Source: an optimization exercise on an open RTL-to-GDS flow (aim: small area and a short achievable clock period). Production flows keep margins and buffers that such runs may drop. Where RTL was checked, it was by simulation tests only, not by an equivalence proof against the original. Not every run is shown, and edits may drop behaviour that the tests do not exercise. For run 5, only the layout was checked, not whether the RTL still works. Power and IR drop assume default switching activity.

### design/flow/constraint.sdc
create_clock -name core_clock -period 10.0 [get_ports {clk}]
set_input_delay 2.0000 -clock core_clock [delete_from_list [all_inputs] [get_ports {clk}]]
set_output_delay 2.0000 -clock core_clock [all_outputs]
set_load 0.01 [all_outputs]
### design/flow/config.mk
export PLATFORM = sky130hd
export DESIGN_NAME = PipeLineCPU
export DESIGN_NICKNAME = PipeLineCPU
export VERILOG_FILES = /design/flow/design.v
export SDC_FILE = /design/flow/constraint.sdc
export NUM_CORES = 4
export LEC_CHECK = 0
export CAP_MARGIN = 20
export CORE_MARGIN = 2
export CORE_UTILIZATION = 40
export GPL_ROUTABILITY_DRIVEN = 1
export PLACE_DENSITY = 0.5
export SETUP_SLACK_MARGIN = 5
export SLEW_MARGIN = 20
### design/flow/run.sh
#!/bin/bash
# synth_recipe.tcl (not shown) runs the flow's synth.tcl, then flattens the netlist and writes it again
# the make line also repeats each setting of config.mk as NAME=value (left out here)
make -C /OpenROAD-flow-scripts/flow DESIGN_CONFIG=/design/flow/config.mk WORK_HOME=/design/flow/orfs CLKGATE_MAP_FILE= SYNTH_SCRIPT=/design/flow/synth_recipe.tcl finish
### design/flow/design.v
module ksdual #(parameter W = 32) (
    input  [W-1:0] a,
    input  [W-1:0] b,
    output [W-1:0] s0,
    output [W-1:0] s1,
    output         c0,
    output         c1
);
localparam L = (W <= 2) ? 1 : (W <= 4) ? 2 : (W <= 8) ? 3 : (W <= 16) ? 4 : (W <= 32) ? 5 : 6;
wire [W-1:0] g [0:L];
wire [W-1:0] p [0:L];
assign g[0] = a & b;
assign p[0] = a ^ b;
genvar i, j;
generate
    for (j = 0; j < L; j = j + 1) begin : lvl
        for (i = 0; i < W; i = i + 1) begin : bit_
            if (i >= (1 << j)) begin : comb
                assign g[j+1][i] = g[j][i] | (p[j][i] & g[j][i - (1 << j)]);
                assign p[j+1][i] = p[j][i] & p[j][i - (1 << j)];
            end else begin : pass
                assign g[j+1][i] = g[j][i];
                assign p[j+1][i] = p[j][i];
            end
        end
    end
endgenerate
wire [W:0] cin0 = {g[L], 1'b0};
wire [W:0] cin1 = {g[L] | p[L], 1'b1};
assign s0 = p[0] ^ cin0[W-1:0];
assign s1 = p[0] ^ cin1[W-1:0];
assign c0 = cin0[W];
assign c1 = cin1[W];
endmodule
module ksadd #(parameter W = 32) (
    input  [W-1:0] a,
    input  [W-1:0] b,
    input          ci,
    output [W-1:0] s,
    output         co
);
wire [W:0] s0, s1;
wire c0, c1;
ksdual #(.W(W+1)) u (.a({a, ci}), .b({b, ci}), .s0(s0), .s1(s1), .c0(c0), .c1(c1));
assign s = s0[W:1];
assign co = c0;
endmodule
module fbooth(
    input  [23:0] b,
    output [12:0] one,
    output [12:0] two,
    output [12:0] neg
);
wire [25:0] bx = {2'b00, b};
assign one[0] = bx[0] ^ 1'b0;
assign two[0] = (bx[1] & ~bx[0] & ~1'b0) | (~bx[1] & bx[0] & 1'b0);
assign neg[0] = bx[1];
assign one[1] = bx[2] ^ bx[1];
assign two[1] = (bx[3] & ~bx[2] & ~bx[1]) | (~bx[3] & bx[2] & bx[1]);
assign neg[1] = bx[3];
assign one[2] = bx[4] ^ bx[3];
assign two[2] = (bx[5] & ~bx[4] & ~bx[3]) | (~bx[5] & bx[4] & bx[3]);
assign neg[2] = bx[5];
assign one[3] = bx[6] ^ bx[5];
assign two[3] = (bx[7] & ~bx[6] & ~bx[5]) | (~bx[7] & bx[6] & bx[5]);
assign neg[3] = bx[7];
assign one[4] = bx[8] ^ bx[7];
assign two[4] = (bx[9] & ~bx[8] & ~bx[7]) | (~bx[9] & bx[8] & bx[7]);
assign neg[4] = bx[9];
assign one[5] = bx[10] ^ bx[9];
assign two[5] = (bx[11] & ~bx[10] & ~bx[9]) | (~bx[11] & bx[10] & bx[9]);
assign neg[5] = bx[11];
assign one[6] = bx[12] ^ bx[11];
assign two[6] = (bx[13] & ~bx[12] & ~bx[11]) | (~bx[13] & bx[12] & bx[11]);
assign neg[6] = bx[13];
assign one[7] = bx[14] ^ bx[13];
assign two[7] = (bx[15] & ~bx[14] & ~bx[13]) | (~bx[15] & bx[14] & bx[13]);
assign neg[7] = bx[15];
assign one[8] = bx[16] ^ bx[15];
assign two[8] = (bx[17] & ~bx[16] & ~bx[15]) | (~bx[17] & bx[16] & bx[15]);
assign neg[8] = bx[17];
assign one[9] = bx[18] ^ bx[17];
assign two[9] = (bx[19] & ~bx[18] & ~bx[17]) | (~bx[19] & bx[18] & bx[17]);
assign neg[9] = bx[19];
assign one[10] = bx[20] ^ bx[19];
assign two[10] = (bx[21] & ~bx[20] & ~bx[19]) | (~bx[21] & bx[20] & bx[19]);
assign neg[10] = bx[21];
assign one[11] = bx[22] ^ bx[21];
assign two[11] = (bx[23] & ~bx[22] & ~bx[21]) | (~bx[23] & bx[22] & bx[21]);
assign neg[11] = bx[23];
assign one[12] = bx[24] ^ bx[23];
assign two[12] = (bx[25] & ~bx[24] & ~bx[23]) | (~bx[25] & bx[24] & bx[23]);
assign neg[12] = bx[25];
endmodule
module fmul_csa(
    input  [23:0] a,
    input  [12:0] one,
    input  [12:0] two,
    input  [12:0] neg,
    output [47:0] s,
    output [47:0] c
);
wire [24:0] a1 = {1'b0, a};
wire [24:0] a2 = {a, 1'b0};
wire g0_one = one[0];
wire g0_two = two[0];
wire g0_neg = neg[0];
wire [24:0] pp0 = ({25{g0_one}} & a1 | {25{g0_two}} & a2) ^ {25{g0_neg}};
wire g1_one = one[1];
wire g1_two = two[1];
wire g1_neg = neg[1];
wire [24:0] pp1 = ({25{g1_one}} & a1 | {25{g1_two}} & a2) ^ {25{g1_neg}};
wire g2_one = one[2];
wire g2_two = two[2];
wire g2_neg = neg[2];
wire [24:0] pp2 = ({25{g2_one}} & a1 | {25{g2_two}} & a2) ^ {25{g2_neg}};
wire g3_one = one[3];
wire g3_two = two[3];
wire g3_neg = neg[3];
wire [24:0] pp3 = ({25{g3_one}} & a1 | {25{g3_two}} & a2) ^ {25{g3_neg}};
wire g4_one = one[4];
wire g4_two = two[4];
wire g4_neg = neg[4];
wire [24:0] pp4 = ({25{g4_one}} & a1 | {25{g4_two}} & a2) ^ {25{g4_neg}};
wire g5_one = one[5];
wire g5_two = two[5];
wire g5_neg = neg[5];
wire [24:0] pp5 = ({25{g5_one}} & a1 | {25{g5_two}} & a2) ^ {25{g5_neg}};
wire g6_one = one[6];
wire g6_two = two[6];
wire g6_neg = neg[6];
wire [24:0] pp6 = ({25{g6_one}} & a1 | {25{g6_two}} & a2) ^ {25{g6_neg}};
wire g7_one = one[7];
wire g7_two = two[7];
wire g7_neg = neg[7];
wire [24:0] pp7 = ({25{g7_one}} & a1 | {25{g7_two}} & a2) ^ {25{g7_neg}};
wire g8_one = one[8];
wire g8_two = two[8];
wire g8_neg = neg[8];
wire [24:0] pp8 = ({25{g8_one}} & a1 | {25{g8_two}} & a2) ^ {25{g8_neg}};
wire g9_one = one[9];
wire g9_two = two[9];
wire g9_neg = neg[9];
wire [24:0] pp9 = ({25{g9_one}} & a1 | {25{g9_two}} & a2) ^ {25{g9_neg}};
wire g10_one = one[10];
wire g10_two = two[10];
wire g10_neg = neg[10];
wire [24:0] pp10 = ({25{g10_one}} & a1 | {25{g10_two}} & a2) ^ {25{g10_neg}};
wire g11_one = one[11];
wire g11_two = two[11];
wire g11_neg = neg[11];
wire [24:0] pp11 = ({25{g11_one}} & a1 | {25{g11_two}} & a2) ^ {25{g11_neg}};
wire g12_one = one[12];
wire g12_two = two[12];
wire g12_neg = neg[12];
wire [24:0] pp12 = ({25{g12_one}} & a1 | {25{g12_two}} & a2) ^ {25{g12_neg}};
wire t1 = pp0[24] ^ pp1[22];
wire t2 = pp0[24] & pp1[22];
wire t3 = g0_neg ^ pp1[23];
wire t4 = g0_neg & pp1[23];
wire t5 = ~g0_neg ^ pp1[24] ^ pp2[22];
wire t6 = (~g0_neg & pp1[24]) | (~g0_neg & pp2[22]) | (pp1[24] & pp2[22]);
wire t7 = g1_neg ^ pp2[23];
wire t8 = g1_neg & pp2[23];
wire t9 = pp0[16] ^ pp1[14];
wire t10 = pp0[16] & pp1[14];
wire t11 = pp0[17] ^ pp1[15];
wire t12 = pp0[17] & pp1[15];
wire t13 = pp0[18] ^ pp1[16] ^ pp2[14];
wire t14 = (pp0[18] & pp1[16]) | (pp0[18] & pp2[14]) | (pp1[16] & pp2[14]);
wire t15 = pp3[12] ^ pp4[10];
wire t16 = pp3[12] & pp4[10];
wire t17 = pp0[19] ^ pp1[17] ^ pp2[15];
wire t18 = (pp0[19] & pp1[17]) | (pp0[19] & pp2[15]) | (pp1[17] & pp2[15]);
wire t19 = pp3[13] ^ pp4[11];
wire t20 = pp3[13] & pp4[11];
wire t21 = pp0[20] ^ pp1[18] ^ pp2[16];
wire t22 = (pp0[20] & pp1[18]) | (pp0[20] & pp2[16]) | (pp1[18] & pp2[16]);
wire t23 = pp3[14] ^ pp4[12] ^ pp5[10];
wire t24 = (pp3[14] & pp4[12]) | (pp3[14] & pp5[10]) | (pp4[12] & pp5[10]);
wire t25 = pp6[8] ^ pp7[6];
wire t26 = pp6[8] & pp7[6];
wire t27 = pp0[21] ^ pp1[19] ^ pp2[17];
wire t28 = (pp0[21] & pp1[19]) | (pp0[21] & pp2[17]) | (pp1[19] & pp2[17]);
wire t29 = pp3[15] ^ pp4[13] ^ pp5[11];
wire t30 = (pp3[15] & pp4[13]) | (pp3[15] & pp5[11]) | (pp4[13] & pp5[11]);
wire t31 = pp6[9] ^ pp7[7];
wire t32 = pp6[9] & pp7[7];
wire t33 = pp0[22] ^ pp1[20] ^ pp2[18];
wire t34 = (pp0[22] & pp1[20]) | (pp0[22] & pp2[18]) | (pp1[20] & pp2[18]);
wire t35 = pp3[16] ^ pp4[14] ^ pp5[12];
wire t36 = (pp3[16] & pp4[14]) | (pp3[16] & pp5[12]) | (pp4[14] & pp5[12]);
wire t37 = pp6[10] ^ pp7[8] ^ pp8[6];
wire t38 = (pp6[10] & pp7[8]) | (pp6[10] & pp8[6]) | (pp7[8] & pp8[6]);
wire t39 = pp9[4] ^ pp10[2];
wire t40 = pp9[4] & pp10[2];
wire t41 = pp0[23] ^ pp1[21] ^ pp2[19];
wire t42 = (pp0[23] & pp1[21]) | (pp0[23] & pp2[19]) | (pp1[21] & pp2[19]);
wire t43 = pp3[17] ^ pp4[15] ^ pp5[13];
wire t44 = (pp3[17] & pp4[15]) | (pp3[17] & pp5[13]) | (pp4[15] & pp5[13]);
wire t45 = pp6[11] ^ pp7[9] ^ pp8[7];
wire t46 = (pp6[11] & pp7[9]) | (pp6[11] & pp8[7]) | (pp7[9] & pp8[7]);
wire t47 = pp9[5] ^ pp10[3];
wire t48 = pp9[5] & pp10[3];
wire t49 = pp2[20] ^ pp3[18] ^ pp4[16];
wire t50 = (pp2[20] & pp3[18]) | (pp2[20] & pp4[16]) | (pp3[18] & pp4[16]);
wire t51 = pp5[14] ^ pp6[12] ^ pp7[10];
wire t52 = (pp5[14] & pp6[12]) | (pp5[14] & pp7[10]) | (pp6[12] & pp7[10]);
wire t53 = pp8[8] ^ pp9[6] ^ pp10[4];
wire t54 = (pp8[8] & pp9[6]) | (pp8[8] & pp10[4]) | (pp9[6] & pp10[4]);
wire t55 = pp11[2] ^ pp12[0] ^ g12_neg;
wire t56 = (pp11[2] & pp12[0]) | (pp11[2] & g12_neg) | (pp12[0] & g12_neg);
wire t57 = pp2[21] ^ pp3[19] ^ pp4[17];
wire t58 = (pp2[21] & pp3[19]) | (pp2[21] & pp4[17]) | (pp3[19] & pp4[17]);
wire t59 = pp5[15] ^ pp6[13] ^ pp7[11];
wire t60 = (pp5[15] & pp6[13]) | (pp5[15] & pp7[11]) | (pp6[13] & pp7[11]);
wire t61 = pp8[9] ^ pp9[7] ^ pp10[5];
wire t62 = (pp8[9] & pp9[7]) | (pp8[9] & pp10[5]) | (pp9[7] & pp10[5]);
wire t63 = pp11[3] ^ pp12[1] ^ t3;
wire t64 = (pp11[3] & pp12[1]) | (pp11[3] & t3) | (pp12[1] & t3);
wire t65 = pp3[20] ^ pp4[18] ^ pp5[16];
wire t66 = (pp3[20] & pp4[18]) | (pp3[20] & pp5[16]) | (pp4[18] & pp5[16]);
wire t67 = pp6[14] ^ pp7[12] ^ pp8[10];
wire t68 = (pp6[14] & pp7[12]) | (pp6[14] & pp8[10]) | (pp7[12] & pp8[10]);
wire t69 = pp9[8] ^ pp10[6] ^ pp11[4];
wire t70 = (pp9[8] & pp10[6]) | (pp9[8] & pp11[4]) | (pp10[6] & pp11[4]);
wire t71 = pp12[2] ^ 1'b1 ^ t5;
wire t72 = (pp12[2] & 1'b1) | (pp12[2] & t5) | (1'b1 & t5);
wire t73 = pp3[21] ^ pp4[19] ^ pp5[17];
wire t74 = (pp3[21] & pp4[19]) | (pp3[21] & pp5[17]) | (pp4[19] & pp5[17]);
wire t75 = pp6[15] ^ pp7[13] ^ pp8[11];
wire t76 = (pp6[15] & pp7[13]) | (pp6[15] & pp8[11]) | (pp7[13] & pp8[11]);
wire t77 = pp9[9] ^ pp10[7] ^ pp11[5];
wire t78 = (pp9[9] & pp10[7]) | (pp9[9] & pp11[5]) | (pp10[7] & pp11[5]);
wire t79 = pp12[3] ^ 1'b1 ^ t7;
wire t80 = (pp12[3] & 1'b1) | (pp12[3] & t7) | (1'b1 & t7);
wire t81 = ~g1_neg ^ pp2[24] ^ pp3[22];
wire t82 = (~g1_neg & pp2[24]) | (~g1_neg & pp3[22]) | (pp2[24] & pp3[22]);
wire t83 = pp4[20] ^ pp5[18] ^ pp6[16];
wire t84 = (pp4[20] & pp5[18]) | (pp4[20] & pp6[16]) | (pp5[18] & pp6[16]);
wire t85 = pp7[14] ^ pp8[12] ^ pp9[10];
wire t86 = (pp7[14] & pp8[12]) | (pp7[14] & pp9[10]) | (pp8[12] & pp9[10]);
wire t87 = pp10[8] ^ pp11[6] ^ pp12[4];
wire t88 = (pp10[8] & pp11[6]) | (pp10[8] & pp12[4]) | (pp11[6] & pp12[4]);
wire t89 = g2_neg ^ pp3[23] ^ pp4[21];
wire t90 = (g2_neg & pp3[23]) | (g2_neg & pp4[21]) | (pp3[23] & pp4[21]);
wire t91 = pp5[19] ^ pp6[17] ^ pp7[15];
wire t92 = (pp5[19] & pp6[17]) | (pp5[19] & pp7[15]) | (pp6[17] & pp7[15]);
wire t93 = pp8[13] ^ pp9[11] ^ pp10[9];
wire t94 = (pp8[13] & pp9[11]) | (pp8[13] & pp10[9]) | (pp9[11] & pp10[9]);
wire t95 = pp11[7] ^ pp12[5];
wire t96 = pp11[7] & pp12[5];
wire t97 = ~g2_neg ^ pp3[24] ^ pp4[22];
wire t98 = (~g2_neg & pp3[24]) | (~g2_neg & pp4[22]) | (pp3[24] & pp4[22]);
wire t99 = pp5[20] ^ pp6[18] ^ pp7[16];
wire t100 = (pp5[20] & pp6[18]) | (pp5[20] & pp7[16]) | (pp6[18] & pp7[16]);
wire t101 = pp8[14] ^ pp9[12] ^ pp10[10];
wire t102 = (pp8[14] & pp9[12]) | (pp8[14] & pp10[10]) | (pp9[12] & pp10[10]);
wire t103 = g3_neg ^ pp4[23] ^ pp5[21];
wire t104 = (g3_neg & pp4[23]) | (g3_neg & pp5[21]) | (pp4[23] & pp5[21]);
wire t105 = pp6[19] ^ pp7[17] ^ pp8[15];
wire t106 = (pp6[19] & pp7[17]) | (pp6[19] & pp8[15]) | (pp7[17] & pp8[15]);
wire t107 = pp9[13] ^ pp10[11];
wire t108 = pp9[13] & pp10[11];
wire t109 = ~g3_neg ^ pp4[24] ^ pp5[22];
wire t110 = (~g3_neg & pp4[24]) | (~g3_neg & pp5[22]) | (pp4[24] & pp5[22]);
wire t111 = pp6[20] ^ pp7[18] ^ pp8[16];
wire t112 = (pp6[20] & pp7[18]) | (pp6[20] & pp8[16]) | (pp7[18] & pp8[16]);
wire t113 = g4_neg ^ pp5[23] ^ pp6[21];
wire t114 = (g4_neg & pp5[23]) | (g4_neg & pp6[21]) | (pp5[23] & pp6[21]);
wire t115 = pp7[19] ^ pp8[17];
wire t116 = pp7[19] & pp8[17];
wire t117 = ~g4_neg ^ pp5[24] ^ pp6[22];
wire t118 = (~g4_neg & pp5[24]) | (~g4_neg & pp6[22]) | (pp5[24] & pp6[22]);
wire t119 = g5_neg ^ pp6[23];
wire t120 = g5_neg & pp6[23];
wire t121 = pp0[10] ^ pp1[8];
wire t122 = pp0[10] & pp1[8];
wire t123 = pp0[11] ^ pp1[9];
wire t124 = pp0[11] & pp1[9];
wire t125 = pp0[12] ^ pp1[10] ^ pp2[8];
wire t126 = (pp0[12] & pp1[10]) | (pp0[12] & pp2[8]) | (pp1[10] & pp2[8]);
wire t127 = pp3[6] ^ pp4[4];
wire t128 = pp3[6] & pp4[4];
wire t129 = pp0[13] ^ pp1[11] ^ pp2[9];
wire t130 = (pp0[13] & pp1[11]) | (pp0[13] & pp2[9]) | (pp1[11] & pp2[9]);
wire t131 = pp3[7] ^ pp4[5];
wire t132 = pp3[7] & pp4[5];
wire t133 = pp0[14] ^ pp1[12] ^ pp2[10];
wire t134 = (pp0[14] & pp1[12]) | (pp0[14] & pp2[10]) | (pp1[12] & pp2[10]);
wire t135 = pp3[8] ^ pp4[6] ^ pp5[4];
wire t136 = (pp3[8] & pp4[6]) | (pp3[8] & pp5[4]) | (pp4[6] & pp5[4]);
wire t137 = pp6[2] ^ pp7[0];
wire t138 = pp6[2] & pp7[0];
wire t139 = pp0[15] ^ pp1[13] ^ pp2[11];
wire t140 = (pp0[15] & pp1[13]) | (pp0[15] & pp2[11]) | (pp1[13] & pp2[11]);
wire t141 = pp3[9] ^ pp4[7] ^ pp5[5];
wire t142 = (pp3[9] & pp4[7]) | (pp3[9] & pp5[5]) | (pp4[7] & pp5[5]);
wire t143 = pp6[3] ^ pp7[1];
wire t144 = pp6[3] & pp7[1];
wire t145 = pp2[12] ^ pp3[10] ^ pp4[8];
wire t146 = (pp2[12] & pp3[10]) | (pp2[12] & pp4[8]) | (pp3[10] & pp4[8]);
wire t147 = pp5[6] ^ pp6[4] ^ pp7[2];
wire t148 = (pp5[6] & pp6[4]) | (pp5[6] & pp7[2]) | (pp6[4] & pp7[2]);
wire t149 = pp8[0] ^ g8_neg ^ t9;
wire t150 = (pp8[0] & g8_neg) | (pp8[0] & t9) | (g8_neg & t9);
wire t151 = pp2[13] ^ pp3[11] ^ pp4[9];
wire t152 = (pp2[13] & pp3[11]) | (pp2[13] & pp4[9]) | (pp3[11] & pp4[9]);
wire t153 = pp5[7] ^ pp6[5] ^ pp7[3];
wire t154 = (pp5[7] & pp6[5]) | (pp5[7] & pp7[3]) | (pp6[5] & pp7[3]);
wire t155 = pp8[1] ^ t11 ^ t10;
wire t156 = (pp8[1] & t11) | (pp8[1] & t10) | (t11 & t10);
wire t157 = pp5[8] ^ pp6[6] ^ pp7[4];
wire t158 = (pp5[8] & pp6[6]) | (pp5[8] & pp7[4]) | (pp6[6] & pp7[4]);
wire t159 = pp8[2] ^ pp9[0] ^ g9_neg;
wire t160 = (pp8[2] & pp9[0]) | (pp8[2] & g9_neg) | (pp9[0] & g9_neg);
wire t161 = t13 ^ t15 ^ t12;
wire t162 = (t13 & t15) | (t13 & t12) | (t15 & t12);
wire t163 = pp5[9] ^ pp6[7] ^ pp7[5];
wire t164 = (pp5[9] & pp6[7]) | (pp5[9] & pp7[5]) | (pp6[7] & pp7[5]);
wire t165 = pp8[3] ^ pp9[1] ^ t17;
wire t166 = (pp8[3] & pp9[1]) | (pp8[3] & t17) | (pp9[1] & t17);
wire t167 = t19 ^ t14 ^ t16;
wire t168 = (t19 & t14) | (t19 & t16) | (t14 & t16);
wire t169 = pp8[4] ^ pp9[2] ^ pp10[0];
wire t170 = (pp8[4] & pp9[2]) | (pp8[4] & pp10[0]) | (pp9[2] & pp10[0]);
wire t171 = g10_neg ^ t21 ^ t23;
wire t172 = (g10_neg & t21) | (g10_neg & t23) | (t21 & t23);
wire t173 = t25 ^ t18 ^ t20;
wire t174 = (t25 & t18) | (t25 & t20) | (t18 & t20);
wire t175 = pp8[5] ^ pp9[3] ^ pp10[1];
wire t176 = (pp8[5] & pp9[3]) | (pp8[5] & pp10[1]) | (pp9[3] & pp10[1]);
wire t177 = t27 ^ t29 ^ t31;
wire t178 = (t27 & t29) | (t27 & t31) | (t29 & t31);
wire t179 = t22 ^ t24 ^ t26;
wire t180 = (t22 & t24) | (t22 & t26) | (t24 & t26);
wire t181 = pp11[0] ^ g11_neg ^ t33;
wire t182 = (pp11[0] & g11_neg) | (pp11[0] & t33) | (g11_neg & t33);
wire t183 = t35 ^ t37 ^ t39;
wire t184 = (t35 & t37) | (t35 & t39) | (t37 & t39);
wire t185 = t28 ^ t30 ^ t32;
wire t186 = (t28 & t30) | (t28 & t32) | (t30 & t32);
wire t187 = pp11[1] ^ t41 ^ t43;
wire t188 = (pp11[1] & t41) | (pp11[1] & t43) | (t41 & t43);
wire t189 = t45 ^ t47 ^ t34;
wire t190 = (t45 & t47) | (t45 & t34) | (t47 & t34);
wire t191 = t36 ^ t38 ^ t40;
wire t192 = (t36 & t38) | (t36 & t40) | (t38 & t40);
wire t193 = t1 ^ t49 ^ t51;
wire t194 = (t1 & t49) | (t1 & t51) | (t49 & t51);
wire t195 = t53 ^ t55 ^ t42;
wire t196 = (t53 & t55) | (t53 & t42) | (t55 & t42);
wire t197 = t44 ^ t46 ^ t48;
wire t198 = (t44 & t46) | (t44 & t48) | (t46 & t48);
wire t199 = t2 ^ t57 ^ t59;
wire t200 = (t2 & t57) | (t2 & t59) | (t57 & t59);
wire t201 = t61 ^ t63 ^ t50;
wire t202 = (t61 & t63) | (t61 & t50) | (t63 & t50);
wire t203 = t52 ^ t54 ^ t56;
wire t204 = (t52 & t54) | (t52 & t56) | (t54 & t56);
wire t205 = t4 ^ t65 ^ t67;
wire t206 = (t4 & t65) | (t4 & t67) | (t65 & t67);
wire t207 = t69 ^ t71 ^ t58;
wire t208 = (t69 & t71) | (t69 & t58) | (t71 & t58);
wire t209 = t60 ^ t62 ^ t64;
wire t210 = (t60 & t62) | (t60 & t64) | (t62 & t64);
wire t211 = t6 ^ t73 ^ t75;
wire t212 = (t6 & t73) | (t6 & t75) | (t73 & t75);
wire t213 = t77 ^ t79 ^ t66;
wire t214 = (t77 & t79) | (t77 & t66) | (t79 & t66);
wire t215 = t68 ^ t70 ^ t72;
wire t216 = (t68 & t70) | (t68 & t72) | (t70 & t72);
wire t217 = t8 ^ t81 ^ t83;
wire t218 = (t8 & t81) | (t8 & t83) | (t81 & t83);
wire t219 = t85 ^ t87 ^ t74;
wire t220 = (t85 & t87) | (t85 & t74) | (t87 & t74);
wire t221 = t76 ^ t78 ^ t80;
wire t222 = (t76 & t78) | (t76 & t80) | (t78 & t80);
wire t223 = 1'b1 ^ t89 ^ t91;
wire t224 = (1'b1 & t89) | (1'b1 & t91) | (t89 & t91);
wire t225 = t93 ^ t95 ^ t82;
wire t226 = (t93 & t95) | (t93 & t82) | (t95 & t82);
wire t227 = t84 ^ t86 ^ t88;
wire t228 = (t84 & t86) | (t84 & t88) | (t86 & t88);
wire t229 = pp11[8] ^ pp12[6] ^ t97;
wire t230 = (pp11[8] & pp12[6]) | (pp11[8] & t97) | (pp12[6] & t97);
wire t231 = t99 ^ t101 ^ t90;
wire t232 = (t99 & t101) | (t99 & t90) | (t101 & t90);
wire t233 = t92 ^ t94 ^ t96;
wire t234 = (t92 & t94) | (t92 & t96) | (t94 & t96);
wire t235 = pp11[9] ^ pp12[7] ^ 1'b1;
wire t236 = (pp11[9] & pp12[7]) | (pp11[9] & 1'b1) | (pp12[7] & 1'b1);
wire t237 = t103 ^ t105 ^ t107;
wire t238 = (t103 & t105) | (t103 & t107) | (t105 & t107);
wire t239 = t98 ^ t100 ^ t102;
wire t240 = (t98 & t100) | (t98 & t102) | (t100 & t102);
wire t241 = pp9[14] ^ pp10[12] ^ pp11[10];
wire t242 = (pp9[14] & pp10[12]) | (pp9[14] & pp11[10]) | (pp10[12] & pp11[10]);
wire t243 = pp12[8] ^ t109 ^ t111;
wire t244 = (pp12[8] & t109) | (pp12[8] & t111) | (t109 & t111);
wire t245 = t104 ^ t106 ^ t108;
wire t246 = (t104 & t106) | (t104 & t108) | (t106 & t108);
wire t247 = pp9[15] ^ pp10[13] ^ pp11[11];
wire t248 = (pp9[15] & pp10[13]) | (pp9[15] & pp11[11]) | (pp10[13] & pp11[11]);
wire t249 = pp12[9] ^ 1'b1 ^ t113;
wire t250 = (pp12[9] & 1'b1) | (pp12[9] & t113) | (1'b1 & t113);
wire t251 = t115 ^ t110 ^ t112;
wire t252 = (t115 & t110) | (t115 & t112) | (t110 & t112);
wire t253 = pp7[20] ^ pp8[18] ^ pp9[16];
wire t254 = (pp7[20] & pp8[18]) | (pp7[20] & pp9[16]) | (pp8[18] & pp9[16]);
wire t255 = pp10[14] ^ pp11[12] ^ pp12[10];
wire t256 = (pp10[14] & pp11[12]) | (pp10[14] & pp12[10]) | (pp11[12] & pp12[10]);
wire t257 = t117 ^ t114 ^ t116;
wire t258 = (t117 & t114) | (t117 & t116) | (t114 & t116);
wire t259 = pp7[21] ^ pp8[19] ^ pp9[17];
wire t260 = (pp7[21] & pp8[19]) | (pp7[21] & pp9[17]) | (pp8[19] & pp9[17]);
wire t261 = pp10[15] ^ pp11[13] ^ pp12[11];
wire t262 = (pp10[15] & pp11[13]) | (pp10[15] & pp12[11]) | (pp11[13] & pp12[11]);
wire t263 = 1'b1 ^ t119 ^ t118;
wire t264 = (1'b1 & t119) | (1'b1 & t118) | (t119 & t118);
wire t265 = ~g5_neg ^ pp6[24] ^ pp7[22];
wire t266 = (~g5_neg & pp6[24]) | (~g5_neg & pp7[22]) | (pp6[24] & pp7[22]);
wire t267 = pp8[20] ^ pp9[18] ^ pp10[16];
wire t268 = (pp8[20] & pp9[18]) | (pp8[20] & pp10[16]) | (pp9[18] & pp10[16]);
wire t269 = pp11[14] ^ pp12[12] ^ t120;
wire t270 = (pp11[14] & pp12[12]) | (pp11[14] & t120) | (pp12[12] & t120);
wire t271 = g6_neg ^ pp7[23] ^ pp8[21];
wire t272 = (g6_neg & pp7[23]) | (g6_neg & pp8[21]) | (pp7[23] & pp8[21]);
wire t273 = pp9[19] ^ pp10[17] ^ pp11[15];
wire t274 = (pp9[19] & pp10[17]) | (pp9[19] & pp11[15]) | (pp10[17] & pp11[15]);
wire t275 = pp12[13] ^ 1'b1;
wire t276 = pp12[13] & 1'b1;
wire t277 = ~g6_neg ^ pp7[24] ^ pp8[22];
wire t278 = (~g6_neg & pp7[24]) | (~g6_neg & pp8[22]) | (pp7[24] & pp8[22]);
wire t279 = pp9[20] ^ pp10[18] ^ pp11[16];
wire t280 = (pp9[20] & pp10[18]) | (pp9[20] & pp11[16]) | (pp10[18] & pp11[16]);
wire t281 = g7_neg ^ pp8[23] ^ pp9[21];
wire t282 = (g7_neg & pp8[23]) | (g7_neg & pp9[21]) | (pp8[23] & pp9[21]);
wire t283 = pp10[19] ^ pp11[17];
wire t284 = pp10[19] & pp11[17];
wire t285 = ~g7_neg ^ pp8[24] ^ pp9[22];
wire t286 = (~g7_neg & pp8[24]) | (~g7_neg & pp9[22]) | (pp8[24] & pp9[22]);
wire t287 = g8_neg ^ pp9[23];
wire t288 = g8_neg & pp9[23];
wire t289 = pp0[6] ^ pp1[4];
wire t290 = pp0[6] & pp1[4];
wire t291 = pp0[7] ^ pp1[5];
wire t292 = pp0[7] & pp1[5];
wire t293 = pp0[8] ^ pp1[6] ^ pp2[4];
wire t294 = (pp0[8] & pp1[6]) | (pp0[8] & pp2[4]) | (pp1[6] & pp2[4]);
wire t295 = pp3[2] ^ pp4[0];
wire t296 = pp3[2] & pp4[0];
wire t297 = pp0[9] ^ pp1[7] ^ pp2[5];
wire t298 = (pp0[9] & pp1[7]) | (pp0[9] & pp2[5]) | (pp1[7] & pp2[5]);
wire t299 = pp3[3] ^ pp4[1];
wire t300 = pp3[3] & pp4[1];
wire t301 = pp2[6] ^ pp3[4] ^ pp4[2];
wire t302 = (pp2[6] & pp3[4]) | (pp2[6] & pp4[2]) | (pp3[4] & pp4[2]);
wire t303 = pp5[0] ^ g5_neg ^ t121;
wire t304 = (pp5[0] & g5_neg) | (pp5[0] & t121) | (g5_neg & t121);
wire t305 = pp2[7] ^ pp3[5] ^ pp4[3];
wire t306 = (pp2[7] & pp3[5]) | (pp2[7] & pp4[3]) | (pp3[5] & pp4[3]);
wire t307 = pp5[1] ^ t123 ^ t122;
wire t308 = (pp5[1] & t123) | (pp5[1] & t122) | (t123 & t122);
wire t309 = pp5[2] ^ pp6[0] ^ g6_neg;
wire t310 = (pp5[2] & pp6[0]) | (pp5[2] & g6_neg) | (pp6[0] & g6_neg);
wire t311 = t125 ^ t127 ^ t124;
wire t312 = (t125 & t127) | (t125 & t124) | (t127 & t124);
wire t313 = pp5[3] ^ pp6[1] ^ t129;
wire t314 = (pp5[3] & pp6[1]) | (pp5[3] & t129) | (pp6[1] & t129);
wire t315 = t131 ^ t126 ^ t128;
wire t316 = (t131 & t126) | (t131 & t128) | (t126 & t128);
wire t317 = g7_neg ^ t133 ^ t135;
wire t318 = (g7_neg & t133) | (g7_neg & t135) | (t133 & t135);
wire t319 = t137 ^ t130 ^ t132;
wire t320 = (t137 & t130) | (t137 & t132) | (t130 & t132);
wire t321 = t139 ^ t141 ^ t143;
wire t322 = (t139 & t141) | (t139 & t143) | (t141 & t143);
wire t323 = t134 ^ t136 ^ t138;
wire t324 = (t134 & t136) | (t134 & t138) | (t136 & t138);
wire t325 = t145 ^ t147 ^ t149;
wire t326 = (t145 & t147) | (t145 & t149) | (t147 & t149);
wire t327 = t140 ^ t142 ^ t144;
wire t328 = (t140 & t142) | (t140 & t144) | (t142 & t144);
wire t329 = t151 ^ t153 ^ t155;
wire t330 = (t151 & t153) | (t151 & t155) | (t153 & t155);
wire t331 = t146 ^ t148 ^ t150;
wire t332 = (t146 & t148) | (t146 & t150) | (t148 & t150);
wire t333 = t157 ^ t159 ^ t161;
wire t334 = (t157 & t159) | (t157 & t161) | (t159 & t161);
wire t335 = t152 ^ t154 ^ t156;
wire t336 = (t152 & t154) | (t152 & t156) | (t154 & t156);
wire t337 = t163 ^ t165 ^ t167;
wire t338 = (t163 & t165) | (t163 & t167) | (t165 & t167);
wire t339 = t158 ^ t160 ^ t162;
wire t340 = (t158 & t160) | (t158 & t162) | (t160 & t162);
wire t341 = t169 ^ t171 ^ t173;
wire t342 = (t169 & t171) | (t169 & t173) | (t171 & t173);
wire t343 = t164 ^ t166 ^ t168;
wire t344 = (t164 & t166) | (t164 & t168) | (t166 & t168);
wire t345 = t175 ^ t177 ^ t179;
wire t346 = (t175 & t177) | (t175 & t179) | (t177 & t179);
wire t347 = t170 ^ t172 ^ t174;
wire t348 = (t170 & t172) | (t170 & t174) | (t172 & t174);
wire t349 = t181 ^ t183 ^ t185;
wire t350 = (t181 & t183) | (t181 & t185) | (t183 & t185);
wire t351 = t176 ^ t178 ^ t180;
wire t352 = (t176 & t178) | (t176 & t180) | (t178 & t180);
wire t353 = t187 ^ t189 ^ t191;
wire t354 = (t187 & t189) | (t187 & t191) | (t189 & t191);
wire t355 = t182 ^ t184 ^ t186;
wire t356 = (t182 & t184) | (t182 & t186) | (t184 & t186);
wire t357 = t193 ^ t195 ^ t197;
wire t358 = (t193 & t195) | (t193 & t197) | (t195 & t197);
wire t359 = t188 ^ t190 ^ t192;
wire t360 = (t188 & t190) | (t188 & t192) | (t190 & t192);
wire t361 = t199 ^ t201 ^ t203;
wire t362 = (t199 & t201) | (t199 & t203) | (t201 & t203);
wire t363 = t194 ^ t196 ^ t198;
wire t364 = (t194 & t196) | (t194 & t198) | (t196 & t198);
wire t365 = t205 ^ t207 ^ t209;
wire t366 = (t205 & t207) | (t205 & t209) | (t207 & t209);
wire t367 = t200 ^ t202 ^ t204;
wire t368 = (t200 & t202) | (t200 & t204) | (t202 & t204);
wire t369 = t211 ^ t213 ^ t215;
wire t370 = (t211 & t213) | (t211 & t215) | (t213 & t215);
wire t371 = t206 ^ t208 ^ t210;
wire t372 = (t206 & t208) | (t206 & t210) | (t208 & t210);
wire t373 = t217 ^ t219 ^ t221;
wire t374 = (t217 & t219) | (t217 & t221) | (t219 & t221);
wire t375 = t212 ^ t214 ^ t216;
wire t376 = (t212 & t214) | (t212 & t216) | (t214 & t216);
wire t377 = t223 ^ t225 ^ t227;
wire t378 = (t223 & t225) | (t223 & t227) | (t225 & t227);
wire t379 = t218 ^ t220 ^ t222;
wire t380 = (t218 & t220) | (t218 & t222) | (t220 & t222);
wire t381 = t229 ^ t231 ^ t233;
wire t382 = (t229 & t231) | (t229 & t233) | (t231 & t233);
wire t383 = t224 ^ t226 ^ t228;
wire t384 = (t224 & t226) | (t224 & t228) | (t226 & t228);
wire t385 = t235 ^ t237 ^ t239;
wire t386 = (t235 & t237) | (t235 & t239) | (t237 & t239);
wire t387 = t230 ^ t232 ^ t234;
wire t388 = (t230 & t232) | (t230 & t234) | (t232 & t234);
wire t389 = t241 ^ t243 ^ t245;
wire t390 = (t241 & t243) | (t241 & t245) | (t243 & t245);
wire t391 = t236 ^ t238 ^ t240;
wire t392 = (t236 & t238) | (t236 & t240) | (t238 & t240);
wire t393 = t247 ^ t249 ^ t251;
wire t394 = (t247 & t249) | (t247 & t251) | (t249 & t251);
wire t395 = t242 ^ t244 ^ t246;
wire t396 = (t242 & t244) | (t242 & t246) | (t244 & t246);
wire t397 = t253 ^ t255 ^ t257;
wire t398 = (t253 & t255) | (t253 & t257) | (t255 & t257);
wire t399 = t248 ^ t250 ^ t252;
wire t400 = (t248 & t250) | (t248 & t252) | (t250 & t252);
wire t401 = t259 ^ t261 ^ t263;
wire t402 = (t259 & t261) | (t259 & t263) | (t261 & t263);
wire t403 = t254 ^ t256 ^ t258;
wire t404 = (t254 & t256) | (t254 & t258) | (t256 & t258);
wire t405 = t265 ^ t267 ^ t269;
wire t406 = (t265 & t267) | (t265 & t269) | (t267 & t269);
wire t407 = t260 ^ t262 ^ t264;
wire t408 = (t260 & t262) | (t260 & t264) | (t262 & t264);
wire t409 = t271 ^ t273 ^ t275;
wire t410 = (t271 & t273) | (t271 & t275) | (t273 & t275);
wire t411 = t266 ^ t268 ^ t270;
wire t412 = (t266 & t268) | (t266 & t270) | (t268 & t270);
wire t413 = pp12[14] ^ t277 ^ t279;
wire t414 = (pp12[14] & t277) | (pp12[14] & t279) | (t277 & t279);
wire t415 = t272 ^ t274 ^ t276;
wire t416 = (t272 & t274) | (t272 & t276) | (t274 & t276);
wire t417 = pp12[15] ^ 1'b1 ^ t281;
wire t418 = (pp12[15] & 1'b1) | (pp12[15] & t281) | (1'b1 & t281);
wire t419 = t283 ^ t278 ^ t280;
wire t420 = (t283 & t278) | (t283 & t280) | (t278 & t280);
wire t421 = pp10[20] ^ pp11[18] ^ pp12[16];
wire t422 = (pp10[20] & pp11[18]) | (pp10[20] & pp12[16]) | (pp11[18] & pp12[16]);
wire t423 = t285 ^ t282 ^ t284;
wire t424 = (t285 & t282) | (t285 & t284) | (t282 & t284);
wire t425 = pp10[21] ^ pp11[19] ^ pp12[17];
wire t426 = (pp10[21] & pp11[19]) | (pp10[21] & pp12[17]) | (pp11[19] & pp12[17]);
wire t427 = 1'b1 ^ t287 ^ t286;
wire t428 = (1'b1 & t287) | (1'b1 & t286) | (t287 & t286);
wire t429 = ~g8_neg ^ pp9[24] ^ pp10[22];
wire t430 = (~g8_neg & pp9[24]) | (~g8_neg & pp10[22]) | (pp9[24] & pp10[22]);
wire t431 = pp11[20] ^ pp12[18] ^ t288;
wire t432 = (pp11[20] & pp12[18]) | (pp11[20] & t288) | (pp12[18] & t288);
wire t433 = g9_neg ^ pp10[23] ^ pp11[21];
wire t434 = (g9_neg & pp10[23]) | (g9_neg & pp11[21]) | (pp10[23] & pp11[21]);
wire t435 = pp12[19] ^ 1'b1;
wire t436 = pp12[19] & 1'b1;
wire t437 = ~g9_neg ^ pp10[24] ^ pp11[22];
wire t438 = (~g9_neg & pp10[24]) | (~g9_neg & pp11[22]) | (pp10[24] & pp11[22]);
wire t439 = g10_neg ^ pp11[23];
wire t440 = g10_neg & pp11[23];
wire t441 = pp0[4] ^ pp1[2];
wire t442 = pp0[4] & pp1[2];
wire t443 = pp0[5] ^ pp1[3];
wire t444 = pp0[5] & pp1[3];
wire t445 = pp2[2] ^ pp3[0] ^ g3_neg;
wire t446 = (pp2[2] & pp3[0]) | (pp2[2] & g3_neg) | (pp3[0] & g3_neg);
wire t447 = pp2[3] ^ pp3[1] ^ t291;
wire t448 = (pp2[3] & pp3[1]) | (pp2[3] & t291) | (pp3[1] & t291);
wire t449 = g4_neg ^ t293 ^ t295;
wire t450 = (g4_neg & t293) | (g4_neg & t295) | (t293 & t295);
wire t451 = t297 ^ t299 ^ t294;
wire t452 = (t297 & t299) | (t297 & t294) | (t299 & t294);
wire t453 = t301 ^ t303 ^ t298;
wire t454 = (t301 & t303) | (t301 & t298) | (t303 & t298);
wire t455 = t305 ^ t307 ^ t302;
wire t456 = (t305 & t307) | (t305 & t302) | (t307 & t302);
wire t457 = t309 ^ t311 ^ t306;
wire t458 = (t309 & t311) | (t309 & t306) | (t311 & t306);
wire t459 = t313 ^ t315 ^ t310;
wire t460 = (t313 & t315) | (t313 & t310) | (t315 & t310);
wire t461 = t317 ^ t319 ^ t314;
wire t462 = (t317 & t319) | (t317 & t314) | (t319 & t314);
wire t463 = t321 ^ t323 ^ t318;
wire t464 = (t321 & t323) | (t321 & t318) | (t323 & t318);
wire t465 = t325 ^ t327 ^ t322;
wire t466 = (t325 & t327) | (t325 & t322) | (t327 & t322);
wire t467 = t329 ^ t331 ^ t326;
wire t468 = (t329 & t331) | (t329 & t326) | (t331 & t326);
wire t469 = t333 ^ t335 ^ t330;
wire t470 = (t333 & t335) | (t333 & t330) | (t335 & t330);
wire t471 = t337 ^ t339 ^ t334;
wire t472 = (t337 & t339) | (t337 & t334) | (t339 & t334);
wire t473 = t341 ^ t343 ^ t338;
wire t474 = (t341 & t343) | (t341 & t338) | (t343 & t338);
wire t475 = t345 ^ t347 ^ t342;
wire t476 = (t345 & t347) | (t345 & t342) | (t347 & t342);
wire t477 = t349 ^ t351 ^ t346;
wire t478 = (t349 & t351) | (t349 & t346) | (t351 & t346);
wire t479 = t353 ^ t355 ^ t350;
wire t480 = (t353 & t355) | (t353 & t350) | (t355 & t350);
wire t481 = t357 ^ t359 ^ t354;
wire t482 = (t357 & t359) | (t357 & t354) | (t359 & t354);
wire t483 = t361 ^ t363 ^ t358;
wire t484 = (t361 & t363) | (t361 & t358) | (t363 & t358);
wire t485 = t365 ^ t367 ^ t362;
wire t486 = (t365 & t367) | (t365 & t362) | (t367 & t362);
wire t487 = t369 ^ t371 ^ t366;
wire t488 = (t369 & t371) | (t369 & t366) | (t371 & t366);
wire t489 = t373 ^ t375 ^ t370;
wire t490 = (t373 & t375) | (t373 & t370) | (t375 & t370);
wire t491 = t377 ^ t379 ^ t374;
wire t492 = (t377 & t379) | (t377 & t374) | (t379 & t374);
wire t493 = t381 ^ t383 ^ t378;
wire t494 = (t381 & t383) | (t381 & t378) | (t383 & t378);
wire t495 = t385 ^ t387 ^ t382;
wire t496 = (t385 & t387) | (t385 & t382) | (t387 & t382);
wire t497 = t389 ^ t391 ^ t386;
wire t498 = (t389 & t391) | (t389 & t386) | (t391 & t386);
wire t499 = t393 ^ t395 ^ t390;
wire t500 = (t393 & t395) | (t393 & t390) | (t395 & t390);
wire t501 = t397 ^ t399 ^ t394;
wire t502 = (t397 & t399) | (t397 & t394) | (t399 & t394);
wire t503 = t401 ^ t403 ^ t398;
wire t504 = (t401 & t403) | (t401 & t398) | (t403 & t398);
wire t505 = t405 ^ t407 ^ t402;
wire t506 = (t405 & t407) | (t405 & t402) | (t407 & t402);
wire t507 = t409 ^ t411 ^ t406;
wire t508 = (t409 & t411) | (t409 & t406) | (t411 & t406);
wire t509 = t413 ^ t415 ^ t410;
wire t510 = (t413 & t415) | (t413 & t410) | (t415 & t410);
wire t511 = t417 ^ t419 ^ t414;
wire t512 = (t417 & t419) | (t417 & t414) | (t419 & t414);
wire t513 = t421 ^ t423 ^ t418;
wire t514 = (t421 & t423) | (t421 & t418) | (t423 & t418);
wire t515 = t425 ^ t427 ^ t422;
wire t516 = (t425 & t427) | (t425 & t422) | (t427 & t422);
wire t517 = t429 ^ t431 ^ t426;
wire t518 = (t429 & t431) | (t429 & t426) | (t431 & t426);
wire t519 = t433 ^ t435 ^ t430;
wire t520 = (t433 & t435) | (t433 & t430) | (t435 & t430);
wire t521 = pp12[20] ^ t437 ^ t434;
wire t522 = (pp12[20] & t437) | (pp12[20] & t434) | (t437 & t434);
wire t523 = pp12[21] ^ 1'b1 ^ t439;
wire t524 = (pp12[21] & 1'b1) | (pp12[21] & t439) | (1'b1 & t439);
wire t525 = ~g10_neg ^ pp11[24] ^ pp12[22];
wire t526 = (~g10_neg & pp11[24]) | (~g10_neg & pp12[22]) | (pp11[24] & pp12[22]);
wire t527 = g11_neg ^ pp12[23];
wire t528 = g11_neg & pp12[23];
wire t529 = pp0[2] ^ pp1[0];
wire t530 = pp0[2] & pp1[0];
wire t531 = pp0[3] ^ pp1[1];
wire t532 = pp0[3] & pp1[1];
wire t533 = pp2[0] ^ g2_neg ^ t441;
wire t534 = (pp2[0] & g2_neg) | (pp2[0] & t441) | (g2_neg & t441);
wire t535 = pp2[1] ^ t443 ^ t442;
wire t536 = (pp2[1] & t443) | (pp2[1] & t442) | (t443 & t442);
wire t537 = t289 ^ t445 ^ t444;
wire t538 = (t289 & t445) | (t289 & t444) | (t445 & t444);
wire t539 = t290 ^ t447 ^ t446;
wire t540 = (t290 & t447) | (t290 & t446) | (t447 & t446);
wire t541 = t292 ^ t449 ^ t448;
wire t542 = (t292 & t449) | (t292 & t448) | (t449 & t448);
wire t543 = t296 ^ t451 ^ t450;
wire t544 = (t296 & t451) | (t296 & t450) | (t451 & t450);
wire t545 = t300 ^ t453 ^ t452;
wire t546 = (t300 & t453) | (t300 & t452) | (t453 & t452);
wire t547 = t304 ^ t455 ^ t454;
wire t548 = (t304 & t455) | (t304 & t454) | (t455 & t454);
wire t549 = t308 ^ t457 ^ t456;
wire t550 = (t308 & t457) | (t308 & t456) | (t457 & t456);
wire t551 = t312 ^ t459 ^ t458;
wire t552 = (t312 & t459) | (t312 & t458) | (t459 & t458);
wire t553 = t316 ^ t461 ^ t460;
wire t554 = (t316 & t461) | (t316 & t460) | (t461 & t460);
wire t555 = t320 ^ t463 ^ t462;
wire t556 = (t320 & t463) | (t320 & t462) | (t463 & t462);
wire t557 = t324 ^ t465 ^ t464;
wire t558 = (t324 & t465) | (t324 & t464) | (t465 & t464);
wire t559 = t328 ^ t467 ^ t466;
wire t560 = (t328 & t467) | (t328 & t466) | (t467 & t466);
wire t561 = t332 ^ t469 ^ t468;
wire t562 = (t332 & t469) | (t332 & t468) | (t469 & t468);
wire t563 = t336 ^ t471 ^ t470;
wire t564 = (t336 & t471) | (t336 & t470) | (t471 & t470);
wire t565 = t340 ^ t473 ^ t472;
wire t566 = (t340 & t473) | (t340 & t472) | (t473 & t472);
wire t567 = t344 ^ t475 ^ t474;
wire t568 = (t344 & t475) | (t344 & t474) | (t475 & t474);
wire t569 = t348 ^ t477 ^ t476;
wire t570 = (t348 & t477) | (t348 & t476) | (t477 & t476);
wire t571 = t352 ^ t479 ^ t478;
wire t572 = (t352 & t479) | (t352 & t478) | (t479 & t478);
wire t573 = t356 ^ t481 ^ t480;
wire t574 = (t356 & t481) | (t356 & t480) | (t481 & t480);
wire t575 = t360 ^ t483 ^ t482;
wire t576 = (t360 & t483) | (t360 & t482) | (t483 & t482);
wire t577 = t364 ^ t485 ^ t484;
wire t578 = (t364 & t485) | (t364 & t484) | (t485 & t484);
wire t579 = t368 ^ t487 ^ t486;
wire t580 = (t368 & t487) | (t368 & t486) | (t487 & t486);
wire t581 = t372 ^ t489 ^ t488;
wire t582 = (t372 & t489) | (t372 & t488) | (t489 & t488);
wire t583 = t376 ^ t491 ^ t490;
wire t584 = (t376 & t491) | (t376 & t490) | (t491 & t490);
wire t585 = t380 ^ t493 ^ t492;
wire t586 = (t380 & t493) | (t380 & t492) | (t493 & t492);
wire t587 = t384 ^ t495 ^ t494;
wire t588 = (t384 & t495) | (t384 & t494) | (t495 & t494);
wire t589 = t388 ^ t497 ^ t496;
wire t590 = (t388 & t497) | (t388 & t496) | (t497 & t496);
wire t591 = t392 ^ t499 ^ t498;
wire t592 = (t392 & t499) | (t392 & t498) | (t499 & t498);
wire t593 = t396 ^ t501 ^ t500;
wire t594 = (t396 & t501) | (t396 & t500) | (t501 & t500);
wire t595 = t400 ^ t503 ^ t502;
wire t596 = (t400 & t503) | (t400 & t502) | (t503 & t502);
wire t597 = t404 ^ t505 ^ t504;
wire t598 = (t404 & t505) | (t404 & t504) | (t505 & t504);
wire t599 = t408 ^ t507 ^ t506;
wire t600 = (t408 & t507) | (t408 & t506) | (t507 & t506);
wire t601 = t412 ^ t509 ^ t508;
wire t602 = (t412 & t509) | (t412 & t508) | (t509 & t508);
wire t603 = t416 ^ t511 ^ t510;
wire t604 = (t416 & t511) | (t416 & t510) | (t511 & t510);
wire t605 = t420 ^ t513 ^ t512;
wire t606 = (t420 & t513) | (t420 & t512) | (t513 & t512);
wire t607 = t424 ^ t515 ^ t514;
wire t608 = (t424 & t515) | (t424 & t514) | (t515 & t514);
wire t609 = t428 ^ t517 ^ t516;
wire t610 = (t428 & t517) | (t428 & t516) | (t517 & t516);
wire t611 = t432 ^ t519 ^ t518;
wire t612 = (t432 & t519) | (t432 & t518) | (t519 & t518);
wire t613 = t436 ^ t521 ^ t520;
wire t614 = (t436 & t521) | (t436 & t520) | (t521 & t520);
wire t615 = t438 ^ t523 ^ t522;
wire t616 = (t438 & t523) | (t438 & t522) | (t523 & t522);
wire t617 = t440 ^ t525 ^ t524;
wire t618 = (t440 & t525) | (t440 & t524) | (t525 & t524);
wire t619 = 1'b1 ^ t527 ^ t526;
wire t620 = (1'b1 & t527) | (1'b1 & t526) | (t527 & t526);
assign s = {t619, t617, t615, t613, t611, t609, t607, t605, t603, t601, t599, t597, t595, t593, t591, t589, t587, t585, t583, t581, t579, t577, t575, t573, t571, t569, t567, t565, t563, t561, t559, t557, t555, t553, t551, t549, t547, t545, t543, t541, t539, t537, t535, t533, t531, g1_neg, pp0[1], pp0[0]};
assign c = {t618, t616, t614, t612, t610, t608, t606, t604, t602, t600, t598, t596, t594, t592, t590, t588, t586, t584, t582, t580, t578, t576, t574, t572, t570, t568, t566, t564, t562, t560, t558, t556, t554, t552, t550, t548, t546, t544, t542, t540, t538, t536, t534, t532, t530, t529, 1'b0, g0_neg};
endmodule
module FPU(
    input clk,
    input rst,
    input [31:0] inst_i,
    input [31:0] oh1,
    input [31:0] oh2,
    input fF1,
    input fF2,
    output [4:0] xRd_o,
    output fmemWrite,
    output [31:0] memfloat
);
reg [31:0] freg [0:31];
reg [31:0] xF1, xF2;
reg        xGE;             
reg [12:0] xOne, xTwo, xNeg;  
reg [7:0]  xD12, xD21;      
reg        xEqE;            
reg        xH1, xH2;        
reg        xZ1, xZ2;        
reg        xAS, xSub, xMul;
reg [4:0]  xRd;
reg        xWrite, xSave;
reg        nAS, nMul;
reg        nSign;
reg [7:0]  nExp;
reg [24:0] nMag;
reg [23:0] nS, nC;
reg        nP23, nCy;
reg [4:0]  nRd;
reg        nWrite;
wire [31:0] float;
wire [4:0] ra1 = inst_i[19:15];
wire [4:0] ra2 = inst_i[24:20];
reg [31:0] row1, row2;
integer k;
always @(*) begin
    row1 = 32'b0;
    row2 = 32'b0;
    for (k = 0; k < 32; k = k + 1) begin
        row1 = row1 | ({32{oh1[k]}} & freg[k]);
        row2 = row2 | ({32{oh2[k]}} & freg[k]);
    end
end
wire [31:0] F1 = fF1 ? float : row1;
wire [31:0] F2 = fF2 ? float : row2;
wire [7:0] e1 = F1[30:23];
wire [7:0] e2 = F2[30:23];
wire ge;
ksdual #(.W(8)) EXPCMP(.a(e1), .b(~e2), .s0(), .s1(), .c0(), .c1(ge));
wire h2 = |e2;
wire [12:0] bOne, bTwo, bNeg;
fbooth BOOTH(.b({h2, F2[22:0]}), .one(bOne), .two(bTwo), .neg(bNeg));
wire [4:0] op = inst_i[31:27];
always @(posedge clk) begin
    xF1 <= F1;
    xF2 <= F2;
    xGE <= ge;
    xD12 <= e1 - e2;
    xD21 <= e2 - e1;
    xEqE <= (e1 == e2);
    xH1 <= |e1;
    xH2 <= h2;
    xOne <= bOne;
    xTwo <= bTwo;
    xNeg <= bNeg;
    xZ1 <= ~|F1[30:0];
    xZ2 <= ~|F2[30:0];
    xAS <= (op == 5'b00000) | (op == 5'b00001);
    xSub <= (op == 5'b00001);
    xMul <= (op == 5'b00010);
    xRd <= inst_i[11:7];
end
always @(posedge clk or posedge rst) begin
    if (rst) begin
        xWrite <= 1'b0;
        xSave <= 1'b0;
    end else begin
        xWrite <= (inst_i[6:0] == 7'b1010011);
        xSave <= (inst_i[6:0] == 7'b0100111);
    end
end
assign fmemWrite = xSave;
assign xRd_o = xRd;
assign memfloat = xF2;
wire [31:0] MAX = xGE ? xF1 : xF2;
wire [31:0] MIN = xGE ? xF2 : xF1;
wire swap = ~xGE;
wire sMAX = MAX[31];
wire sMIN = MIN[31];
wire [7:0] xDiff = xGE ? xD12 : xD21;
wire [23:0] X  = {xGE ? xH1 : xH2, MAX[22:0]};
wire [23:0] Ym = {xGE ? xH2 : xH1, MIN[22:0]};
wire [23:0] Y  = Ym >> xDiff;
wire X0 = xGE ? xZ1 : xZ2;
wire Y0 = (Y == 24'd0);
wire zx = sMAX & X0;
wire q  = zx ^ (sMIN & Y0);
wire eps1 = (xSub & swap) ^ sMAX;
wire eps2 = (xSub & ~swap) ^ sMIN;
wire [24:0] sumXY;
ksadd #(.W(24)) ADDXY(.a(X), .b(Y), .ci(1'b0), .s(sumXY[23:0]), .co(sumXY[24]));
wire [23:0] dm1XY, dXY;
ksdual #(.W(24)) SUBXY(.a(X), .b(~Y), .s0(dm1XY), .s1(dXY), .c0(), .c1());
wire [23:0] dYX = ~dm1XY;
wire xltY = xEqE & (X < Ym);
wire xeqY = xEqE & (X == Ym);
wire [24:0] negX = 25'd0 - {1'b0, X};
wire [24:0] negY = 25'd0 - {1'b0, Y};
wire same = (eps1 == eps2);
wire [24:0] absV = same ? sumXY : {1'b0, xltY ? dYX : dXY};
wire vNeg = same ? (eps1 & ~(X0 & Y0)) : (eps1 ? (~xltY & ~xeqY) : xltY);
wire asSign = q ^ vNeg;
wire [24:0] asMag = q ? (zx ? negY : negX) : absV;
wire [7:0] expSUM = xF1[30:23] + xF2[30:23] + 8'd129;
wire [47:0] ms, mc;
fmul_csa MUL(
    .a({xH1, xF1[22:0]}),
    .one(xOne),
    .two(xTwo),
    .neg(xNeg),
    .s(ms),
    .c(mc)
);
wire [23:0] mlo;
wire mlc;
ksadd #(.W(24)) MULLO(.a(ms[23:0]), .b(mc[23:0]), .ci(1'b0), .s(mlo), .co(mlc));
always @(posedge clk) begin
    nMag <= asMag;
    nS <= ms[47:24];
    nC <= mc[47:24];
    nP23 <= mlo[23];
    nCy <= mlc;
end
always @(posedge clk or posedge rst) begin
    if (rst) begin
        nAS <= 1'b0;
        nMul <= 1'b0;
        nSign <= 1'b0;
        nExp <= 8'b0;
        nRd <= 5'b0;
        nWrite <= 1'b0;
    end else begin
        nAS <= xAS;
        nMul <= xMul;
        nSign <= xMul ? (xF1[31] ^ xF2[31]) : (xAS & asSign);
        nExp <= xMul ? expSUM : MAX[30:23];
        nRd <= xRd;
        nWrite <= xWrite;
    end
end
wire [47:0] P;
ksadd #(.W(24)) MULHI(.a(nS), .b(nC), .ci(nCy), .s(P[47:24]), .co());
assign P[23] = nP23;
assign P[22:0] = 23'b0;
wire [22:0] mFrac = P[47] ? P[46:24] : (P[46] ? P[45:23] : P[46:24]);
wire [7:0]  mExp  = P[47] ? nExp + 8'd1 : nExp;
reg [4:0] lz;
integer i;
always @(*) begin
    lz = 5'd0;
    for (i = 0; i < 24; i = i + 1)
        if (nMag[i]) lz = 23 - i;
end
wire [23:0] shl = nMag[23:0] << lz;
wire [22:0] aFrac = nMag[24] ? nMag[23:1] : shl[22:0];
wire [7:0]  aExp  = nMag[24] ? nExp + 8'd1 : nExp - {3'b0, lz};
wire [22:0] frac = nMul ? mFrac : (nAS ? aFrac : 23'd0);
wire [7:0]  expo = nMul ? mExp : (nAS ? aExp : nExp);
assign float = {nSign, expo, frac};
always @(posedge clk or posedge rst) begin
    if (rst) begin
        freg[0] <= 32'h3F000000;
        freg[1] <= 32'h3E999999;
        freg[2] <= 32'h3E8F5C28;
        freg[3] <= 32'h3F68F5C2;
    end else if (nWrite) begin
        freg[nRd] <= float;
    end
end
endmodule
module PipeLineCPU(
    input clk,
    input rst,
    output wire [31:0] pc,
    input  wire [31:0] inst,
    output wire [7:0]  dmem_addr,
    output wire [31:0] dmem_wdata,
    output wire        dmem_we,
    input  wire [31:0] dmem_rdata,
    output wire [7:0]  io_addr,
    output wire [31:0] io_dout,
    output wire        io_we,
    input  wire [31:0] io_din
);
reg  [31:0] pc_r;
reg  [31:0] idPC;
reg  [31:0] idInst;
reg         exMEMWrite, exRegWrite, exLoad, exfloat, exSub;
reg  [1:0]  exWBSrc;
reg  [4:0]  exRegDes;
reg         exIsAddAddi, exIsLw;
reg  [31:0] exOperand1, exOperand2, exMEMWdata;
reg         exA_mem, exA_wb, exB_mem, exB_wb, exM_mem, exM_wb;
reg         memMEMWrite, memRegWrite;
reg  [1:0]  memWBSrc;
reg  [4:0]  memRegDes;
reg         memIsAddAddi, memIsLw;
reg  [31:0] memResult, memMEMWdata;
reg         wbRegWrite;
reg  [4:0]  wbRegDes;
reg  [31:0] wbResult;
reg  [31:0] xreg [1:31];
wire [6:0] opc = idInst[6:0];
wire isJal  = (opc == 7'b1101111);
wire isBeq  = (opc == 7'b1100011);
wire isLw   = (opc == 7'b0000011);
wire isSw   = (opc == 7'b0100011) | (opc == 7'b0100111);
wire isAddi = (opc == 7'b0010011);
wire isAdd  = (opc == 7'b0110011);
wire isFsw  = (opc == 7'b0100111);
wire isFop  = (opc == 7'b1010011);
wire idfloat = isFsw | isFop;
wire idRegWrite = isJal | isLw | isAddi | isAdd;
wire idImm = isJal | isLw | isSw | isAddi;
wire [1:0] idWBSrc = isJal ? 2'd2 : (isLw ? 2'd1 : 2'd0);
wire [4:0] rs1 = idInst[19:15];
wire [4:0] rs2 = idInst[24:20];
wire [4:0] rd  = idInst[11:7];
reg [31:0] IMM;
always @(*) begin
    case (opc)
    7'b1101111:        IMM = {{12{idInst[31]}}, idInst[19:12], idInst[20], idInst[30:21], 1'b0};
    7'b1100011:        IMM = {{20{idInst[31]}}, idInst[7], idInst[30:25], idInst[11:8], 1'b0};
    7'b0010011, 7'b0000011:  IMM = {{20{idInst[31]}}, idInst[31:20]};
    7'b0100011, 7'b0100111:   IMM = {{20{idInst[31]}}, idInst[31:25], idInst[11:7]};
    default:     IMM = 32'b0;
    endcase
end
reg [31:0] oh1, oh2;         
reg        fX1, fX2;         
reg        fF1, fF2;         
reg [31:0] row1, row2;
integer k;
always @(*) begin
    row1 = 32'b0;
    row2 = 32'b0;
    for (k = 1; k < 32; k = k + 1) begin
        row1 = row1 | ({32{oh1[k]}} & xreg[k]);
        row2 = row2 | ({32{oh2[k]}} & xreg[k]);
    end
end
wire [31:0] rf1 = fX1 ? wbResult : row1;
wire [31:0] rf2 = fX2 ? wbResult : row2;
reg exM1, exM2, memM1, memM2;
wire fw1 = isBeq & ~exM1 & memM1 & memIsAddAddi;
wire fw2 = isBeq & ~exM2 & memM2 & memIsAddAddi;
wire brhStall = isBeq & (exM1 | exM2 | (~exM1 & memM1 & memIsLw) | (~exM2 & memM2 & memIsLw));
wire [31:0] cmp1 = fw1 ? memResult : rf1;
wire [31:0] cmp2 = fw2 ? memResult : rf2;
wire equal = (cmp1 == cmp2);
wire Branch = isJal | (isBeq & equal);
wire hazStall = (exLoad | (idfloat & exfloat)) & (exM1 | exM2);
wire LoadStall = hazStall | brhStall;
wire [31:0] BranchAddr;
ksadd #(.W(32)) BRADD(.a(idPC), .b(IMM), .ci(1'b0), .s(BranchAddr), .co());
assign pc = pc_r;
always @(posedge clk or posedge rst) begin
    if (rst) pc_r <= 32'h3000;
    else if (LoadStall) pc_r <= pc_r;
    else if (Branch) pc_r <= BranchAddr;
    else pc_r <= pc_r + 32'h4;
end
always @(posedge clk or posedge rst) begin
    if (rst) idInst <= 32'b0;
    else if (LoadStall) idInst <= idInst;
    else if (Branch) idInst <= 32'b0;
    else idInst <= inst;
end
always @(posedge clk) begin
    if (!LoadStall) idPC <= pc_r;
end
wire [4:0] nrs1 = inst[19:15];
wire [4:0] nrs2 = inst[24:20];
wire [4:0] fxRd;             
always @(posedge clk or posedge rst) begin
    if (rst) begin
        oh1 <= 32'd1;
        oh2 <= 32'd1;
        fX1 <= 1'b0;
        fX2 <= 1'b0;
        exM1 <= 1'b0;
        exM2 <= 1'b0;
        memM1 <= 1'b0;
        memM2 <= 1'b0;
        fF1 <= 1'b1;
        fF2 <= 1'b1;
    end else if (LoadStall) begin
        exM1 <= 1'b0;
        exM2 <= 1'b0;
        memM1 <= exM1;
        memM2 <= exM2;
        fX1 <= (rs1 != 5'd0) & (rs1 == memRegDes);
        fX2 <= (rs2 != 5'd0) & (rs2 == memRegDes);
        fF1 <= (rs1 == fxRd);
        fF2 <= (rs2 == fxRd);
    end else if (Branch) begin
        oh1 <= 32'd1;
        oh2 <= 32'd1;
        fX1 <= 1'b0;
        fX2 <= 1'b0;
        exM1 <= 1'b0;
        exM2 <= 1'b0;
        memM1 <= 1'b0;
        memM2 <= 1'b0;
        fF1 <= (fxRd == 5'd0);
        fF2 <= (fxRd == 5'd0);
    end else begin
        oh1 <= 32'd1 << nrs1;
        oh2 <= 32'd1 << nrs2;
        exM1 <= (rd != 5'd0) & (rd == nrs1);
        exM2 <= (rd != 5'd0) & (rd == nrs2);
        memM1 <= (exRegDes != 5'd0) & (exRegDes == nrs1);
        memM2 <= (exRegDes != 5'd0) & (exRegDes == nrs2);
        fX1 <= (nrs1 != 5'd0) & (nrs1 == memRegDes);
        fX2 <= (nrs2 != 5'd0) & (nrs2 == memRegDes);
        fF1 <= (nrs1 == fxRd);
        fF2 <= (nrs2 == fxRd);
    end
end
wire nA_mem = exRegWrite & exM1;
wire nA_wb  = memRegWrite & memM1;
wire nB_mem = exRegWrite & exM2;
wire nB_wb  = memRegWrite & memM2;
always @(posedge clk) begin
    if (rst | LoadStall) begin
        exMEMWrite <= 1'b0;
        exRegWrite <= 1'b0;
        exLoad <= 1'b0;
        exfloat <= 1'b0;
        exSub <= 1'b0;
        exWBSrc <= 2'b0;
        exRegDes <= 5'b0;
        exIsAddAddi <= 1'b0;
        exIsLw <= 1'b0;
        exA_mem <= 1'b0; exA_wb <= 1'b0;
        exB_mem <= 1'b0; exB_wb <= 1'b0;
        exM_mem <= 1'b0; exM_wb <= 1'b0;
    end else begin
        exMEMWrite <= isSw;
        exRegWrite <= idRegWrite;
        exLoad <= isLw;
        exfloat <= idfloat;
        exSub <= isBeq | (isAdd & idInst[30]);
        exWBSrc <= idWBSrc;
        exRegDes <= rd;
        exIsAddAddi <= isAdd | isAddi;
        exIsLw <= isLw;
        exA_mem <= nA_mem;
        exA_wb  <= ~nA_mem & nA_wb;
        exB_mem <= nB_mem & ~idImm;
        exB_wb  <= ~nB_mem & nB_wb & ~idImm;
        exM_mem <= nB_mem & isSw;
        exM_wb  <= ~nB_mem & nB_wb & isSw;
    end
end
always @(posedge clk) begin
    exOperand1 <= rf1;
    exOperand2 <= idImm ? IMM : rf2;
    exMEMWdata <= rf2;
end
wire        fsave;           
wire [31:0] fsaveData;
wire [31:0] aluA = exA_mem ? memResult : (exA_wb ? wbResult : exOperand1);
wire [31:0] aluB = exB_mem ? memResult : (exB_wb ? wbResult : exOperand2);
wire [31:0] aluY;
ksadd #(.W(32)) ALUADD(.a(aluA), .b(aluB ^ {32{exSub}}), .ci(exSub), .s(aluY), .co());
wire [31:0] stData = fsave ? fsaveData :
                     (exM_mem ? memResult : (exM_wb ? wbResult : exMEMWdata));
always @(posedge clk) begin
    if (rst) begin
        memMEMWrite <= 1'b0;
        memRegWrite <= 1'b0;
        memWBSrc <= 2'b0;
        memRegDes <= 5'b0;
        memIsAddAddi <= 1'b0;
        memIsLw <= 1'b0;
    end else begin
        memMEMWrite <= exMEMWrite;
        memRegWrite <= exRegWrite;
        memWBSrc <= exWBSrc;
        memRegDes <= exRegDes;
        memIsAddAddi <= exIsAddAddi;
        memIsLw <= exIsLw;
    end
end
always @(posedge clk) begin
    memResult <= aluY;
    memMEMWdata <= stData;
end
assign dmem_addr = memResult[9:2];
assign dmem_wdata = memMEMWdata;
assign dmem_we = memMEMWrite & ~memResult[10];
assign io_addr = memResult[7:0];
assign io_dout = memMEMWdata;
assign io_we = memResult[10] & memMEMWrite;
wire [31:0] linkAddr = {pc_r[31:2] - 30'd1, pc_r[1:0]};
wire [31:0] loadData = rst ? 32'b0 : (memResult[10] ? io_din : dmem_rdata);
always @(posedge clk) begin
    case (memWBSrc)
    2'd0: wbResult <= memResult;
    2'd1: wbResult <= loadData;
    2'd2: wbResult <= linkAddr;
    default: wbResult <= 32'b0;
    endcase
end
always @(posedge clk) begin
    if (rst) begin
        wbRegWrite <= 1'b0;
        wbRegDes <= 5'b0;
    end else begin
        wbRegWrite <= memRegWrite;
        wbRegDes <= memRegDes;
    end
end
always @(posedge clk) begin
    for (k = 1; k < 32; k = k + 1)
        if (wbRegWrite && wbRegDes == k) xreg[k] <= wbResult;
end
FPU FPU(
    .clk(clk),
    .rst(rst),
    .inst_i(idInst),
    .oh1(oh1),
    .oh2(oh2),
    .fF1(fF1),
    .fF2(fF2),
    .xRd_o(fxRd),
    .fmemWrite(fsave),
    .memfloat(fsaveData)
);
endmodule
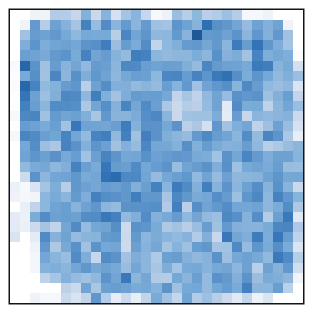
(run_1/util_map.png)
Scale: 0.5 px per µm. The die is cut into 29 by 29 equal tiles; white is low, dark blue is high, 0 to 100% covered.
tiles over 75% full: 0.50%
nearly empty tiles: 5.0%
densest ninth of the die: middle
core region area: 0.3369 mm²
end-of-flow core utilization: 47.52%
Initial Util: 40.19%

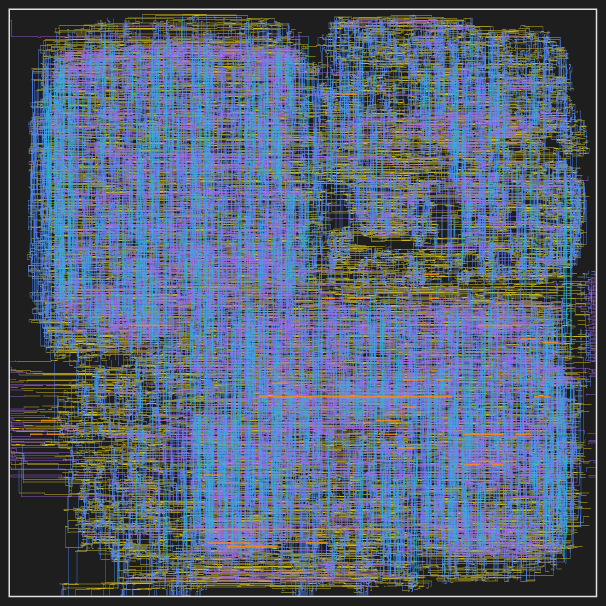
(run_1/layers.png)
Scale: 1 px per µm.
[M4] cyan | wire length: 56.5 mm
[M5] orange | wire length: 991 µm
[M1] yellow | wire length: 273 mm
[M3] purple | wire length: 125 mm
[M2] blue | wire length: 295 mm
total global-route track usage: 41.96%
wire per inst: 45.23 µm

==> results by group, run 1 <==
Run status
  • Status: timing/DRC/antenna clean

Timing
  • Tmin final: approximately 5.2 ns
  • Max-slew violations: 0
  • Max Clk Rate: about 190 MHz
  • Final worst slack: roughly 4.8 ns
  • Final Hold Vio Count: 0
  • Sum Neg Setup Slack: 0 ns
  • Final Cycle Share: around half
  • RSZ-0062 raised after global routing: true
  • Slew HR: under 10%
  • Setup Viol. Count Final: 0
  • Worst Tran Pin Value: roughly 1.4 ns
  • Skew final: between 0.09 and 0.1 ns

Cells and area
  • Most common cell after layout, fill and taps aside: edfxtp_1
  • Layout cells sized above 1: 16.05%
  • Syn-to-layout area delta: 18.24%
  • Final cell count without fillers: ~17000
  • Nets: 12400
  • Commonest non-fill, non-tap cells in the layout: 1920 x edfxtp_1, 915 x a22oi_1, 661 x nand2_1, 635 x a22o_1, 635 x a221oi_1
  • Seq. cell area: approximately 0.074 mm²
  • Fillers: 30090
  • Area occupied by multi-input gates: around 0.059 mm²

Pwr
  • Cell-internal power: 31.12 mW
  • P_leak: between 50 and 60 nW
  • Switching part of the total: slightly above 40%
  • Sw power: 22.12 mW
  • Pwr/cell area: approximately 330 mW/mm²
  • Comb power frac: between 50% and 60%
  • Max VDD drop: just under 1000 µV
  • Power share of the clock group: between 20% and 30%
  • Seq pwr share: 27.3%

Yosys
  • Post-Synth Adder-Cell Area: ~6.3%
  • Seq/Total Area, Yosys: 54.07%
  • Share of the synthesized area in the top cell type: around 43%
  • Post-Synthesis Cells: 11480
  • Avg Cell Area, Syn: between 10 and 15 µm²
  • Main combinational cell family by area after synthesis: compound AO/OA/AOI/OAI gates
  • Compound-Gate Fraction of Synth Area: a little over a fifth
  • Synthesized flop and latch total: between 2000 and 3000
  • Synth Flop Type: edfxtp_1
  • Synth Area in Simple Gates: under 10%
  • Post-synth EDFFs: approximately 1900
  • Post-Synth XOR/XNOR Area: about 3.9%
  • Syn nets: 12100
  • Post-synthesis mux area share: under 10%
  • Area leader, netlist: edfxtp_1
  • Top post-synthesis cells by area: edfxtp_1 43%, dfxtp_1 6.2%, a22oi_1 5.2%
  • Synth warn: 8
  • FFs w/ async S/R, synth: a little over a tenth
  • Synth unique cells: 109
  • Combined area of all synthesized cells: approximately 0.14 mm²

Clock network
  • Total CTS buffers: 300
  • Clock Sink Count: around 2600
  • Clk root buf: clkbuf_16
  • Clk slew on worst S/H paths: 0.06 ns
  • Clk buf depth: 4
  • H-Tree Level Count: 5
  • CTS tree: yes
  • Hold Buf Count CTS: 0
  • Worst-Skew Late Latency: roughly 1 ns

Place
  • Port Buffers: between 200 and 250
  • DPL Wire Length: about 420 mm
  • Placed insts: ~16000
  • GPL Wtd Cong: just under 1
  • Setup WS pre-CTS: around 3.1 ns

Routing
  • Total Routed Length: approximately 750 mm
  • DRC Markers: 0
  • DR vias: 122000
  • Initial DRC count: 25330
  • Vias per cell: 7.348
  • Post-route ant nets: 0
  • First drt pass iteration count: 15

Critical path
  • WP data arrival: approximately 6 ns
  • Startpoint Class: register
  • CP required: between 10 and 15 ns
  • Crit path kind: reg2reg
  • CP Capture Type: register
  • Critical-path maximum fanout: 56

Floorplan
  • Die width: between 500 and 600 µm

Global route
  • Vias in the first global route: roughly 110k
  • Global route overflow: 0
  • Largest net degree at the start of global routing: 87
  • Initial antenna violation count: 60
  • First-pass GRT wire length: just under 1000 mm

Run
  • Max cap viols: 0

Worst hold path
  • Min-delay worst type: reg2reg
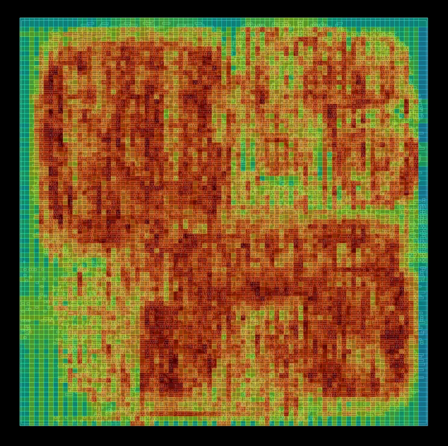
(run_1/congestion_map.png)
GR Layer Usage met3: 19.30%
GRT met1 Usage: 53.95%
met2 GRT Util: 57.84%

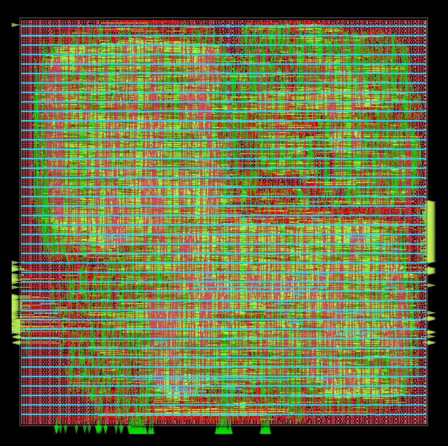
(run_1/chip.png)
cell row count: 213
Die ar.: 0.3431 mm²
Die Ht: 585.8 µm
post-route cell area: 0.1601 mm²
top-level port count: 212

## run 1: power groups by stage
stage / clock [mW] / combinational (mW) / sequential [mW]
2_1_floorplan: 0 / 14.9 / 14.4
3_3_place_gp: 0 / 23.3 / 14.6
3_5_place_dp: 0 / 23.1 / 14.7
4_1_cts: 11.6 / 25.5 / 14.5
5_1_grt: 12.1 / 29.4 / 14.6
6_report: 11.7 / 27.0 / 14.5
## run 1: layer usage
| metal | track usage, % | part of all wire, % | vias up | wire (µm) |
|---|---|---|---|---|
| li1 | - | - | 45570 | - |
| met1 | 53.95 | 36 | 60700 | 272700 |
| met2 | 57.84 | 39 | 12240 | 295400 |
| met3 | 19.30 | 17 | 3423 | 125300 |
| met4 | 23.62 | 7.5 | 70 | 56530 |
| met5 | 0.4483 | 0.13 | - | 990 |
## run 1: sequential cells by signal, summed over array words and instances (netlist names), 11 cells and up
| register | cells |
|---|---|
| FPU.freg | 1024 |
| FPU.nC | 24 |
| FPU.nMag | 25 |
| FPU.nS | 24 |
| FPU.xF1 | 32 |
| FPU.xF2 | 32 |
| FPU.xOne | 11 |
| FPU.xTwo | 12 |
| exMEMWdata | 32 |
| exOperand1 | 32 |
| exOperand2 | 32 |
| idInst | 32 |
| idPC | 32 |
| memMEMWdata | 32 |
| memResult | 32 |
| oh1 | 32 |
| oh2 | 32 |
| pc_r | 32 |
| wbResult | 32 |
| xreg | 992 |
## run 1: final timing paths
check | start | to | slack, ns | depth (start not counted)
min in group asynchronous | rst | FPU.nRd[1] | 1.08 | 2
worst max-delay path | oh1[31] | pc_r[31] | 4.84 | 15
worst max register to register | oh1[31] | pc_r[31] | 4.84 | 15
worst min-delay path | FPU.xWrite | FPU.nWrite | 0.36 | 0
worst min register to register | FPU.xWrite | FPU.nWrite | 0.36 | 0
max in group asynchronous | rst | FPU.nSign | 6.53 | 4
## run 1: metrics by stage
| step | hold WS, ns | utilization, % | cell area, µm² | power (mW) |
|---|---|---|---|---|
| final | 0.3568 | 47.52 | 160100 | 53.25 |
| after global routing | 0.3661 | 47.48 | 159900 | 56.04 |
| after CTS | 0.3580 | 46.63 | 157100 | 51.55 |
| after detailed placement | 0.3435 | 42.50 | 143200 | 37.76 |
| after global placement | 0.3451 | 42.49 | 143100 | 37.95 |
| after floorplan | 0.3310 | - | 135600 | 29.30 |
## run 1: area by class of cell
class	count	area share (%)
repair buffers	948	6.103
multi-input cells	7410	36.73
well taps	4515	3.529
flip-flops and latches	2622	45.98
diodes	59	0.09223
clock buffers	412	5.260
clock inverters	142	1.079
repair inverters	9	0.02814
inverters	485	1.195
## run 1: Yosys cell counts, types with 32 or more instances
master       n
buf_2       36
nand2_1    672
or3_1       56
a21oi_1    461
nor3_1     148
buf_4       52
xor2_1     239
and2_1      40
dfxtp_1    419
edfxtp_1  1920
inv_1      470
a211oi_1    32
ha_1       258
dfstp_2     63
a31oi_1     42
and3_1      37
xnor2_1    362
a221oi_1   642
nand3_1    282
nor2_1     382
o21ai_0    425
o211ai_1    34
buf_1      236
nand2b_1    47
a222oi_1    65
a22o_1     641
mux2_2      71
a21o_1      81
a22oi_1    939
nand4_1    289
o22ai_1     89
mux2i_1    247
dfrtp_1    220
o32a_1      53
nor2b_1     56
fa_1       265
nor4_1      50
clkbuf_1   636
## run 1: what timing repair did
item,4_1_cts,5_1_grt
buffers inserted,149,167
endpoints found under the setup margin,392,123
cloned,27,14
pin swaps,41,110
resized for setup,426,284
## run 1: worst max-delay path, stage by stage (launching register included)
cell and delay, ns:
dfrtp_4 1.02, buf_6 0.57, a22o_1 0.24, a221oi_1 0.06, nand3_1 0.13, nor3_1 0.07, a21oi_1 0.73, a221oi_1 0.18
o21ai_0 0.33, o2111ai_1 0.22, nor4_4 0.26, buf_6 0.20, nor2_4 0.06, buf_8 0.22, or4_1 0.55, nand4_1 0.08
## run 1: kinds of logic (layout without fill, tap and decap cells)
family                   Yosys count  count (layout)
multiplexers                     349             350
flip-flops                      2622            2622
AO/OA/AOI/OAI                   3783            3783
adder cells (fa/ha/maj)          523             523
buffers and inverters           1451            1996
XOR/XNOR                         601             602
other                              0              59
AND/OR/NAND/NOR                 2151            2152
==> run_1/ff_map.png <==
Scale: 1 px per µm.
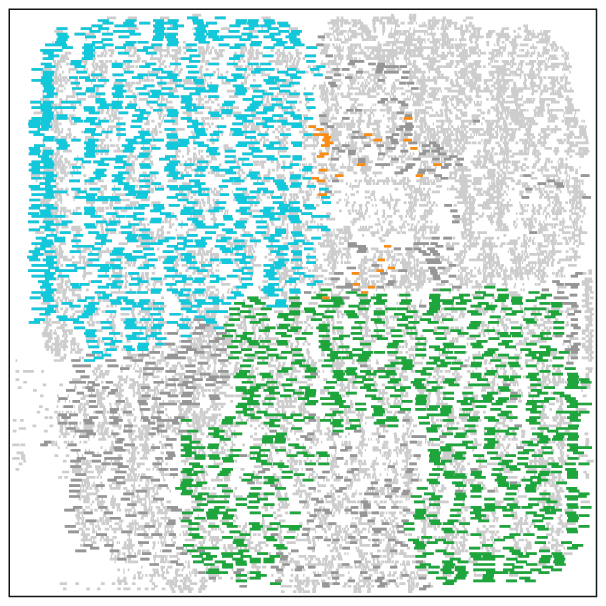

==> run 2, diff against run 1 <==
--- a/design/flow/config.mk
+++ b/design/flow/config.mk
@@ -8,6 +8,9 @@
 export CAP_MARGIN = 20
 export CORE_MARGIN = 2
 export CORE_UTILIZATION = 40
+export CTS_BUF_LIST = sky130_fd_sc_hd__clkbuf_16
+export CTS_CLUSTER_DIAMETER = 60
+export CTS_CLUSTER_SIZE = 24
 export GPL_ROUTABILITY_DRIVEN = 1
 export PLACE_DENSITY = 0.5
 export SETUP_SLACK_MARGIN = 5
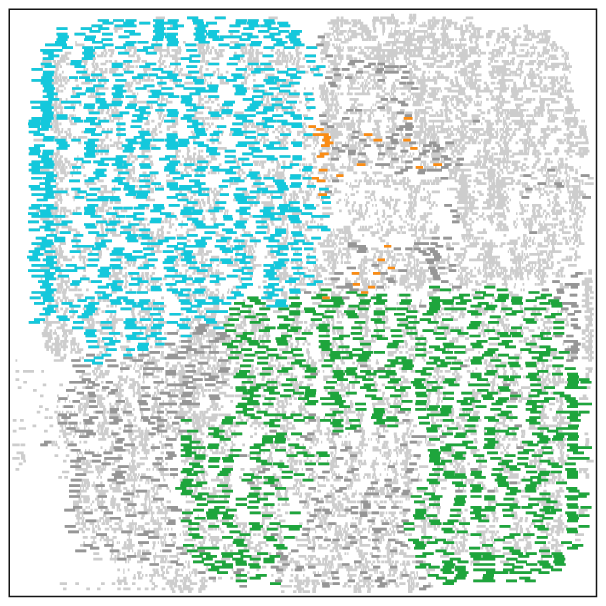
(run_2/ff_map.png)
Scale: 1 px per µm.
[xreg] green | placed flops: 992
[FPU.xF1] orange | placed flops: 32 | where: top middle
[FPU.freg] cyan | placed flops: 1024

==> run 2 against run 1 <==
Synthesized area unchanged; power fell by 4.1%; critical endpoint is now pc_r[18]; critical path type unchanged; first-iteration DRC count shrank 0.49%; largest cell class unchanged.
==> results by group, run 2 <==
Run status
  • Status: timing/DRC/antenna clean (unchanged)

Worst hold path
  • Worst Hold Launch: FPU.xWrite (unchanged)
  • Hold path depth: 0 (unchanged)
  • Min-delay worst type: reg2reg (unchanged)
  • Hold Path Sink: FPU.nWrite (unchanged)

Yosys
  • Post-Synthesis Cells: 11480 (unchanged)
  • Synthesized flop and latch total: 2622 (unchanged)
  • Post-synth EDFFs: 1920 (unchanged)
  • Ranking of synthesized cells by instance count: 1920 x edfxtp_1, 939 x a22oi_1, 672 x nand2_1 (unchanged)
  • Most common cell in the netlist: edfxtp_1 (unchanged)
  • Syn nets: 12100 (unchanged)
  • FFs w/ async S/R, synth: 10.79% (unchanged)
  • Top post-synthesis cells by area: edfxtp_1 43%, dfxtp_1 6.2%, a22oi_1 5.2% (unchanged)
  • Synth unique cells: 109 (unchanged)
  • Synth warn: 8 (unchanged)
  • Area leader, netlist: edfxtp_1 (unchanged)
  • Avg Cell Area, Syn: 11.79 µm² (unchanged)
  • Share of the synthesized area in the top cell type: 42.59% (unchanged)
  • Seq/Total Area, Yosys: 54.07% (unchanged)
  • Synth Flop Type: edfxtp_1 (unchanged)
  • Combined area of all synthesized cells: 0.1354 mm² (unchanged)

Routing
  • Total Routed Length: 750.6 mm (was 750.9 mm)
  • Initial DRC count: 25210 (was 25330)
  • Wire per inst: 45.75 µm (was 45.23 µm)
  • DRC Markers: 0 (unchanged)
  • First drt pass iteration count: 13 (was 15)
  • Post-route ant nets: 0 (unchanged)
  • Vias per cell: 7.415 (was 7.348)
  • DR vias: 121600 (was 122000)

Pwr
  • Max VDD drop: 924.4 µV (was 979.4 µV)
  • P_leak: 55.55 nW (was 56.90 nW)
  • Pwr/cell area: 324.8 mW/mm² (was 332.6 mW/mm²)

Critical path
  • WP data arrival: 5.90 ns (was 5.99 ns)
  • Reg2reg path depth: 16 (was 15)
  • R2R Setup Slk: 4.94 ns (was 4.84 ns)
  • Crit path kind: reg2reg (unchanged)
  • Critical-path maximum fanout: 56 (unchanged)
  • CP top delay family: compound AO/OA/AOI/OAI gates (unchanged)
  • Slowest stage delay, CP: 0.91 ns (was 1.02 ns)
  • R2r endpoint: pc_r[18] (was pc_r[31])
  • CP required: 10.84 ns (was 10.83 ns)
  • CP Cell Sequence: buf_6 > a22o_1 > a221oi_1 > nand4_1 > o32a_1 > xor2_1 > o22ai_1 > a211oi_1 > nor4_1 > o2111ai_1 > nor4_4 > buf_6 > nor2_4 > buf_6 > mux2_2 > o22a_1 (was buf_6 > a22o_1 > a221oi_1 > nand3_1 > nor3_1 > a21oi_1 > a221oi_1 > o21ai_0 > o2111ai_1 > nor4_4 > buf_6 > nor2_4 > buf_8 > or4_1 > nand4_1)
  • Startpoint Class: register (unchanged)
  • WP buf/inv: 3 (unchanged)
  • Worst r2r src: oh2[28] (was oh1[31])
  • CP Capture Type: register (unchanged)
  • CP dominant cell by count: buf_6
  • Slowest CP cell: dfrtp_4 (unchanged)

Cells and area
  • Final cell count without fillers: 16410 (was 16600)
  • Fillers: 30230 (was 30090)
  • Largest Register: FPU.freg (unchanged)
  • Seq. cell area: 0.07358 mm² (was 0.07361 mm²)
  • Most common cell after layout, fill and taps aside: edfxtp_1 (unchanged)
  • Nets: 12260 (was 12400)
  • Commonest non-fill, non-tap cells in the layout: 1920 x edfxtp_1, 918 x a22oi_1, 663 x nand2_1, 636 x a22o_1, 635 x a221oi_1 (was 1920 x edfxtp_1, 915 x a22oi_1, 661 x nand2_1, 635 x a22o_1, 635 x a221oi_1)
  • Syn-to-layout area delta: 16.19% (was 18.24%)
  • Area occupied by multi-input gates: 0.05862 mm² (was 0.05880 mm²)
  • Max FFs per register: 1024 (unchanged)
  • Layout cells sized above 1: 15.14% (was 16.05%)
  • Biggest regs: FPU.freg: 1024 flops, xreg: 992 flops (unchanged)

Clock network
  • Total CTS buffers: 232 (was 300)
  • H-Tree Level Count: 4 (was 5)
  • Clk root buf: clkbuf_16 (unchanged)
  • Clk slew on worst S/H paths: 0.07 ns (was 0.06 ns)
  • Worst-Skew Late Latency: 1.04 ns (was 0.98 ns)
  • Clock Sink Count: 2622 (unchanged)
  • CTS tree: yes (unchanged)
  • Hold Buf Count CTS: 0 (unchanged)
  • Clk buf depth: 4 (unchanged)

Global route
  • Largest net degree at the start of global routing: 87 (unchanged)
  • Global route overflow: 0 (unchanged)
  • Vias in the first global route: 112900 (was 113500)
  • Initial antenna violation count: 61 (was 60)
  • Total global-route track usage: 42.14% (was 41.96%)
  • First-pass GRT wire length: 990.4 mm (was 987.7 mm)

Floorplan
  • Initial Util: 40.19% (unchanged)
  • Die ar.: 0.3431 mm² (unchanged)
  • Die Ht: 585.8 µm (unchanged)
  • Die width: 585.8 µm (unchanged)
  • Cell row count: 213 (unchanged)
  • Top-level port count: 212 (unchanged)
  • Core region area: 0.3369 mm² (unchanged)

Place
  • Port Buffers: 211 (unchanged)
  • DPL Wire Length: 422.1 mm (unchanged)
  • GPL Wtd Cong: 0.9704 (unchanged)
  • Placed insts: 15630 (unchanged)

Timing
  • Setup Viol. Count Final: 0 (unchanged)
  • Skew final: 0.1378 ns (was 0.09318 ns)
  • Max-slew violations: 0 (unchanged)
  • Final Cycle Share: 50.65% (was 51.61%)
  • Final Hold Vio Count: 0 (unchanged)
  • Max Clk Rate: 197.4 MHz (was 193.8 MHz)
  • Slew HR: 12.63% (was 9.250%)
  • Tmin final: 5.065 ns (was 5.161 ns)
  • Sum Neg Setup Slack: 0 ns (unchanged)
  • RSZ-0062 raised after global routing: true (unchanged)
  • Worst Tran Pin Value: 1.311 ns (was 1.351 ns)

Run
  • Max cap viols: 0 (unchanged)
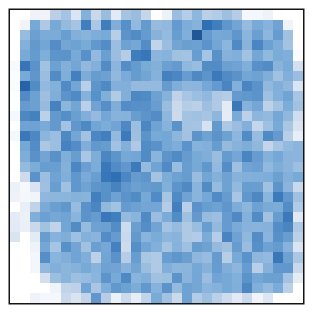
(run_2/util_map.png)
Scale: 0.5 px per µm. The die is cut into 29 by 29 equal tiles; white is low, dark blue is high, 0 to 100% covered.
nearly empty tiles: 5.0%
fullest tile: 84%
emptiest ninth of the die: bottom left
end-of-flow core utilization: 46.70%

[run 2: what timing repair did]
action                     CTS  global route
pin swaps                   43            92
resized for setup          410           216
cloned                      24             8
setup endpoints to repair  361           105
buffers inserted           195            65
[run 2: where the power goes]
| group | switching (mW) | internal, mW |
|---|---|---|
| clock network | 5.09 | 5.01 |
| logic | 16.0 | 10.5 |
| registers | 1.00 | 13.5 |
[run 2: cell families after synthesis]
family | synth area share (%)
AO/OA/AOI/OAI | 20.85
XOR/XNOR | 3.888
adder cells (fa/ha/maj) | 6.303
buffers and inverters | 4.234
flip-flops | 54.07
multiplexers | 2.920
AND/OR/NAND/NOR | 7.737
[run 2: worst max path at each step]
stage,from,to,cells past startpoint
2_1_floorplan,FPU.xGE,FPU.nMag[20],24
3_3_place_gp,FPU.xGE,FPU.nMag[22],22
3_5_place_dp,FPU.xGE,FPU.nMag[22],19
4_1_cts,FPU.xGE,FPU.nMag[22],20
5_1_grt,FPU.xF1[14],FPU.nMag[22],22
6_report,oh2[28],pc_r[18],16
[run 2: final cells by class]
type | instances | area share (%)
clock buffer | 237 | 3.770
tap | 4515 | 3.591
clock inverter | 199 | 1.541
multi-input combinational | 7410 | 37.26
inverter | 485 | 1.215
antenna | 47 | 0.07477
sequential | 2622 | 46.77
timing repair inverter | 9 | 0.02864
timing repair buffer | 882 | 5.741
[run 2: stage by stage]
stage               setup slack [ns]  utilization [%]  total power, mW  cell area (µm²)  hold WS (ns)
floorplan                      5.006                -            29.30           135600        0.3310
global placement               2.938            42.49            37.95           143100        0.3451
detailed placement             3.107            42.50            37.76           143200        0.3435
CTS                            4.956            46.19            49.94           155600        0.3556
global route                   4.851            46.66            53.93           157200        0.3711
finish                         4.935            46.70            51.08           157300        0.3534
[run 2: routing by layer]
metal	global-route usage (%)	routed length, µm	up-vias
li1	-	-	45300
met1	54.18	272200	60950
met2	57.77	295400	12050
met3	19.57	126400	3294
met4	24.08	55790	52
met5	0.4763	748	-
==> run_2/layers.png <==
Scale: 1 px per µm.
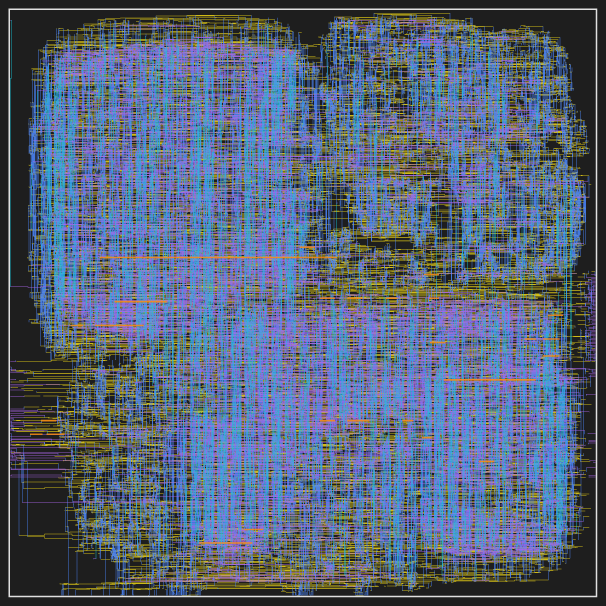

==> run 3, diff against run 2 <==
--- a/design/flow/config.mk
+++ b/design/flow/config.mk
@@ -9,8 +9,8 @@
 export CORE_MARGIN = 2
 export CORE_UTILIZATION = 40
 export CTS_BUF_LIST = sky130_fd_sc_hd__clkbuf_16
-export CTS_CLUSTER_DIAMETER = 60
-export CTS_CLUSTER_SIZE = 24
+export CTS_CLUSTER_DIAMETER = 72
+export CTS_CLUSTER_SIZE = 28
 export GPL_ROUTABILITY_DRIVEN = 1
 export PLACE_DENSITY = 0.5
 export SETUP_SLACK_MARGIN = 5
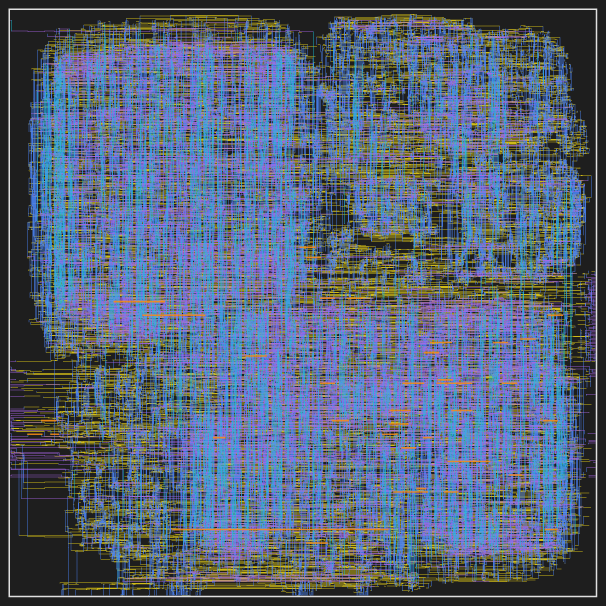
(run_3/layers.png)
Scale: 1 px per µm.
[M4] cyan | wire length: 56.8 mm
[M3] purple | wire length: 124 mm
[M1] yellow | wire length: 273 mm
[M2] blue | wire length: 293 mm
[M5] orange | wire length: 877 µm

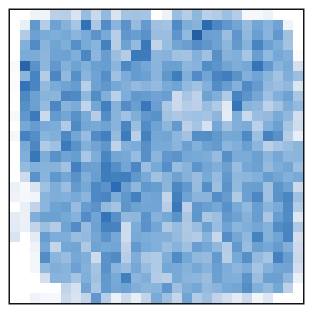
(run_3/util_map.png)
Scale: 0.5 px per µm. The die is cut into 29 by 29 equal tiles; white is low, dark blue is high, 0 to 100% covered.
nearly empty tiles: 5.1%
fullest tile: 81%
densest ninth of the die: middle
emptiest ninth of the die: bottom left
tiles over 75% full: 0.50%
end-of-flow core utilization: 46.07%

==> run 3 against run 2 <==
Flip-flop and latch count stayed put; clock power is 17% lower; fmax is 0.89% lower; core utilization is 0.62 points lower; global-route usage is 0.077 points lower; highest routed layer unchanged.
==> results by group, run 3 <==
Run
  • Max cap viols: 0 (unchanged)

Routing
  • Wire per inst: 45.93 µm (was 45.75 µm)
  • Initial DRC count: 25050 (was 25210)
  • Post-route ant nets: 0 (unchanged)
  • DRC Markers: 0 (unchanged)
  • DR vias: 121100 (was 121600)
  • Vias per cell: 7.437 (was 7.415)
  • First drt pass iteration count: 12 (was 13)
  • Total Routed Length: 748.1 mm (was 750.6 mm)

Yosys
  • FFs w/ async S/R, synth: 10.79% (unchanged)
  • Syn nets: 12100 (unchanged)
  • Synth unique cells: 109 (unchanged)
  • Synthesized flop and latch total: 2622 (unchanged)
  • Seq/Total Area, Yosys: 54.07% (unchanged)
  • Area leader, netlist: edfxtp_1 (unchanged)
  • Most common cell in the netlist: edfxtp_1 (unchanged)
  • Avg Cell Area, Syn: 11.79 µm² (unchanged)
  • Ranking of synthesized cells by instance count: 1920 x edfxtp_1, 939 x a22oi_1, 672 x nand2_1 (unchanged)
  • Synth warn: 8 (unchanged)
  • Share of the synthesized area in the top cell type: 42.59% (unchanged)
  • Post-synth EDFFs: 1920 (unchanged)
  • Combined area of all synthesized cells: 0.1354 mm² (unchanged)
  • Top post-synthesis cells by area: edfxtp_1 43%, dfxtp_1 6.2%, a22oi_1 5.2% (unchanged)
  • Synth Flop Type: edfxtp_1 (unchanged)
  • Post-Synthesis Cells: 11480 (unchanged)

Pwr
  • Pwr/cell area: 317.8 mW/mm² (was 324.8 mW/mm²)
  • Total design power: 49.33 mW (was 51.08 mW)
  • P_leak: 54.53 nW (was 55.55 nW)
  • Max VDD drop: 960.1 µV (was 924.4 µV)

Worst hold path
  • Hold Path Sink: FPU.nWrite (unchanged)
  • Worst Hold Launch: FPU.xWrite (unchanged)
  • Min-delay worst type: reg2reg (unchanged)
  • Hold path depth: 0 (unchanged)

Clock network
  • H-Tree Level Count: 4 (unchanged)
  • Worst-Skew Late Latency: 0.98 ns (was 1.04 ns)
  • CTS tree: yes (unchanged)
  • Clk slew on worst S/H paths: 0.09 ns (was 0.07 ns)
  • Hold Buf Count CTS: 0 (unchanged)
  • Clock Sink Count: 2622 (unchanged)
  • Total CTS buffers: 171 (was 232)
  • Clk root buf: clkbuf_16 (unchanged)
  • Clk buf depth: 4 (unchanged)

Critical path
  • R2r endpoint: oh2[17] (was pc_r[18])
  • Worst r2r src: oh2[21] (was oh2[28])
  • CP Capture Type: register (unchanged)
  • Crit path kind: reg2reg (unchanged)
  • WP data arrival: 5.94 ns (was 5.90 ns)
  • Slowest stage delay, CP: 0.83 ns (was 0.91 ns)
  • Critical-path maximum fanout: 42 (was 56)
  • CP Cell Sequence: buf_4 > buf_6 > a221oi_1 > nand4_1 > nor3_1 > a21oi_1 > buf_4 > a221oi_1 > o21ai_0 > o2111ai_1 > nor4_4 > buf_6 > nor2_4 > buf_6 > and3_2 > a32o_1 (was buf_6 > a22o_1 > a221oi_1 > nand4_1 > o32a_1 > xor2_1 > o22ai_1 > a211oi_1 > nor4_1 > o2111ai_1 > nor4_4 > buf_6 > nor2_4 > buf_6 > mux2_2 > o22a_1)
  • CP required: 10.83 ns (was 10.84 ns)
  • R2R Setup Slk: 4.89 ns (was 4.94 ns)
  • CP dominant cell by count: buf_6 (unchanged)
  • Startpoint Class: register (unchanged)
  • Slowest CP cell: dfrtp_4 (unchanged)
  • Reg2reg path depth: 16 (unchanged)

Timing
  • Final Cycle Share: 51.10% (was 50.65%)
  • Max Clk Rate: 195.7 MHz (was 197.4 MHz)
  • Worst Tran Pin Value: 1.318 ns (was 1.311 ns)
  • Setup Viol. Count Final: 0 (unchanged)
  • Tmin final: 5.110 ns (was 5.065 ns)
  • Slew HR: 11.22% (was 12.63%)
  • Sum Neg Setup Slack: 0 ns (unchanged)
  • Skew final: 0.1497 ns (was 0.1378 ns)
  • Final Hold Vio Count: 0 (unchanged)
  • Max-slew violations: 0 (unchanged)
  • Final worst slack: 4.890 ns (was 4.935 ns)
  • RSZ-0062 raised after global routing: true (unchanged)

Floorplan
  • Initial Util: 40.19% (unchanged)
  • Core region area: 0.3369 mm² (unchanged)
  • Cell row count: 213 (unchanged)
  • Top-level port count: 212 (unchanged)
  • Die Ht: 585.8 µm (unchanged)
  • Die width: 585.8 µm (unchanged)
  • Die ar.: 0.3431 mm² (unchanged)

Global route
  • First-pass GRT wire length: 988.0 mm (was 990.4 mm)
  • Global route overflow: 0 (unchanged)
  • Initial antenna violation count: 67 (was 61)
  • Vias in the first global route: 112100 (was 112900)
  • Total global-route track usage: 42.07% (was 42.14%)
  • Largest net degree at the start of global routing: 87 (unchanged)

Place
  • Setup WS pre-CTS: 3.107 ns (unchanged)
  • DPL Wire Length: 422.1 mm (unchanged)
  • Placed cell area: 0.1432 mm² (unchanged)
  • Port Buffers: 211 (unchanged)
  • GPL Wtd Cong: 0.9704 (unchanged)

Cells and area
  • Commonest non-fill, non-tap cells in the layout: 1920 x edfxtp_1, 924 x a22oi_1, 660 x nand2_1, 635 x a22o_1, 635 x a221oi_1 (was 1920 x edfxtp_1, 918 x a22oi_1, 663 x nand2_1, 636 x a22o_1, 635 x a221oi_1)
  • Most common cell after layout, fill and taps aside: edfxtp_1 (unchanged)
  • Largest Register: FPU.freg (unchanged)
  • Nets: 12210 (was 12260)
  • Layout cells sized above 1: 14.50% (was 15.14%)
  • Post-route cell area: 0.1552 mm² (was 0.1573 mm²)
  • Syn-to-layout area delta: 14.64% (was 16.19%)
  • Biggest regs: FPU.freg: 1024 flops, xreg: 992 flops (unchanged)
  • Max FFs per register: 1024 (unchanged)
  • Fillers: 30350 (was 30230)

Run status
  • Status: timing/DRC/antenna clean (unchanged)
==> run 3: changes by cell type in the layout (fill, tap and decap cells not counted), moves of 6 or more <==
cell	before	now
clkinvlp_4	25	19
clkbuf_16	244	180
inv_8	28	15
clkinv_2	10	4
inv_6	44	23
clkinv_4	22	8
bufinv_16	15	7
buf_4	481	498
a22oi_2	23	17
a22oi_1	918	924
diode_2	47	40
inv_16	6	12
==> run 3: worst max-delay path by stage <==
stage	from	endpoint	slack, ns
2_1_floorplan	FPU.xGE	FPU.nMag[20]	5.01
3_3_place_gp	FPU.xGE	FPU.nMag[22]	2.94
3_5_place_dp	FPU.xGE	FPU.nMag[22]	3.11
4_1_cts	FPU.xGE	FPU.nMag[22]	4.93
5_1_grt	FPU.xF1[17]	FPU.nP23	4.86
6_report	oh2[21]	oh2[17]	4.89
==> run 3: cells by family after synthesis <==
| family | Yosys count | share of synthesized area [%] |
|---|---|---|
| simple gates | 2151 | 7.737 |
| buf+inv | 1451 | 4.234 |
| xor+xnor | 601 | 3.888 |
| fa+ha+maj | 523 | 6.303 |
| mux | 349 | 2.920 |
| compound gates | 3783 | 20.85 |
| flops | 2622 | 54.07 |
==> run 3: per-stage QoR <==
step                      hold WS (ns)  std cells
after floorplan                 0.3310      11480
after global placement          0.3451      15630
after detailed placement        0.3435      15630
after CTS                       0.3591      16170
after global routing            0.3745      16250
final                           0.3571      16290
==> run 3: worst max-delay path: cells and delay by family, from the launching register on <==
kind / cells / cell delay [ns]
compound gates: 6 / 1.28
flops: 1 / 0.83
buf+inv: 5 / 1.87
simple gates: 5 / 0.91
==> run 3: timing repair <==
item	4_1_cts	5_1_grt
buffers inserted	199	73
cloned	25	6
pin swaps	49	82
gates resized for setup	433	215
setup endpoints to repair	357	100
==> run 3: power breakdown <==
part           switching [mW]  leakage, nW  internal (mW)
clock network            4.65         3.03           3.70
registers                1.01         24.5           13.5
logic                    16.0         27.1           10.5
total                    21.6         54.5           27.7
==> run 3: routing by layer <==
layer | routed length [µm] | vias to the layer above | GRT usage (%)
li1 | - | 45040 | -
met1 | 272900 | 60540 | 54.41
met2 | 293300 | 12090 | 57.45
met3 | 124300 | 3383 | 19.21
met4 | 56830 | 75 | 24.16
met5 | 876 | - | 0.6725
==> run 3: cell type report <==
type,instances,area [µm²],share of cell area [%]
Clock inverter,137,1800,1.160
Tap cell,4515,5649,3.640
Multi-Input combinational cell,7410,58700,37.82
Timing Repair Buffer,893,9012,5.807
Timing Repair inverter,10,50.05,0.03225
Sequential cell,2622,73580,47.41
Clock buffer,176,4404,2.838
Inverter,485,1913,1.233
Antenna cell,40,100.1,0.06449
==> run_3/ff_map.png <==
Scale: 1 px per µm.
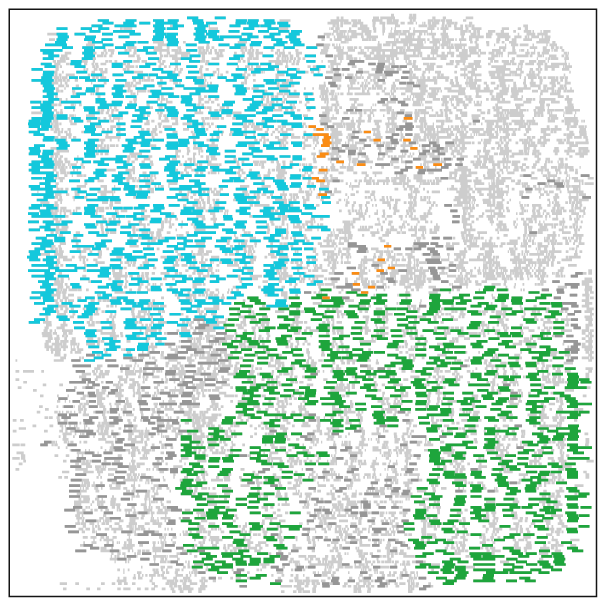

==> run 4, diff against run 3 <==
--- a/design/flow/config.mk
+++ b/design/flow/config.mk
@@ -7,11 +7,11 @@
 export LEC_CHECK = 0
 export CAP_MARGIN = 20
 export CORE_MARGIN = 2
-export CORE_UTILIZATION = 40
+export CORE_UTILIZATION = 45
 export CTS_BUF_LIST = sky130_fd_sc_hd__clkbuf_16
 export CTS_CLUSTER_DIAMETER = 72
 export CTS_CLUSTER_SIZE = 28
 export GPL_ROUTABILITY_DRIVEN = 1
-export PLACE_DENSITY = 0.5
+export PLACE_DENSITY = 0.55
 export SETUP_SLACK_MARGIN = 5
 export SLEW_MARGIN = 20
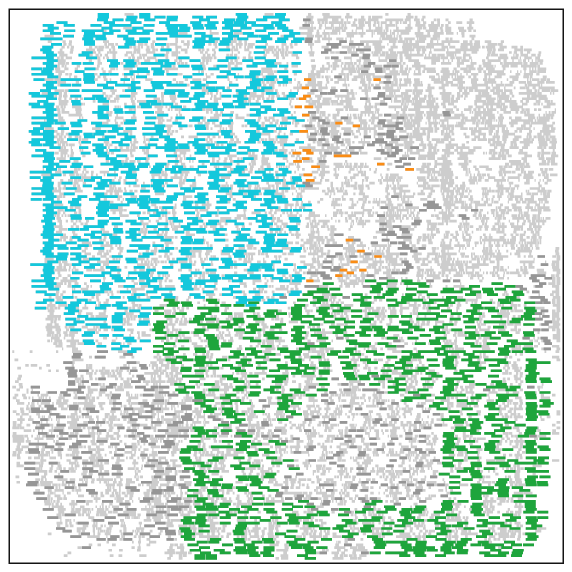
(run_4/ff_map.png)
Scale: 1 px per µm.
[FPU.xF1] orange | placed flops: 32
[FPU.freg] cyan | placed flops: 1024
[xreg] green | placed flops: 992
not colored: 574
end-of-flow core utilization: 52.19%
Seq/total area: 47.09%
Seq. cell area: 0.07360 mm²

==> run 4 against run 3 <==
Still clean on timing, DRC and antenna; combinational power about the same; sequential power about the same; synthesized area unchanged; clock power is 5.6% lower; power is 1.2% lower; largest cell class unchanged.
==> results by group, run 4 <==
Run status
  • Status: timing/DRC/antenna clean (unchanged)

Cells and area
  • Max FFs per register: 1024 (unchanged)
  • Fillers: 25690 (was 30350)
  • Most common cell after layout, fill and taps aside: edfxtp_1 (unchanged)
  • Biggest regs: FPU.freg: 1024 flops, xreg: 992 flops (unchanged)
  • Final cell count without fillers: 15880 (was 16290)
  • Nets: 12330 (was 12210)
  • Post-route cell area: 0.1563 mm² (was 0.1552 mm²)
  • Layout cells sized above 1: 15.63% (was 14.50%)
  • Commonest non-fill, non-tap cells in the layout: 1920 x edfxtp_1, 919 x a22oi_1, 660 x nand2_1, 634 x a22o_1, 622 x a221oi_1 (was 1920 x edfxtp_1, 924 x a22oi_1, 660 x nand2_1, 635 x a22o_1, 635 x a221oi_1)

Clock network
  • Clock Sink Count: 2622 (unchanged)
  • CTS tree: yes (unchanged)
  • Clk buf depth: 4 (unchanged)
  • Clk slew on worst S/H paths: 0.11 ns (was 0.09 ns)
  • H-Tree Level Count: 4 (unchanged)

Timing
  • Skew final: 0.1125 ns (was 0.1497 ns)
  • Worst Tran Pin Value: 1.306 ns (was 1.318 ns)
  • Final worst slack: 4.667 ns (was 4.890 ns)
  • Final Cycle Share: 53.33% (was 51.10%)
  • Sum Neg Setup Slack: 0 ns (unchanged)
  • Tmin final: 5.333 ns (was 5.110 ns)
  • RSZ-0062 raised after global routing: true (unchanged)
  • Slew HR: 12.94% (was 11.22%)

Yosys
  • Area leader, netlist: edfxtp_1 (unchanged)
  • Syn nets: 12100 (unchanged)
  • Synth warn: 8 (unchanged)
  • Top post-synthesis cells by area: edfxtp_1 43%, dfxtp_1 6.2%, a22oi_1 5.2% (unchanged)
  • Synthesized flop and latch total: 2622 (unchanged)
  • FFs w/ async S/R, synth: 10.79% (unchanged)
  • Avg Cell Area, Syn: 11.79 µm² (unchanged)
  • Ranking of synthesized cells by instance count: 1920 x edfxtp_1, 939 x a22oi_1, 672 x nand2_1 (unchanged)
  • Synth Flop Type: edfxtp_1 (unchanged)
  • Seq/Total Area, Yosys: 54.07% (unchanged)
  • Share of the synthesized area in the top cell type: 42.59% (unchanged)
  • Post-synth EDFFs: 1920 (unchanged)
  • Most common cell in the netlist: edfxtp_1 (unchanged)
  • Synth unique cells: 109 (unchanged)

Critical path
  • CP top delay family: simple AND/OR/NAND/NOR gates (was buffers and inverters)
  • Slowest CP cell: a21oi_1 (was dfrtp_4)
  • CP Cell Sequence: buf_4 > inv_1 > nand2_1 > nor2_1 > nand2_1 > o2111ai_4 > inv_1 > a21oi_1 > or4b_1 > nor4_2 (was buf_4 > buf_6 > a221oi_1 > nand4_1 > nor3_1 > a21oi_1 > buf_4 > a221oi_1 > o21ai_0 > o2111ai_1 > nor4_4 > buf_6 > nor2_4 > buf_6 > and3_2 > a32o_1)
  • Critical-path maximum fanout: 38 (was 42)
  • CP Capture Type: register (unchanged)

Pwr
  • Seq pwr share: 29.8% (was 29.4%)
  • Comb power frac: 54.0% (was 53.7%)
  • Total design power: 48.72 mW (was 49.33 mW)
  • Max VDD drop: 867.5 µV (was 960.1 µV)
  • Sw power: 21.36 mW (was 21.64 mW)
  • Pwr/cell area: 311.7 mW/mm² (was 317.8 mW/mm²)
  • Cell-internal power: 27.36 mW (was 27.69 mW)
  • Switching part of the total: 43.84% (was 43.87%)

Place
  • Setup WS pre-CTS: 3.032 ns (was 3.107 ns)
  • Placed insts: 15060 (was 15630)
  • Port Buffers: 211 (unchanged)

Floorplan
  • Top-level port count: 212 (unchanged)
  • Die ar.: 0.3053 mm² (was 0.3431 mm²)
  • Cell row count: 201 (was 213)
  • Die width: 552.5 µm (was 585.8 µm)

Routing
  • Initial DRC count: 27110 (was 25050)
  • Vias per cell: 7.807 (was 7.437)
  • DRC Markers: 0 (unchanged)
  • Total Routed Length: 734.9 mm (was 748.1 mm)
  • Wire per inst: 46.27 µm (was 45.93 µm)
  • Post-route ant nets: 0 (unchanged)

Global route
  • First-pass GRT wire length: 965.6 mm (was 988.0 mm)
  • Largest net degree at the start of global routing: 144 (was 87)
  • Global route overflow: 0 (unchanged)

Run
  • Max cap viols: 0 (unchanged)

Worst hold path
  • Min-delay worst type: reg2reg (unchanged)
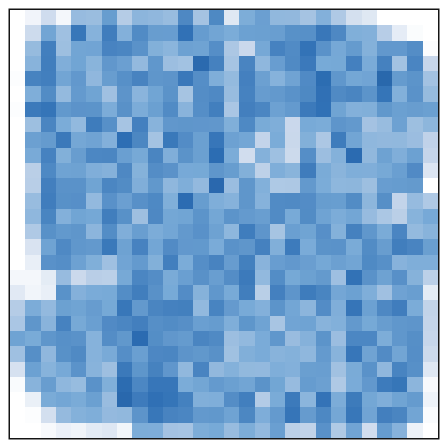
(run_4/util_map.png)
The die is cut into 28 by 28 equal tiles; white is low, dark blue is high, 0 to 100% covered.
mean over tiles: 50%
tiles over 75% full: 1.3%
nearly empty tiles: 3.8%
fullest tile: 78%
Initial Util: 45.20%
core region area: 0.2995 mm²

run 4: through the flow:
stage / utilization (%) / hold WS [ns]
after floorplan: - / 0.3310
after global placement: 47.52 / 0.3400
after detailed placement: 47.53 / 0.3468
after CTS: 50.98 / 0.3616
after global routing: 52.12 / 0.3709
final: 52.19 / 0.3575
run 4: layout make-up:
cell class                 instances  area share (%)
sequential                      2622           47.09
multi-input combinational       7411           37.74
timing repair buffer            1018           6.962
tap                             3958           3.168
clock buffer                     163           2.609
inverter                         485           1.229
clock inverter                   131           1.036
antenna                           86          0.1377
timing repair inverter            10         0.03202
run 4: final timing paths:
kind | end | depth (start not counted) | slack [ns] | start
setup / recovery | FPU.xZ1 | 10 | 4.67 | FPU.nMul
hold / removal | FPU.nAS | 0 | 0.36 | FPU.xAS
setup reg to reg | FPU.xZ1 | 10 | 4.67 | FPU.nMul
hold reg to reg | FPU.nAS | 0 | 0.36 | FPU.xAS
max in group asynchronous | FPU.freg[2][1] | 5 | 6.22 | rst
min in group asynchronous | idInst[13] | 3 | 1.42 | rst
run 4: kinds of logic (layout without fill, tap and decap cells):
group / count (synthesis) / after routing / synth area share (%)
AND/OR/NAND/NOR: 2151 / 2153 / 7.737
flip-flops: 2622 / 2622 / 54.07
adder cells (fa/ha/maj): 523 / 523 / 6.303
other: 0 / 86 / 0
XOR/XNOR: 601 / 602 / 3.888
AO/OA/AOI/OAI: 3783 / 3784 / 20.85
multiplexers: 349 / 349 / 2.920
buffers and inverters: 1451 / 1807 / 4.234
run 4: routing by layer:
metal | global-route usage, % | vias up | wire, µm
met5 | 4.548 | - | 3176
met2 | 59.99 | 13890 | 277500
met3 | 24.83 | 3821 | 140700
li1 | - | 45360 | -
met4 | 27.30 | 86 | 58740
met1 | 58.07 | 60860 | 254700
run 4: power groups by stage:
stage | Clock [mW] | Combinational [mW] | Sequential (mW)
after floorplan | 0 | 14.9 | 14.4
after global placement | 0 | 23.0 | 14.6
after detailed placement | 0 | 22.9 | 14.7
after CTS | 7.80 | 24.7 | 14.4
after global routing | 8.16 | 28.6 | 14.5
final | 7.88 | 26.3 | 14.5
run 4: what timing repair did:
item                       CTS  global route
gates resized for setup    435           355
hold endpoints to repair     0             0
pin swaps                   50           108
gates cloned                26            25
hold buffers                 0             0
setup endpoints to repair  348           111
setup buffers              232           162
==> run_4/layers.png <==
Scale: 1 px per µm.
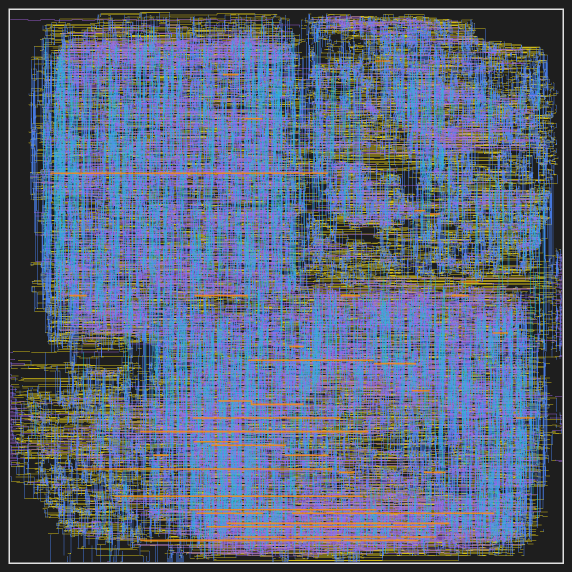

--- run 5: outline of the changes from run 4 ---
design/flow/design.v: 1221 -> 1702 lines; modules unchanged: 0
  IF: new, 20 lines
  IF_ID: new, 31 lines
  Control: new, 103 lines
  HDU: new, 15 lines
  BrhUnit: new, 91 lines
  Regfile: new, 55 lines
  IGU: new, 32 lines
  ID: new, 126 lines
  ID_EX: new, 81 lines
  ALUcontrol: new, 29 lines
  ALU: new, 22 lines
  EX: new, 80 lines
  Forward: new, 56 lines
  EX_MEM: new, 43 lines
  MEM: new, 31 lines
  MEM_WB: new, 46 lines
  SWAP: new, 36 lines
  Fregfile: new, 49 lines
  PRE_EX: new, 67 lines
  Shift: new, 15 lines
  FALU: new, 51 lines
  EX_NORMAL: new, 50 lines
  Normal: new, 67 lines
  FPU: edited, 181 -> 208 lines
  PipeLineCPU: edited, 261 -> 298 lines
  removed: ksdual, ksadd, fbooth, fmul_csa
==> module IF as of run 5 <==
module IF(
    input	wire 		clk,
	input	wire		rst,
	input 	wire		Branch,
	input 	wire[31:0] 	Addr,
	input	wire 	    stall,
	output	reg [31:0] 	PC_out 
);
    always @ (posedge clk or posedge rst) begin
	if (rst)
		PC_out <= 32'h3000;
	else if (stall) begin
			PC_out <= PC_out;  
        end
	else if(Branch) PC_out <= Addr;
	else begin
		PC_out <= PC_out + 4'h4;
	end
    end
endmodule
==> module PRE_EX as of run 5 <==
module PRE_EX(
    input clk,
    input rst,
    input PREsave,
    input PREfregWrite,
    input [4:0]     PREFALUop,
    input [4:0]     PREfRs1,
    input [4:0]     PREfRs2, 
    input [4:0]     PREfRd, 
    input [7:0]     PREexpDiff, 
    input           PREsign, 
    input           PREswap,
    input           PREhidemax,
    input           PREhidemin, 
    input [31:0]    PREFloatMAX,
    input [31:0]    PREFloatMIN,
    input [31:0]    PREsave_Float, 
    output reg          EXsave,
    output reg [31:0]   EXsave_Float,
    output reg          EXfregWrite,
    output reg [4:0]    EXFALUop,
    output reg [4:0]    EXfRs1,
    output reg [4:0]    EXfRs2,
    output reg [4:0]    EXfRd,
    output reg [7:0]    EXexpDiff,
    output reg          EXsign,
    output reg          EXhidemax,
    output reg          EXhidemin,
    output reg [31:0]   EXFloatMAX,
    output reg [31:0]   EXFloatMIN
);
reg [1:0] tempswap;
always@(posedge clk or posedge rst)begin
    if(rst)
    begin
        EXsave <= 1'b0;
        EXFALUop <= 5'b0;
        EXfRs1 <= 5'b0;
        EXfRs2 <= 5'b0;
        EXfRd <= 5'b0;
        EXexpDiff <= 8'b0;
        EXsign <= 1'b0;
        EXhidemax <= 1'b0;
        EXhidemin <= 1'b0;
        EXFloatMAX <= 32'b0;
        EXFloatMIN <= 32'b0;
        EXfregWrite <= 1'b0;
        EXsave_Float <= 32'b0;
    end
    else
    begin
        EXsave <= PREsave;
        EXsave_Float <= PREsave_Float;
        EXfregWrite <= PREfregWrite;
        EXFALUop <= PREFALUop;
        EXfRs1 <= PREfRs1;
        EXfRs2 <= PREfRs2;
        EXfRd <= PREfRd;
        EXexpDiff <= PREexpDiff;
        EXsign <= PREsign;
        EXhidemax <= PREhidemax;
        EXhidemin <= PREhidemin;
        EXFloatMAX <= PREFloatMAX;
        EXFloatMIN <= PREFloatMIN;
    end
end
endmodule
==> module Regfile as of run 5 <==
module Regfile #(parameter SCALE=3,WIDTH=32)
(
    input clk,
    input [SCALE-1:0] ra0,
    output reg [WIDTH-1:0] rd0,
    input [SCALE-1:0] ra1,
    output reg [WIDTH-1:0] rd1,
    input [SCALE-1:0] ra2,
    output reg  [WIDTH-1:0] rd2,
    input [SCALE-1:0] wa,
    input we,
    input [WIDTH-1:0] wd
);
    reg [WIDTH-1:0] regfile [0:2**SCALE - 1];
    always@(*)
    begin
        if(!ra0) rd0 = 0;
        else
        begin
            if(ra0==wa)
            rd0 = wd;
            else 
            rd0 = regfile[ra0];
        end
    end
    always@(*)
    begin
        if(!ra1) rd1 = 0;
        else
        begin
            if(ra1==wa)
            rd1 = wd;
            else 
            rd1 = regfile[ra1];
        end
    end
    always@(*)
    begin
        if(!ra2) rd2 = 0;
        else
        begin
            if(ra2==wa)
            rd2 = wd;
            else 
            rd2 = regfile[ra2];
        end
    end
always @(posedge clk)
    begin
        if(we)
        begin
            regfile[wa] <= wd;
        end
    end
endmodule
==> module Control as of run 5 <==
module Control(
    input  [6:0] Instruction,
    output reg jal,
    output reg branch,
    output reg [1:0] RegSrc,
    output reg [1:0] ALUop,
    output reg MemWrite,
    output reg ALUSrc,
    output reg RegWrite,
    output reg imm,
    output reg Load,
    output float 
);
always@ (*)
    begin
    case(Instruction)
    7'b1101111: 
    begin
        jal = 1;
        branch = 0;
        RegSrc = 2'h2; 
        ALUop = 2'b00;
        MemWrite = 0;
        ALUSrc = 1'h0;
        RegWrite = 1;
        Load = 0;
        imm = 1;
    end
    7'b1100011: 
    begin
        jal = 0;
        branch = 1;
        RegSrc = 2'h0; 
        ALUop = 2'b01;
        MemWrite = 0;
        ALUSrc = 1'h0;
        RegWrite = 0;
        Load = 0;
        imm = 0;
    end
    7'b0000011: 
    begin
        jal = 0;
        branch = 0;
        RegSrc = 2'h1; 
        ALUop = 2'b00;
        MemWrite = 0;
        ALUSrc = 1'h1;
        RegWrite = 1;
        Load = 1;
        imm = 1;
    end
    7'b0100011,7'b0100111: 
    begin
        jal = 0;
        branch = 0;
        RegSrc = 2'h0;
        ALUop = 2'b00;
        MemWrite = 1;
        ALUSrc = 1'h1;
        RegWrite = 0;    
        Load = 0;
        imm = 1;
    end
    7'b0010011: 
    begin
        jal = 0;
        branch = 0;
        RegSrc = 2'h0;
        ALUop = 2'b00;
        MemWrite = 0;
        ALUSrc = 1'h1; 
        RegWrite = 1;
        Load = 0;
        imm = 1;     
    end
    7'b0110011: 
    begin
        jal = 0;
        branch = 0;
        RegSrc = 2'h0;
        ALUop = 2'b10;
        MemWrite = 0;
        ALUSrc = 1'h0; 
        RegWrite = 1; 
        Load = 0;         
        imm = 0;
    end
    default:begin
            jal = 0;
            branch = 0;
            RegSrc = 2'h0;
            ALUop = 2'b00;
            MemWrite = 0;
            ALUSrc = 1'h0;
            RegWrite = 0;
            Load = 0;
            imm = 0;
            end
    endcase
    end
assign float = (Instruction == 7'b0100111 || Instruction == 7'b1010011);
endmodule
==> design/flow/config.mk (replaced) <==
export PLATFORM = sky130hd
export DESIGN_NAME = PipeLineCPU
export DESIGN_NICKNAME = PipeLineCPU
export VERILOG_FILES = /design/flow/design.v
export SDC_FILE = /design/flow/constraint.sdc
export NUM_CORES = 4
export LEC_CHECK = 0
export CAP_MARGIN = 20
export CORE_MARGIN = 2
export CORE_UTILIZATION = 40
export GPL_ROUTABILITY_DRIVEN = 1
export PLACE_DENSITY = 0.5
export SLEW_MARGIN = 20
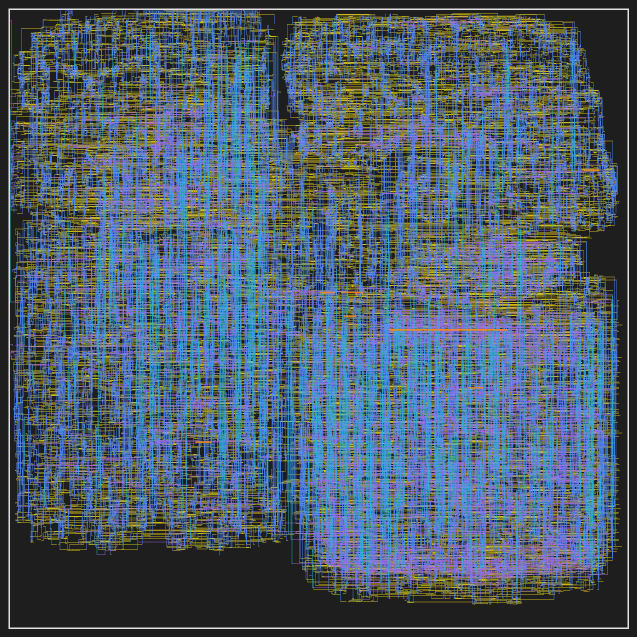
(run_5/layers.png)
Scale: 1 px per µm.
[M5] orange | wire length: 204 µm
[M1] yellow | wire length: 259 mm
[M2] blue | wire length: 296 mm
[M3] purple | wire length: 73.0 mm
[M4] cyan | wire length: 49.6 mm
total global-route track usage: 34.80%
wire per inst: 37.87 µm

==> run 5 against run 4 <==
Via count decreased by 5.2%; wire length shrank 7.7%; still clean; highest routed layer unchanged; final area rose by 8.6%; register-to-register slack got worse by 4.2 ns; clock power increased by 51%.
==> results by group, run 5 <==
Critical path
  • Crit path kind: reg2reg (unchanged)
  • Slowest CP cell: fa_1 (was a21oi_1)
  • WP data arrival: 10.35 ns (was 6.11 ns)
  • Critical-path maximum fanout: 26 (was 38)
  • CP required: 10.80 ns (was 10.78 ns)
  • Startpoint Class: register (unchanged)
  • Slowest stage delay, CP: 0.58 ns (was 1.06 ns)
  • CP Capture Type: register (unchanged)
  • CP dominant cell by count: fa_1

Yosys
  • FFs w/ async S/R, synth: 15.63% (was 10.79%)
  • Syn nets: 13500 (was 12100)
  • Seq/Total Area, Yosys: 49.44% (was 54.07%)
  • Ranking of synthesized cells by instance count: 1920 x edfxtp_1, 1372 x nand2_1, 960 x a22oi_1 (was 1920 x edfxtp_1, 939 x a22oi_1, 672 x nand2_1)
  • Area leader, netlist: edfxtp_1 (unchanged)
  • Synth Flop Type: edfxtp_1 (unchanged)
  • Post-Synthesis Cells: 12570 (was 11480)
  • Synth warn: 20 (was 8)
  • Synth unique cells: 111 (was 109)
  • Combined area of all synthesized cells: 0.1505 mm² (was 0.1354 mm²)
  • Post-synth EDFFs: 1920 (unchanged)
  • Share of the synthesized area in the top cell type: 38.31% (was 42.59%)
  • Avg Cell Area, Syn: 11.97 µm² (was 11.79 µm²)
  • Most common cell in the netlist: edfxtp_1 (unchanged)
  • Synthesized flop and latch total: 2649 (was 2622)
  • Top post-synthesis cells by area: edfxtp_1 38%, mux4_2 8.4%, fa_1 6.5% (was edfxtp_1 43%, dfxtp_1 6.2%, a22oi_1 5.2%)

Cells and area
  • Nets: 13560 (was 12330)
  • Biggest regs: FPU.registers.regfile: 1024 flops, ID.Register.regfile: 1024 flops, FPU.EX_NORMAL_u.norfracALU: 48 flops (was FPU.freg: 1024 flops, xreg: 992 flops)
  • Fillers: 34030 (was 25690)
  • Layout cells sized above 1: 15.44% (was 15.63%)
  • Syn-to-layout area delta: 12.82% (was 15.46%)
  • Most common cell after layout, fill and taps aside: edfxtp_1 (unchanged)
  • Commonest non-fill, non-tap cells in the layout: 1920 x edfxtp_1, 1365 x nand2_1, 960 x a22oi_1, 719 x inv_1, 558 x mux4_2 (was 1920 x edfxtp_1, 919 x a22oi_1, 660 x nand2_1, 634 x a22o_1, 622 x a221oi_1)

Global route
  • Global route overflow: 0 (unchanged)
  • Largest net degree at the start of global routing: 143 (was 144)
  • Vias in the first global route: 116000 (was 113300)
  • First-pass GRT wire length: 932.5 mm (was 965.6 mm)
  • Initial antenna violation count: 39 (was 66)

Floorplan
  • Cell row count: 225 (was 201)
  • Die Ht: 617.4 µm (was 552.5 µm)
  • Core region area: 0.3750 mm² (was 0.2995 mm²)
  • Initial Util: 40.13% (was 45.20%)
  • Die width: 617.4 µm (was 552.5 µm)
  • Die ar.: 0.3812 mm² (was 0.3053 mm²)
  • Top-level port count: 212 (unchanged)

Place
  • DPL Wire Length: 428.1 mm (was 398.8 mm)
  • GPL Wtd Cong: 0.9582 (was 1.008)
  • Port Buffers: 211 (unchanged)

Run status
  • Status: timing/DRC/antenna clean (unchanged)

Timing
  • Max Clk Rate: 104.7 MHz (was 187.5 MHz)
  • Tmin final: 9.551 ns (was 5.333 ns)
  • Max-slew violations: 0 (unchanged)
  • RSZ-0062 raised after global routing: false (was true)
  • Slew HR: 13.85% (was 12.94%)
  • Sum Neg Setup Slack: 0 ns (unchanged)
  • Final Cycle Share: 95.51% (was 53.33%)
  • Final Hold Vio Count: 0 (unchanged)
  • Final hold slack: 0.3284 ns (was 0.3575 ns)
  • Setup Viol. Count Final: 0 (unchanged)
  • Skew final: 0.08196 ns (was 0.1125 ns)
  • Worst Tran Pin Value: 1.280 ns (was 1.306 ns)

Pwr
  • P_leak: 62.69 nW (was 55.31 nW)
  • Max VDD drop: 190.3 µV (was 867.5 µV)
  • Pwr/cell area: 244.5 mW/mm² (was 311.7 mW/mm²)
  • Total design power: 41.50 mW (was 48.72 mW)

Clock network
  • Clk root buf: clkbuf_16 (unchanged)
  • Worst-Skew Late Latency: 0.99 ns (was 0.97 ns)
  • Total CTS buffers: 310 (was 160)
  • CTS tree: yes (unchanged)
  • Clock Sink Count: 2649 (was 2622)
  • H-Tree Level Count: 5 (was 4)
  • Clk buf depth: 4 (unchanged)
  • Clk slew on worst S/H paths: 0.06 ns (was 0.11 ns)

Routing
  • Total Routed Length: 678.0 mm (was 734.9 mm)
  • Initial DRC count: 18120 (was 27110)
  • DR vias: 117500 (was 124000)
  • First drt pass iteration count: 9 (was 13)
  • Vias per cell: 6.564 (was 7.807)
  • DRC Markers: 0 (unchanged)
  • Post-route ant nets: 0 (unchanged)

Worst hold path
  • Min-delay worst type: reg2reg (unchanged)

Run
  • Max cap viols: 0 (unchanged)
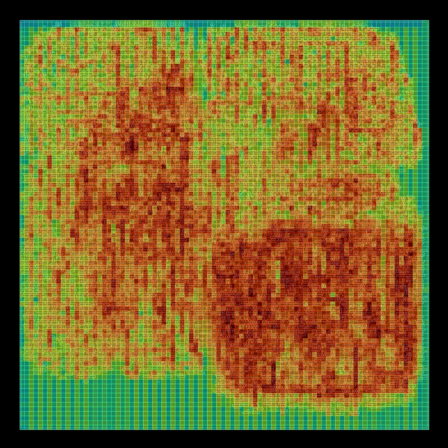
(run_5/congestion_map.png)
met2 GRT Util: 53.03%
GRT met1 Usage: 45.67%
busiest layer in global routing: met2
end-of-flow core utilization: 45.28%

## run 5: cell count changes after synthesis, moves of 154 or more
cell      change
a221oi_1    -599
a22o_1      -598
fa_1        +224
inv_1       +252
mux4_2      +530
nand2_1     +700
nand3_1     -156
nand4_1     -154
nor2_1      +250
xnor2_1     -181
## run 5: per-stage QoR
stage	std cells	setup WS [ns]	util [%]	instance area, µm²
2_1_floorplan	12570	0.3693	-	150500
3_3_place_gp	17300	0.3760	42.42	159100
3_5_place_dp	17300	0.4385	42.45	159200
4_1_cts	17880	0.4277	45.23	169600
5_1_grt	17890	0.01751	45.27	169800
6_report	17900	0.4494	45.28	169800
## run 5: report_power, final
group / internal [mW] / switching, mW / leakage [nW]
clock: 6.89 / 4.97 / 5.11
combinational: 5.08 / 10.7 / 32.2
sequential: 13.1 / 0.770 / 25.3
## run 5: cell type report
cell class | instances | area, µm² | share of cell area, %
Clock buffer | 413 | 8499 | 5.006
Timing Repair Buffer | 673 | 5826 | 3.431
Inverter | 730 | 2751 | 1.621
Sequential cell | 2649 | 74440 | 43.85
Tap cell | 4994 | 6248 | 3.680
Multi-Input combinational cell | 8258 | 70020 | 41.24
Antenna cell | 23 | 57.56 | 0.03390
Clock inverter | 163 | 1943 | 1.144
## run 5: critical path, delay by kind of cell, from the launching register on
family	cells	cell delay (ns)
flip-flops	1	0.39
buffers and inverters	4	0.37
AO/OA/AOI/OAI	13	3.15
XOR/XNOR	1	0.17
AND/OR/NAND/NOR	5	1.37
adder cells (fa/ha/maj)	8	3.91
## run 5: cell families (layout without fill, tap and decap cells)
| logic type | count (synthesis) | in the layout | synth area share (%) |
|---|---|---|---|
| DFF | 2649 | 2649 | 49.44 |
| xor gates and xnor gates | 299 | 299 | 1.740 |
| buffers and inverters | 1663 | 1979 | 4.870 |
| AOI/OAI and AO/OA | 2812 | 2812 | 12.75 |
| adders and majority gates | 836 | 836 | 9.390 |
| other | 0 | 23 | 0 |
| and+or+nand+nor | 3292 | 3292 | 10.28 |
| muxes | 1019 | 1019 | 11.53 |
## run 5: what timing repair did
item	CTS	global route
resized for setup	0	6
endpoints found under the setup margin	0	4
setup buffers	0	0
hold buffers	0	0
## run 5: worst paths after layout
check | slack (ns) | end | depth (start not counted) | start
min in group asynchronous | 1.31 | FPU.PRE_EX_u.EXsave_Float[21] | 2 | rst
worst max register to register | 0.45 | FPU.EX_NORMAL_u.norfracALU[47] | 31 | FPU.PRE_EX_u.EXexpDiff[7]
max in group asynchronous | 6.52 | FPU.registers.regfile[1][10] | 4 | rst
worst min-delay path | 0.33 | FPU.EX_NORMAL_u.norfRd[3] | 0 | FPU.EXfRd[3]
worst max-delay path | 0.45 | FPU.EX_NORMAL_u.norfracALU[47] | 31 | FPU.PRE_EX_u.EXexpDiff[7]
worst min register to register | 0.33 | FPU.EX_NORMAL_u.norfRd[3] | 0 | FPU.EXfRd[3]
## run 5: layer usage
layer	up-vias	part of all wire [%]	global-route usage, %
li1	47040	-	-
met1	60090	38	45.67
met2	8278	44	53.03
met3	2104	11	7.775
met4	14	7.3	20.29
met5	-	0.030	0.2146

[what the ideal ports hide]
How much do the figures lean on ideal ports? The routed layouts below were timed once more, with nothing changed but the port constraints. Step 1 assumes that a clkbuf_16 drives the clock port and a buf_2 every other input. Step 2, shift: input delay + t, output delay - t, t = (earliest + latest rising clock arrival at the registers) / 2. This alone moves slack from input paths to output paths. a / b / c = ideal ports / drivers / drivers and shift; a / b = the first two.
run | t (ns) | slack for setup (ns) | latest minus earliest clock arrival (ns)
run 1 | 1.045 | 4.839 / 4.839 / 4.837 | 0.106 / 0.106
run 2 | 1.079 | 4.935 / 4.935 / 4.875 | 0.138 / 0.138
run 3 | 1.028 | 4.890 / 4.890 / 4.890 | 0.149 / 0.149
run 4 | 1.034 | 4.667 / 4.667 / 4.667 | 0.116 / 0.116
run 5 | 1.067 | 0.449 / 0.449 / 0.449 | 0.083 / 0.083
After both steps every run listed still meets setup and hold. The setup slack of run 2, which loses most, moves by 0.000 ns with the drivers and by -0.060 ns with both steps.
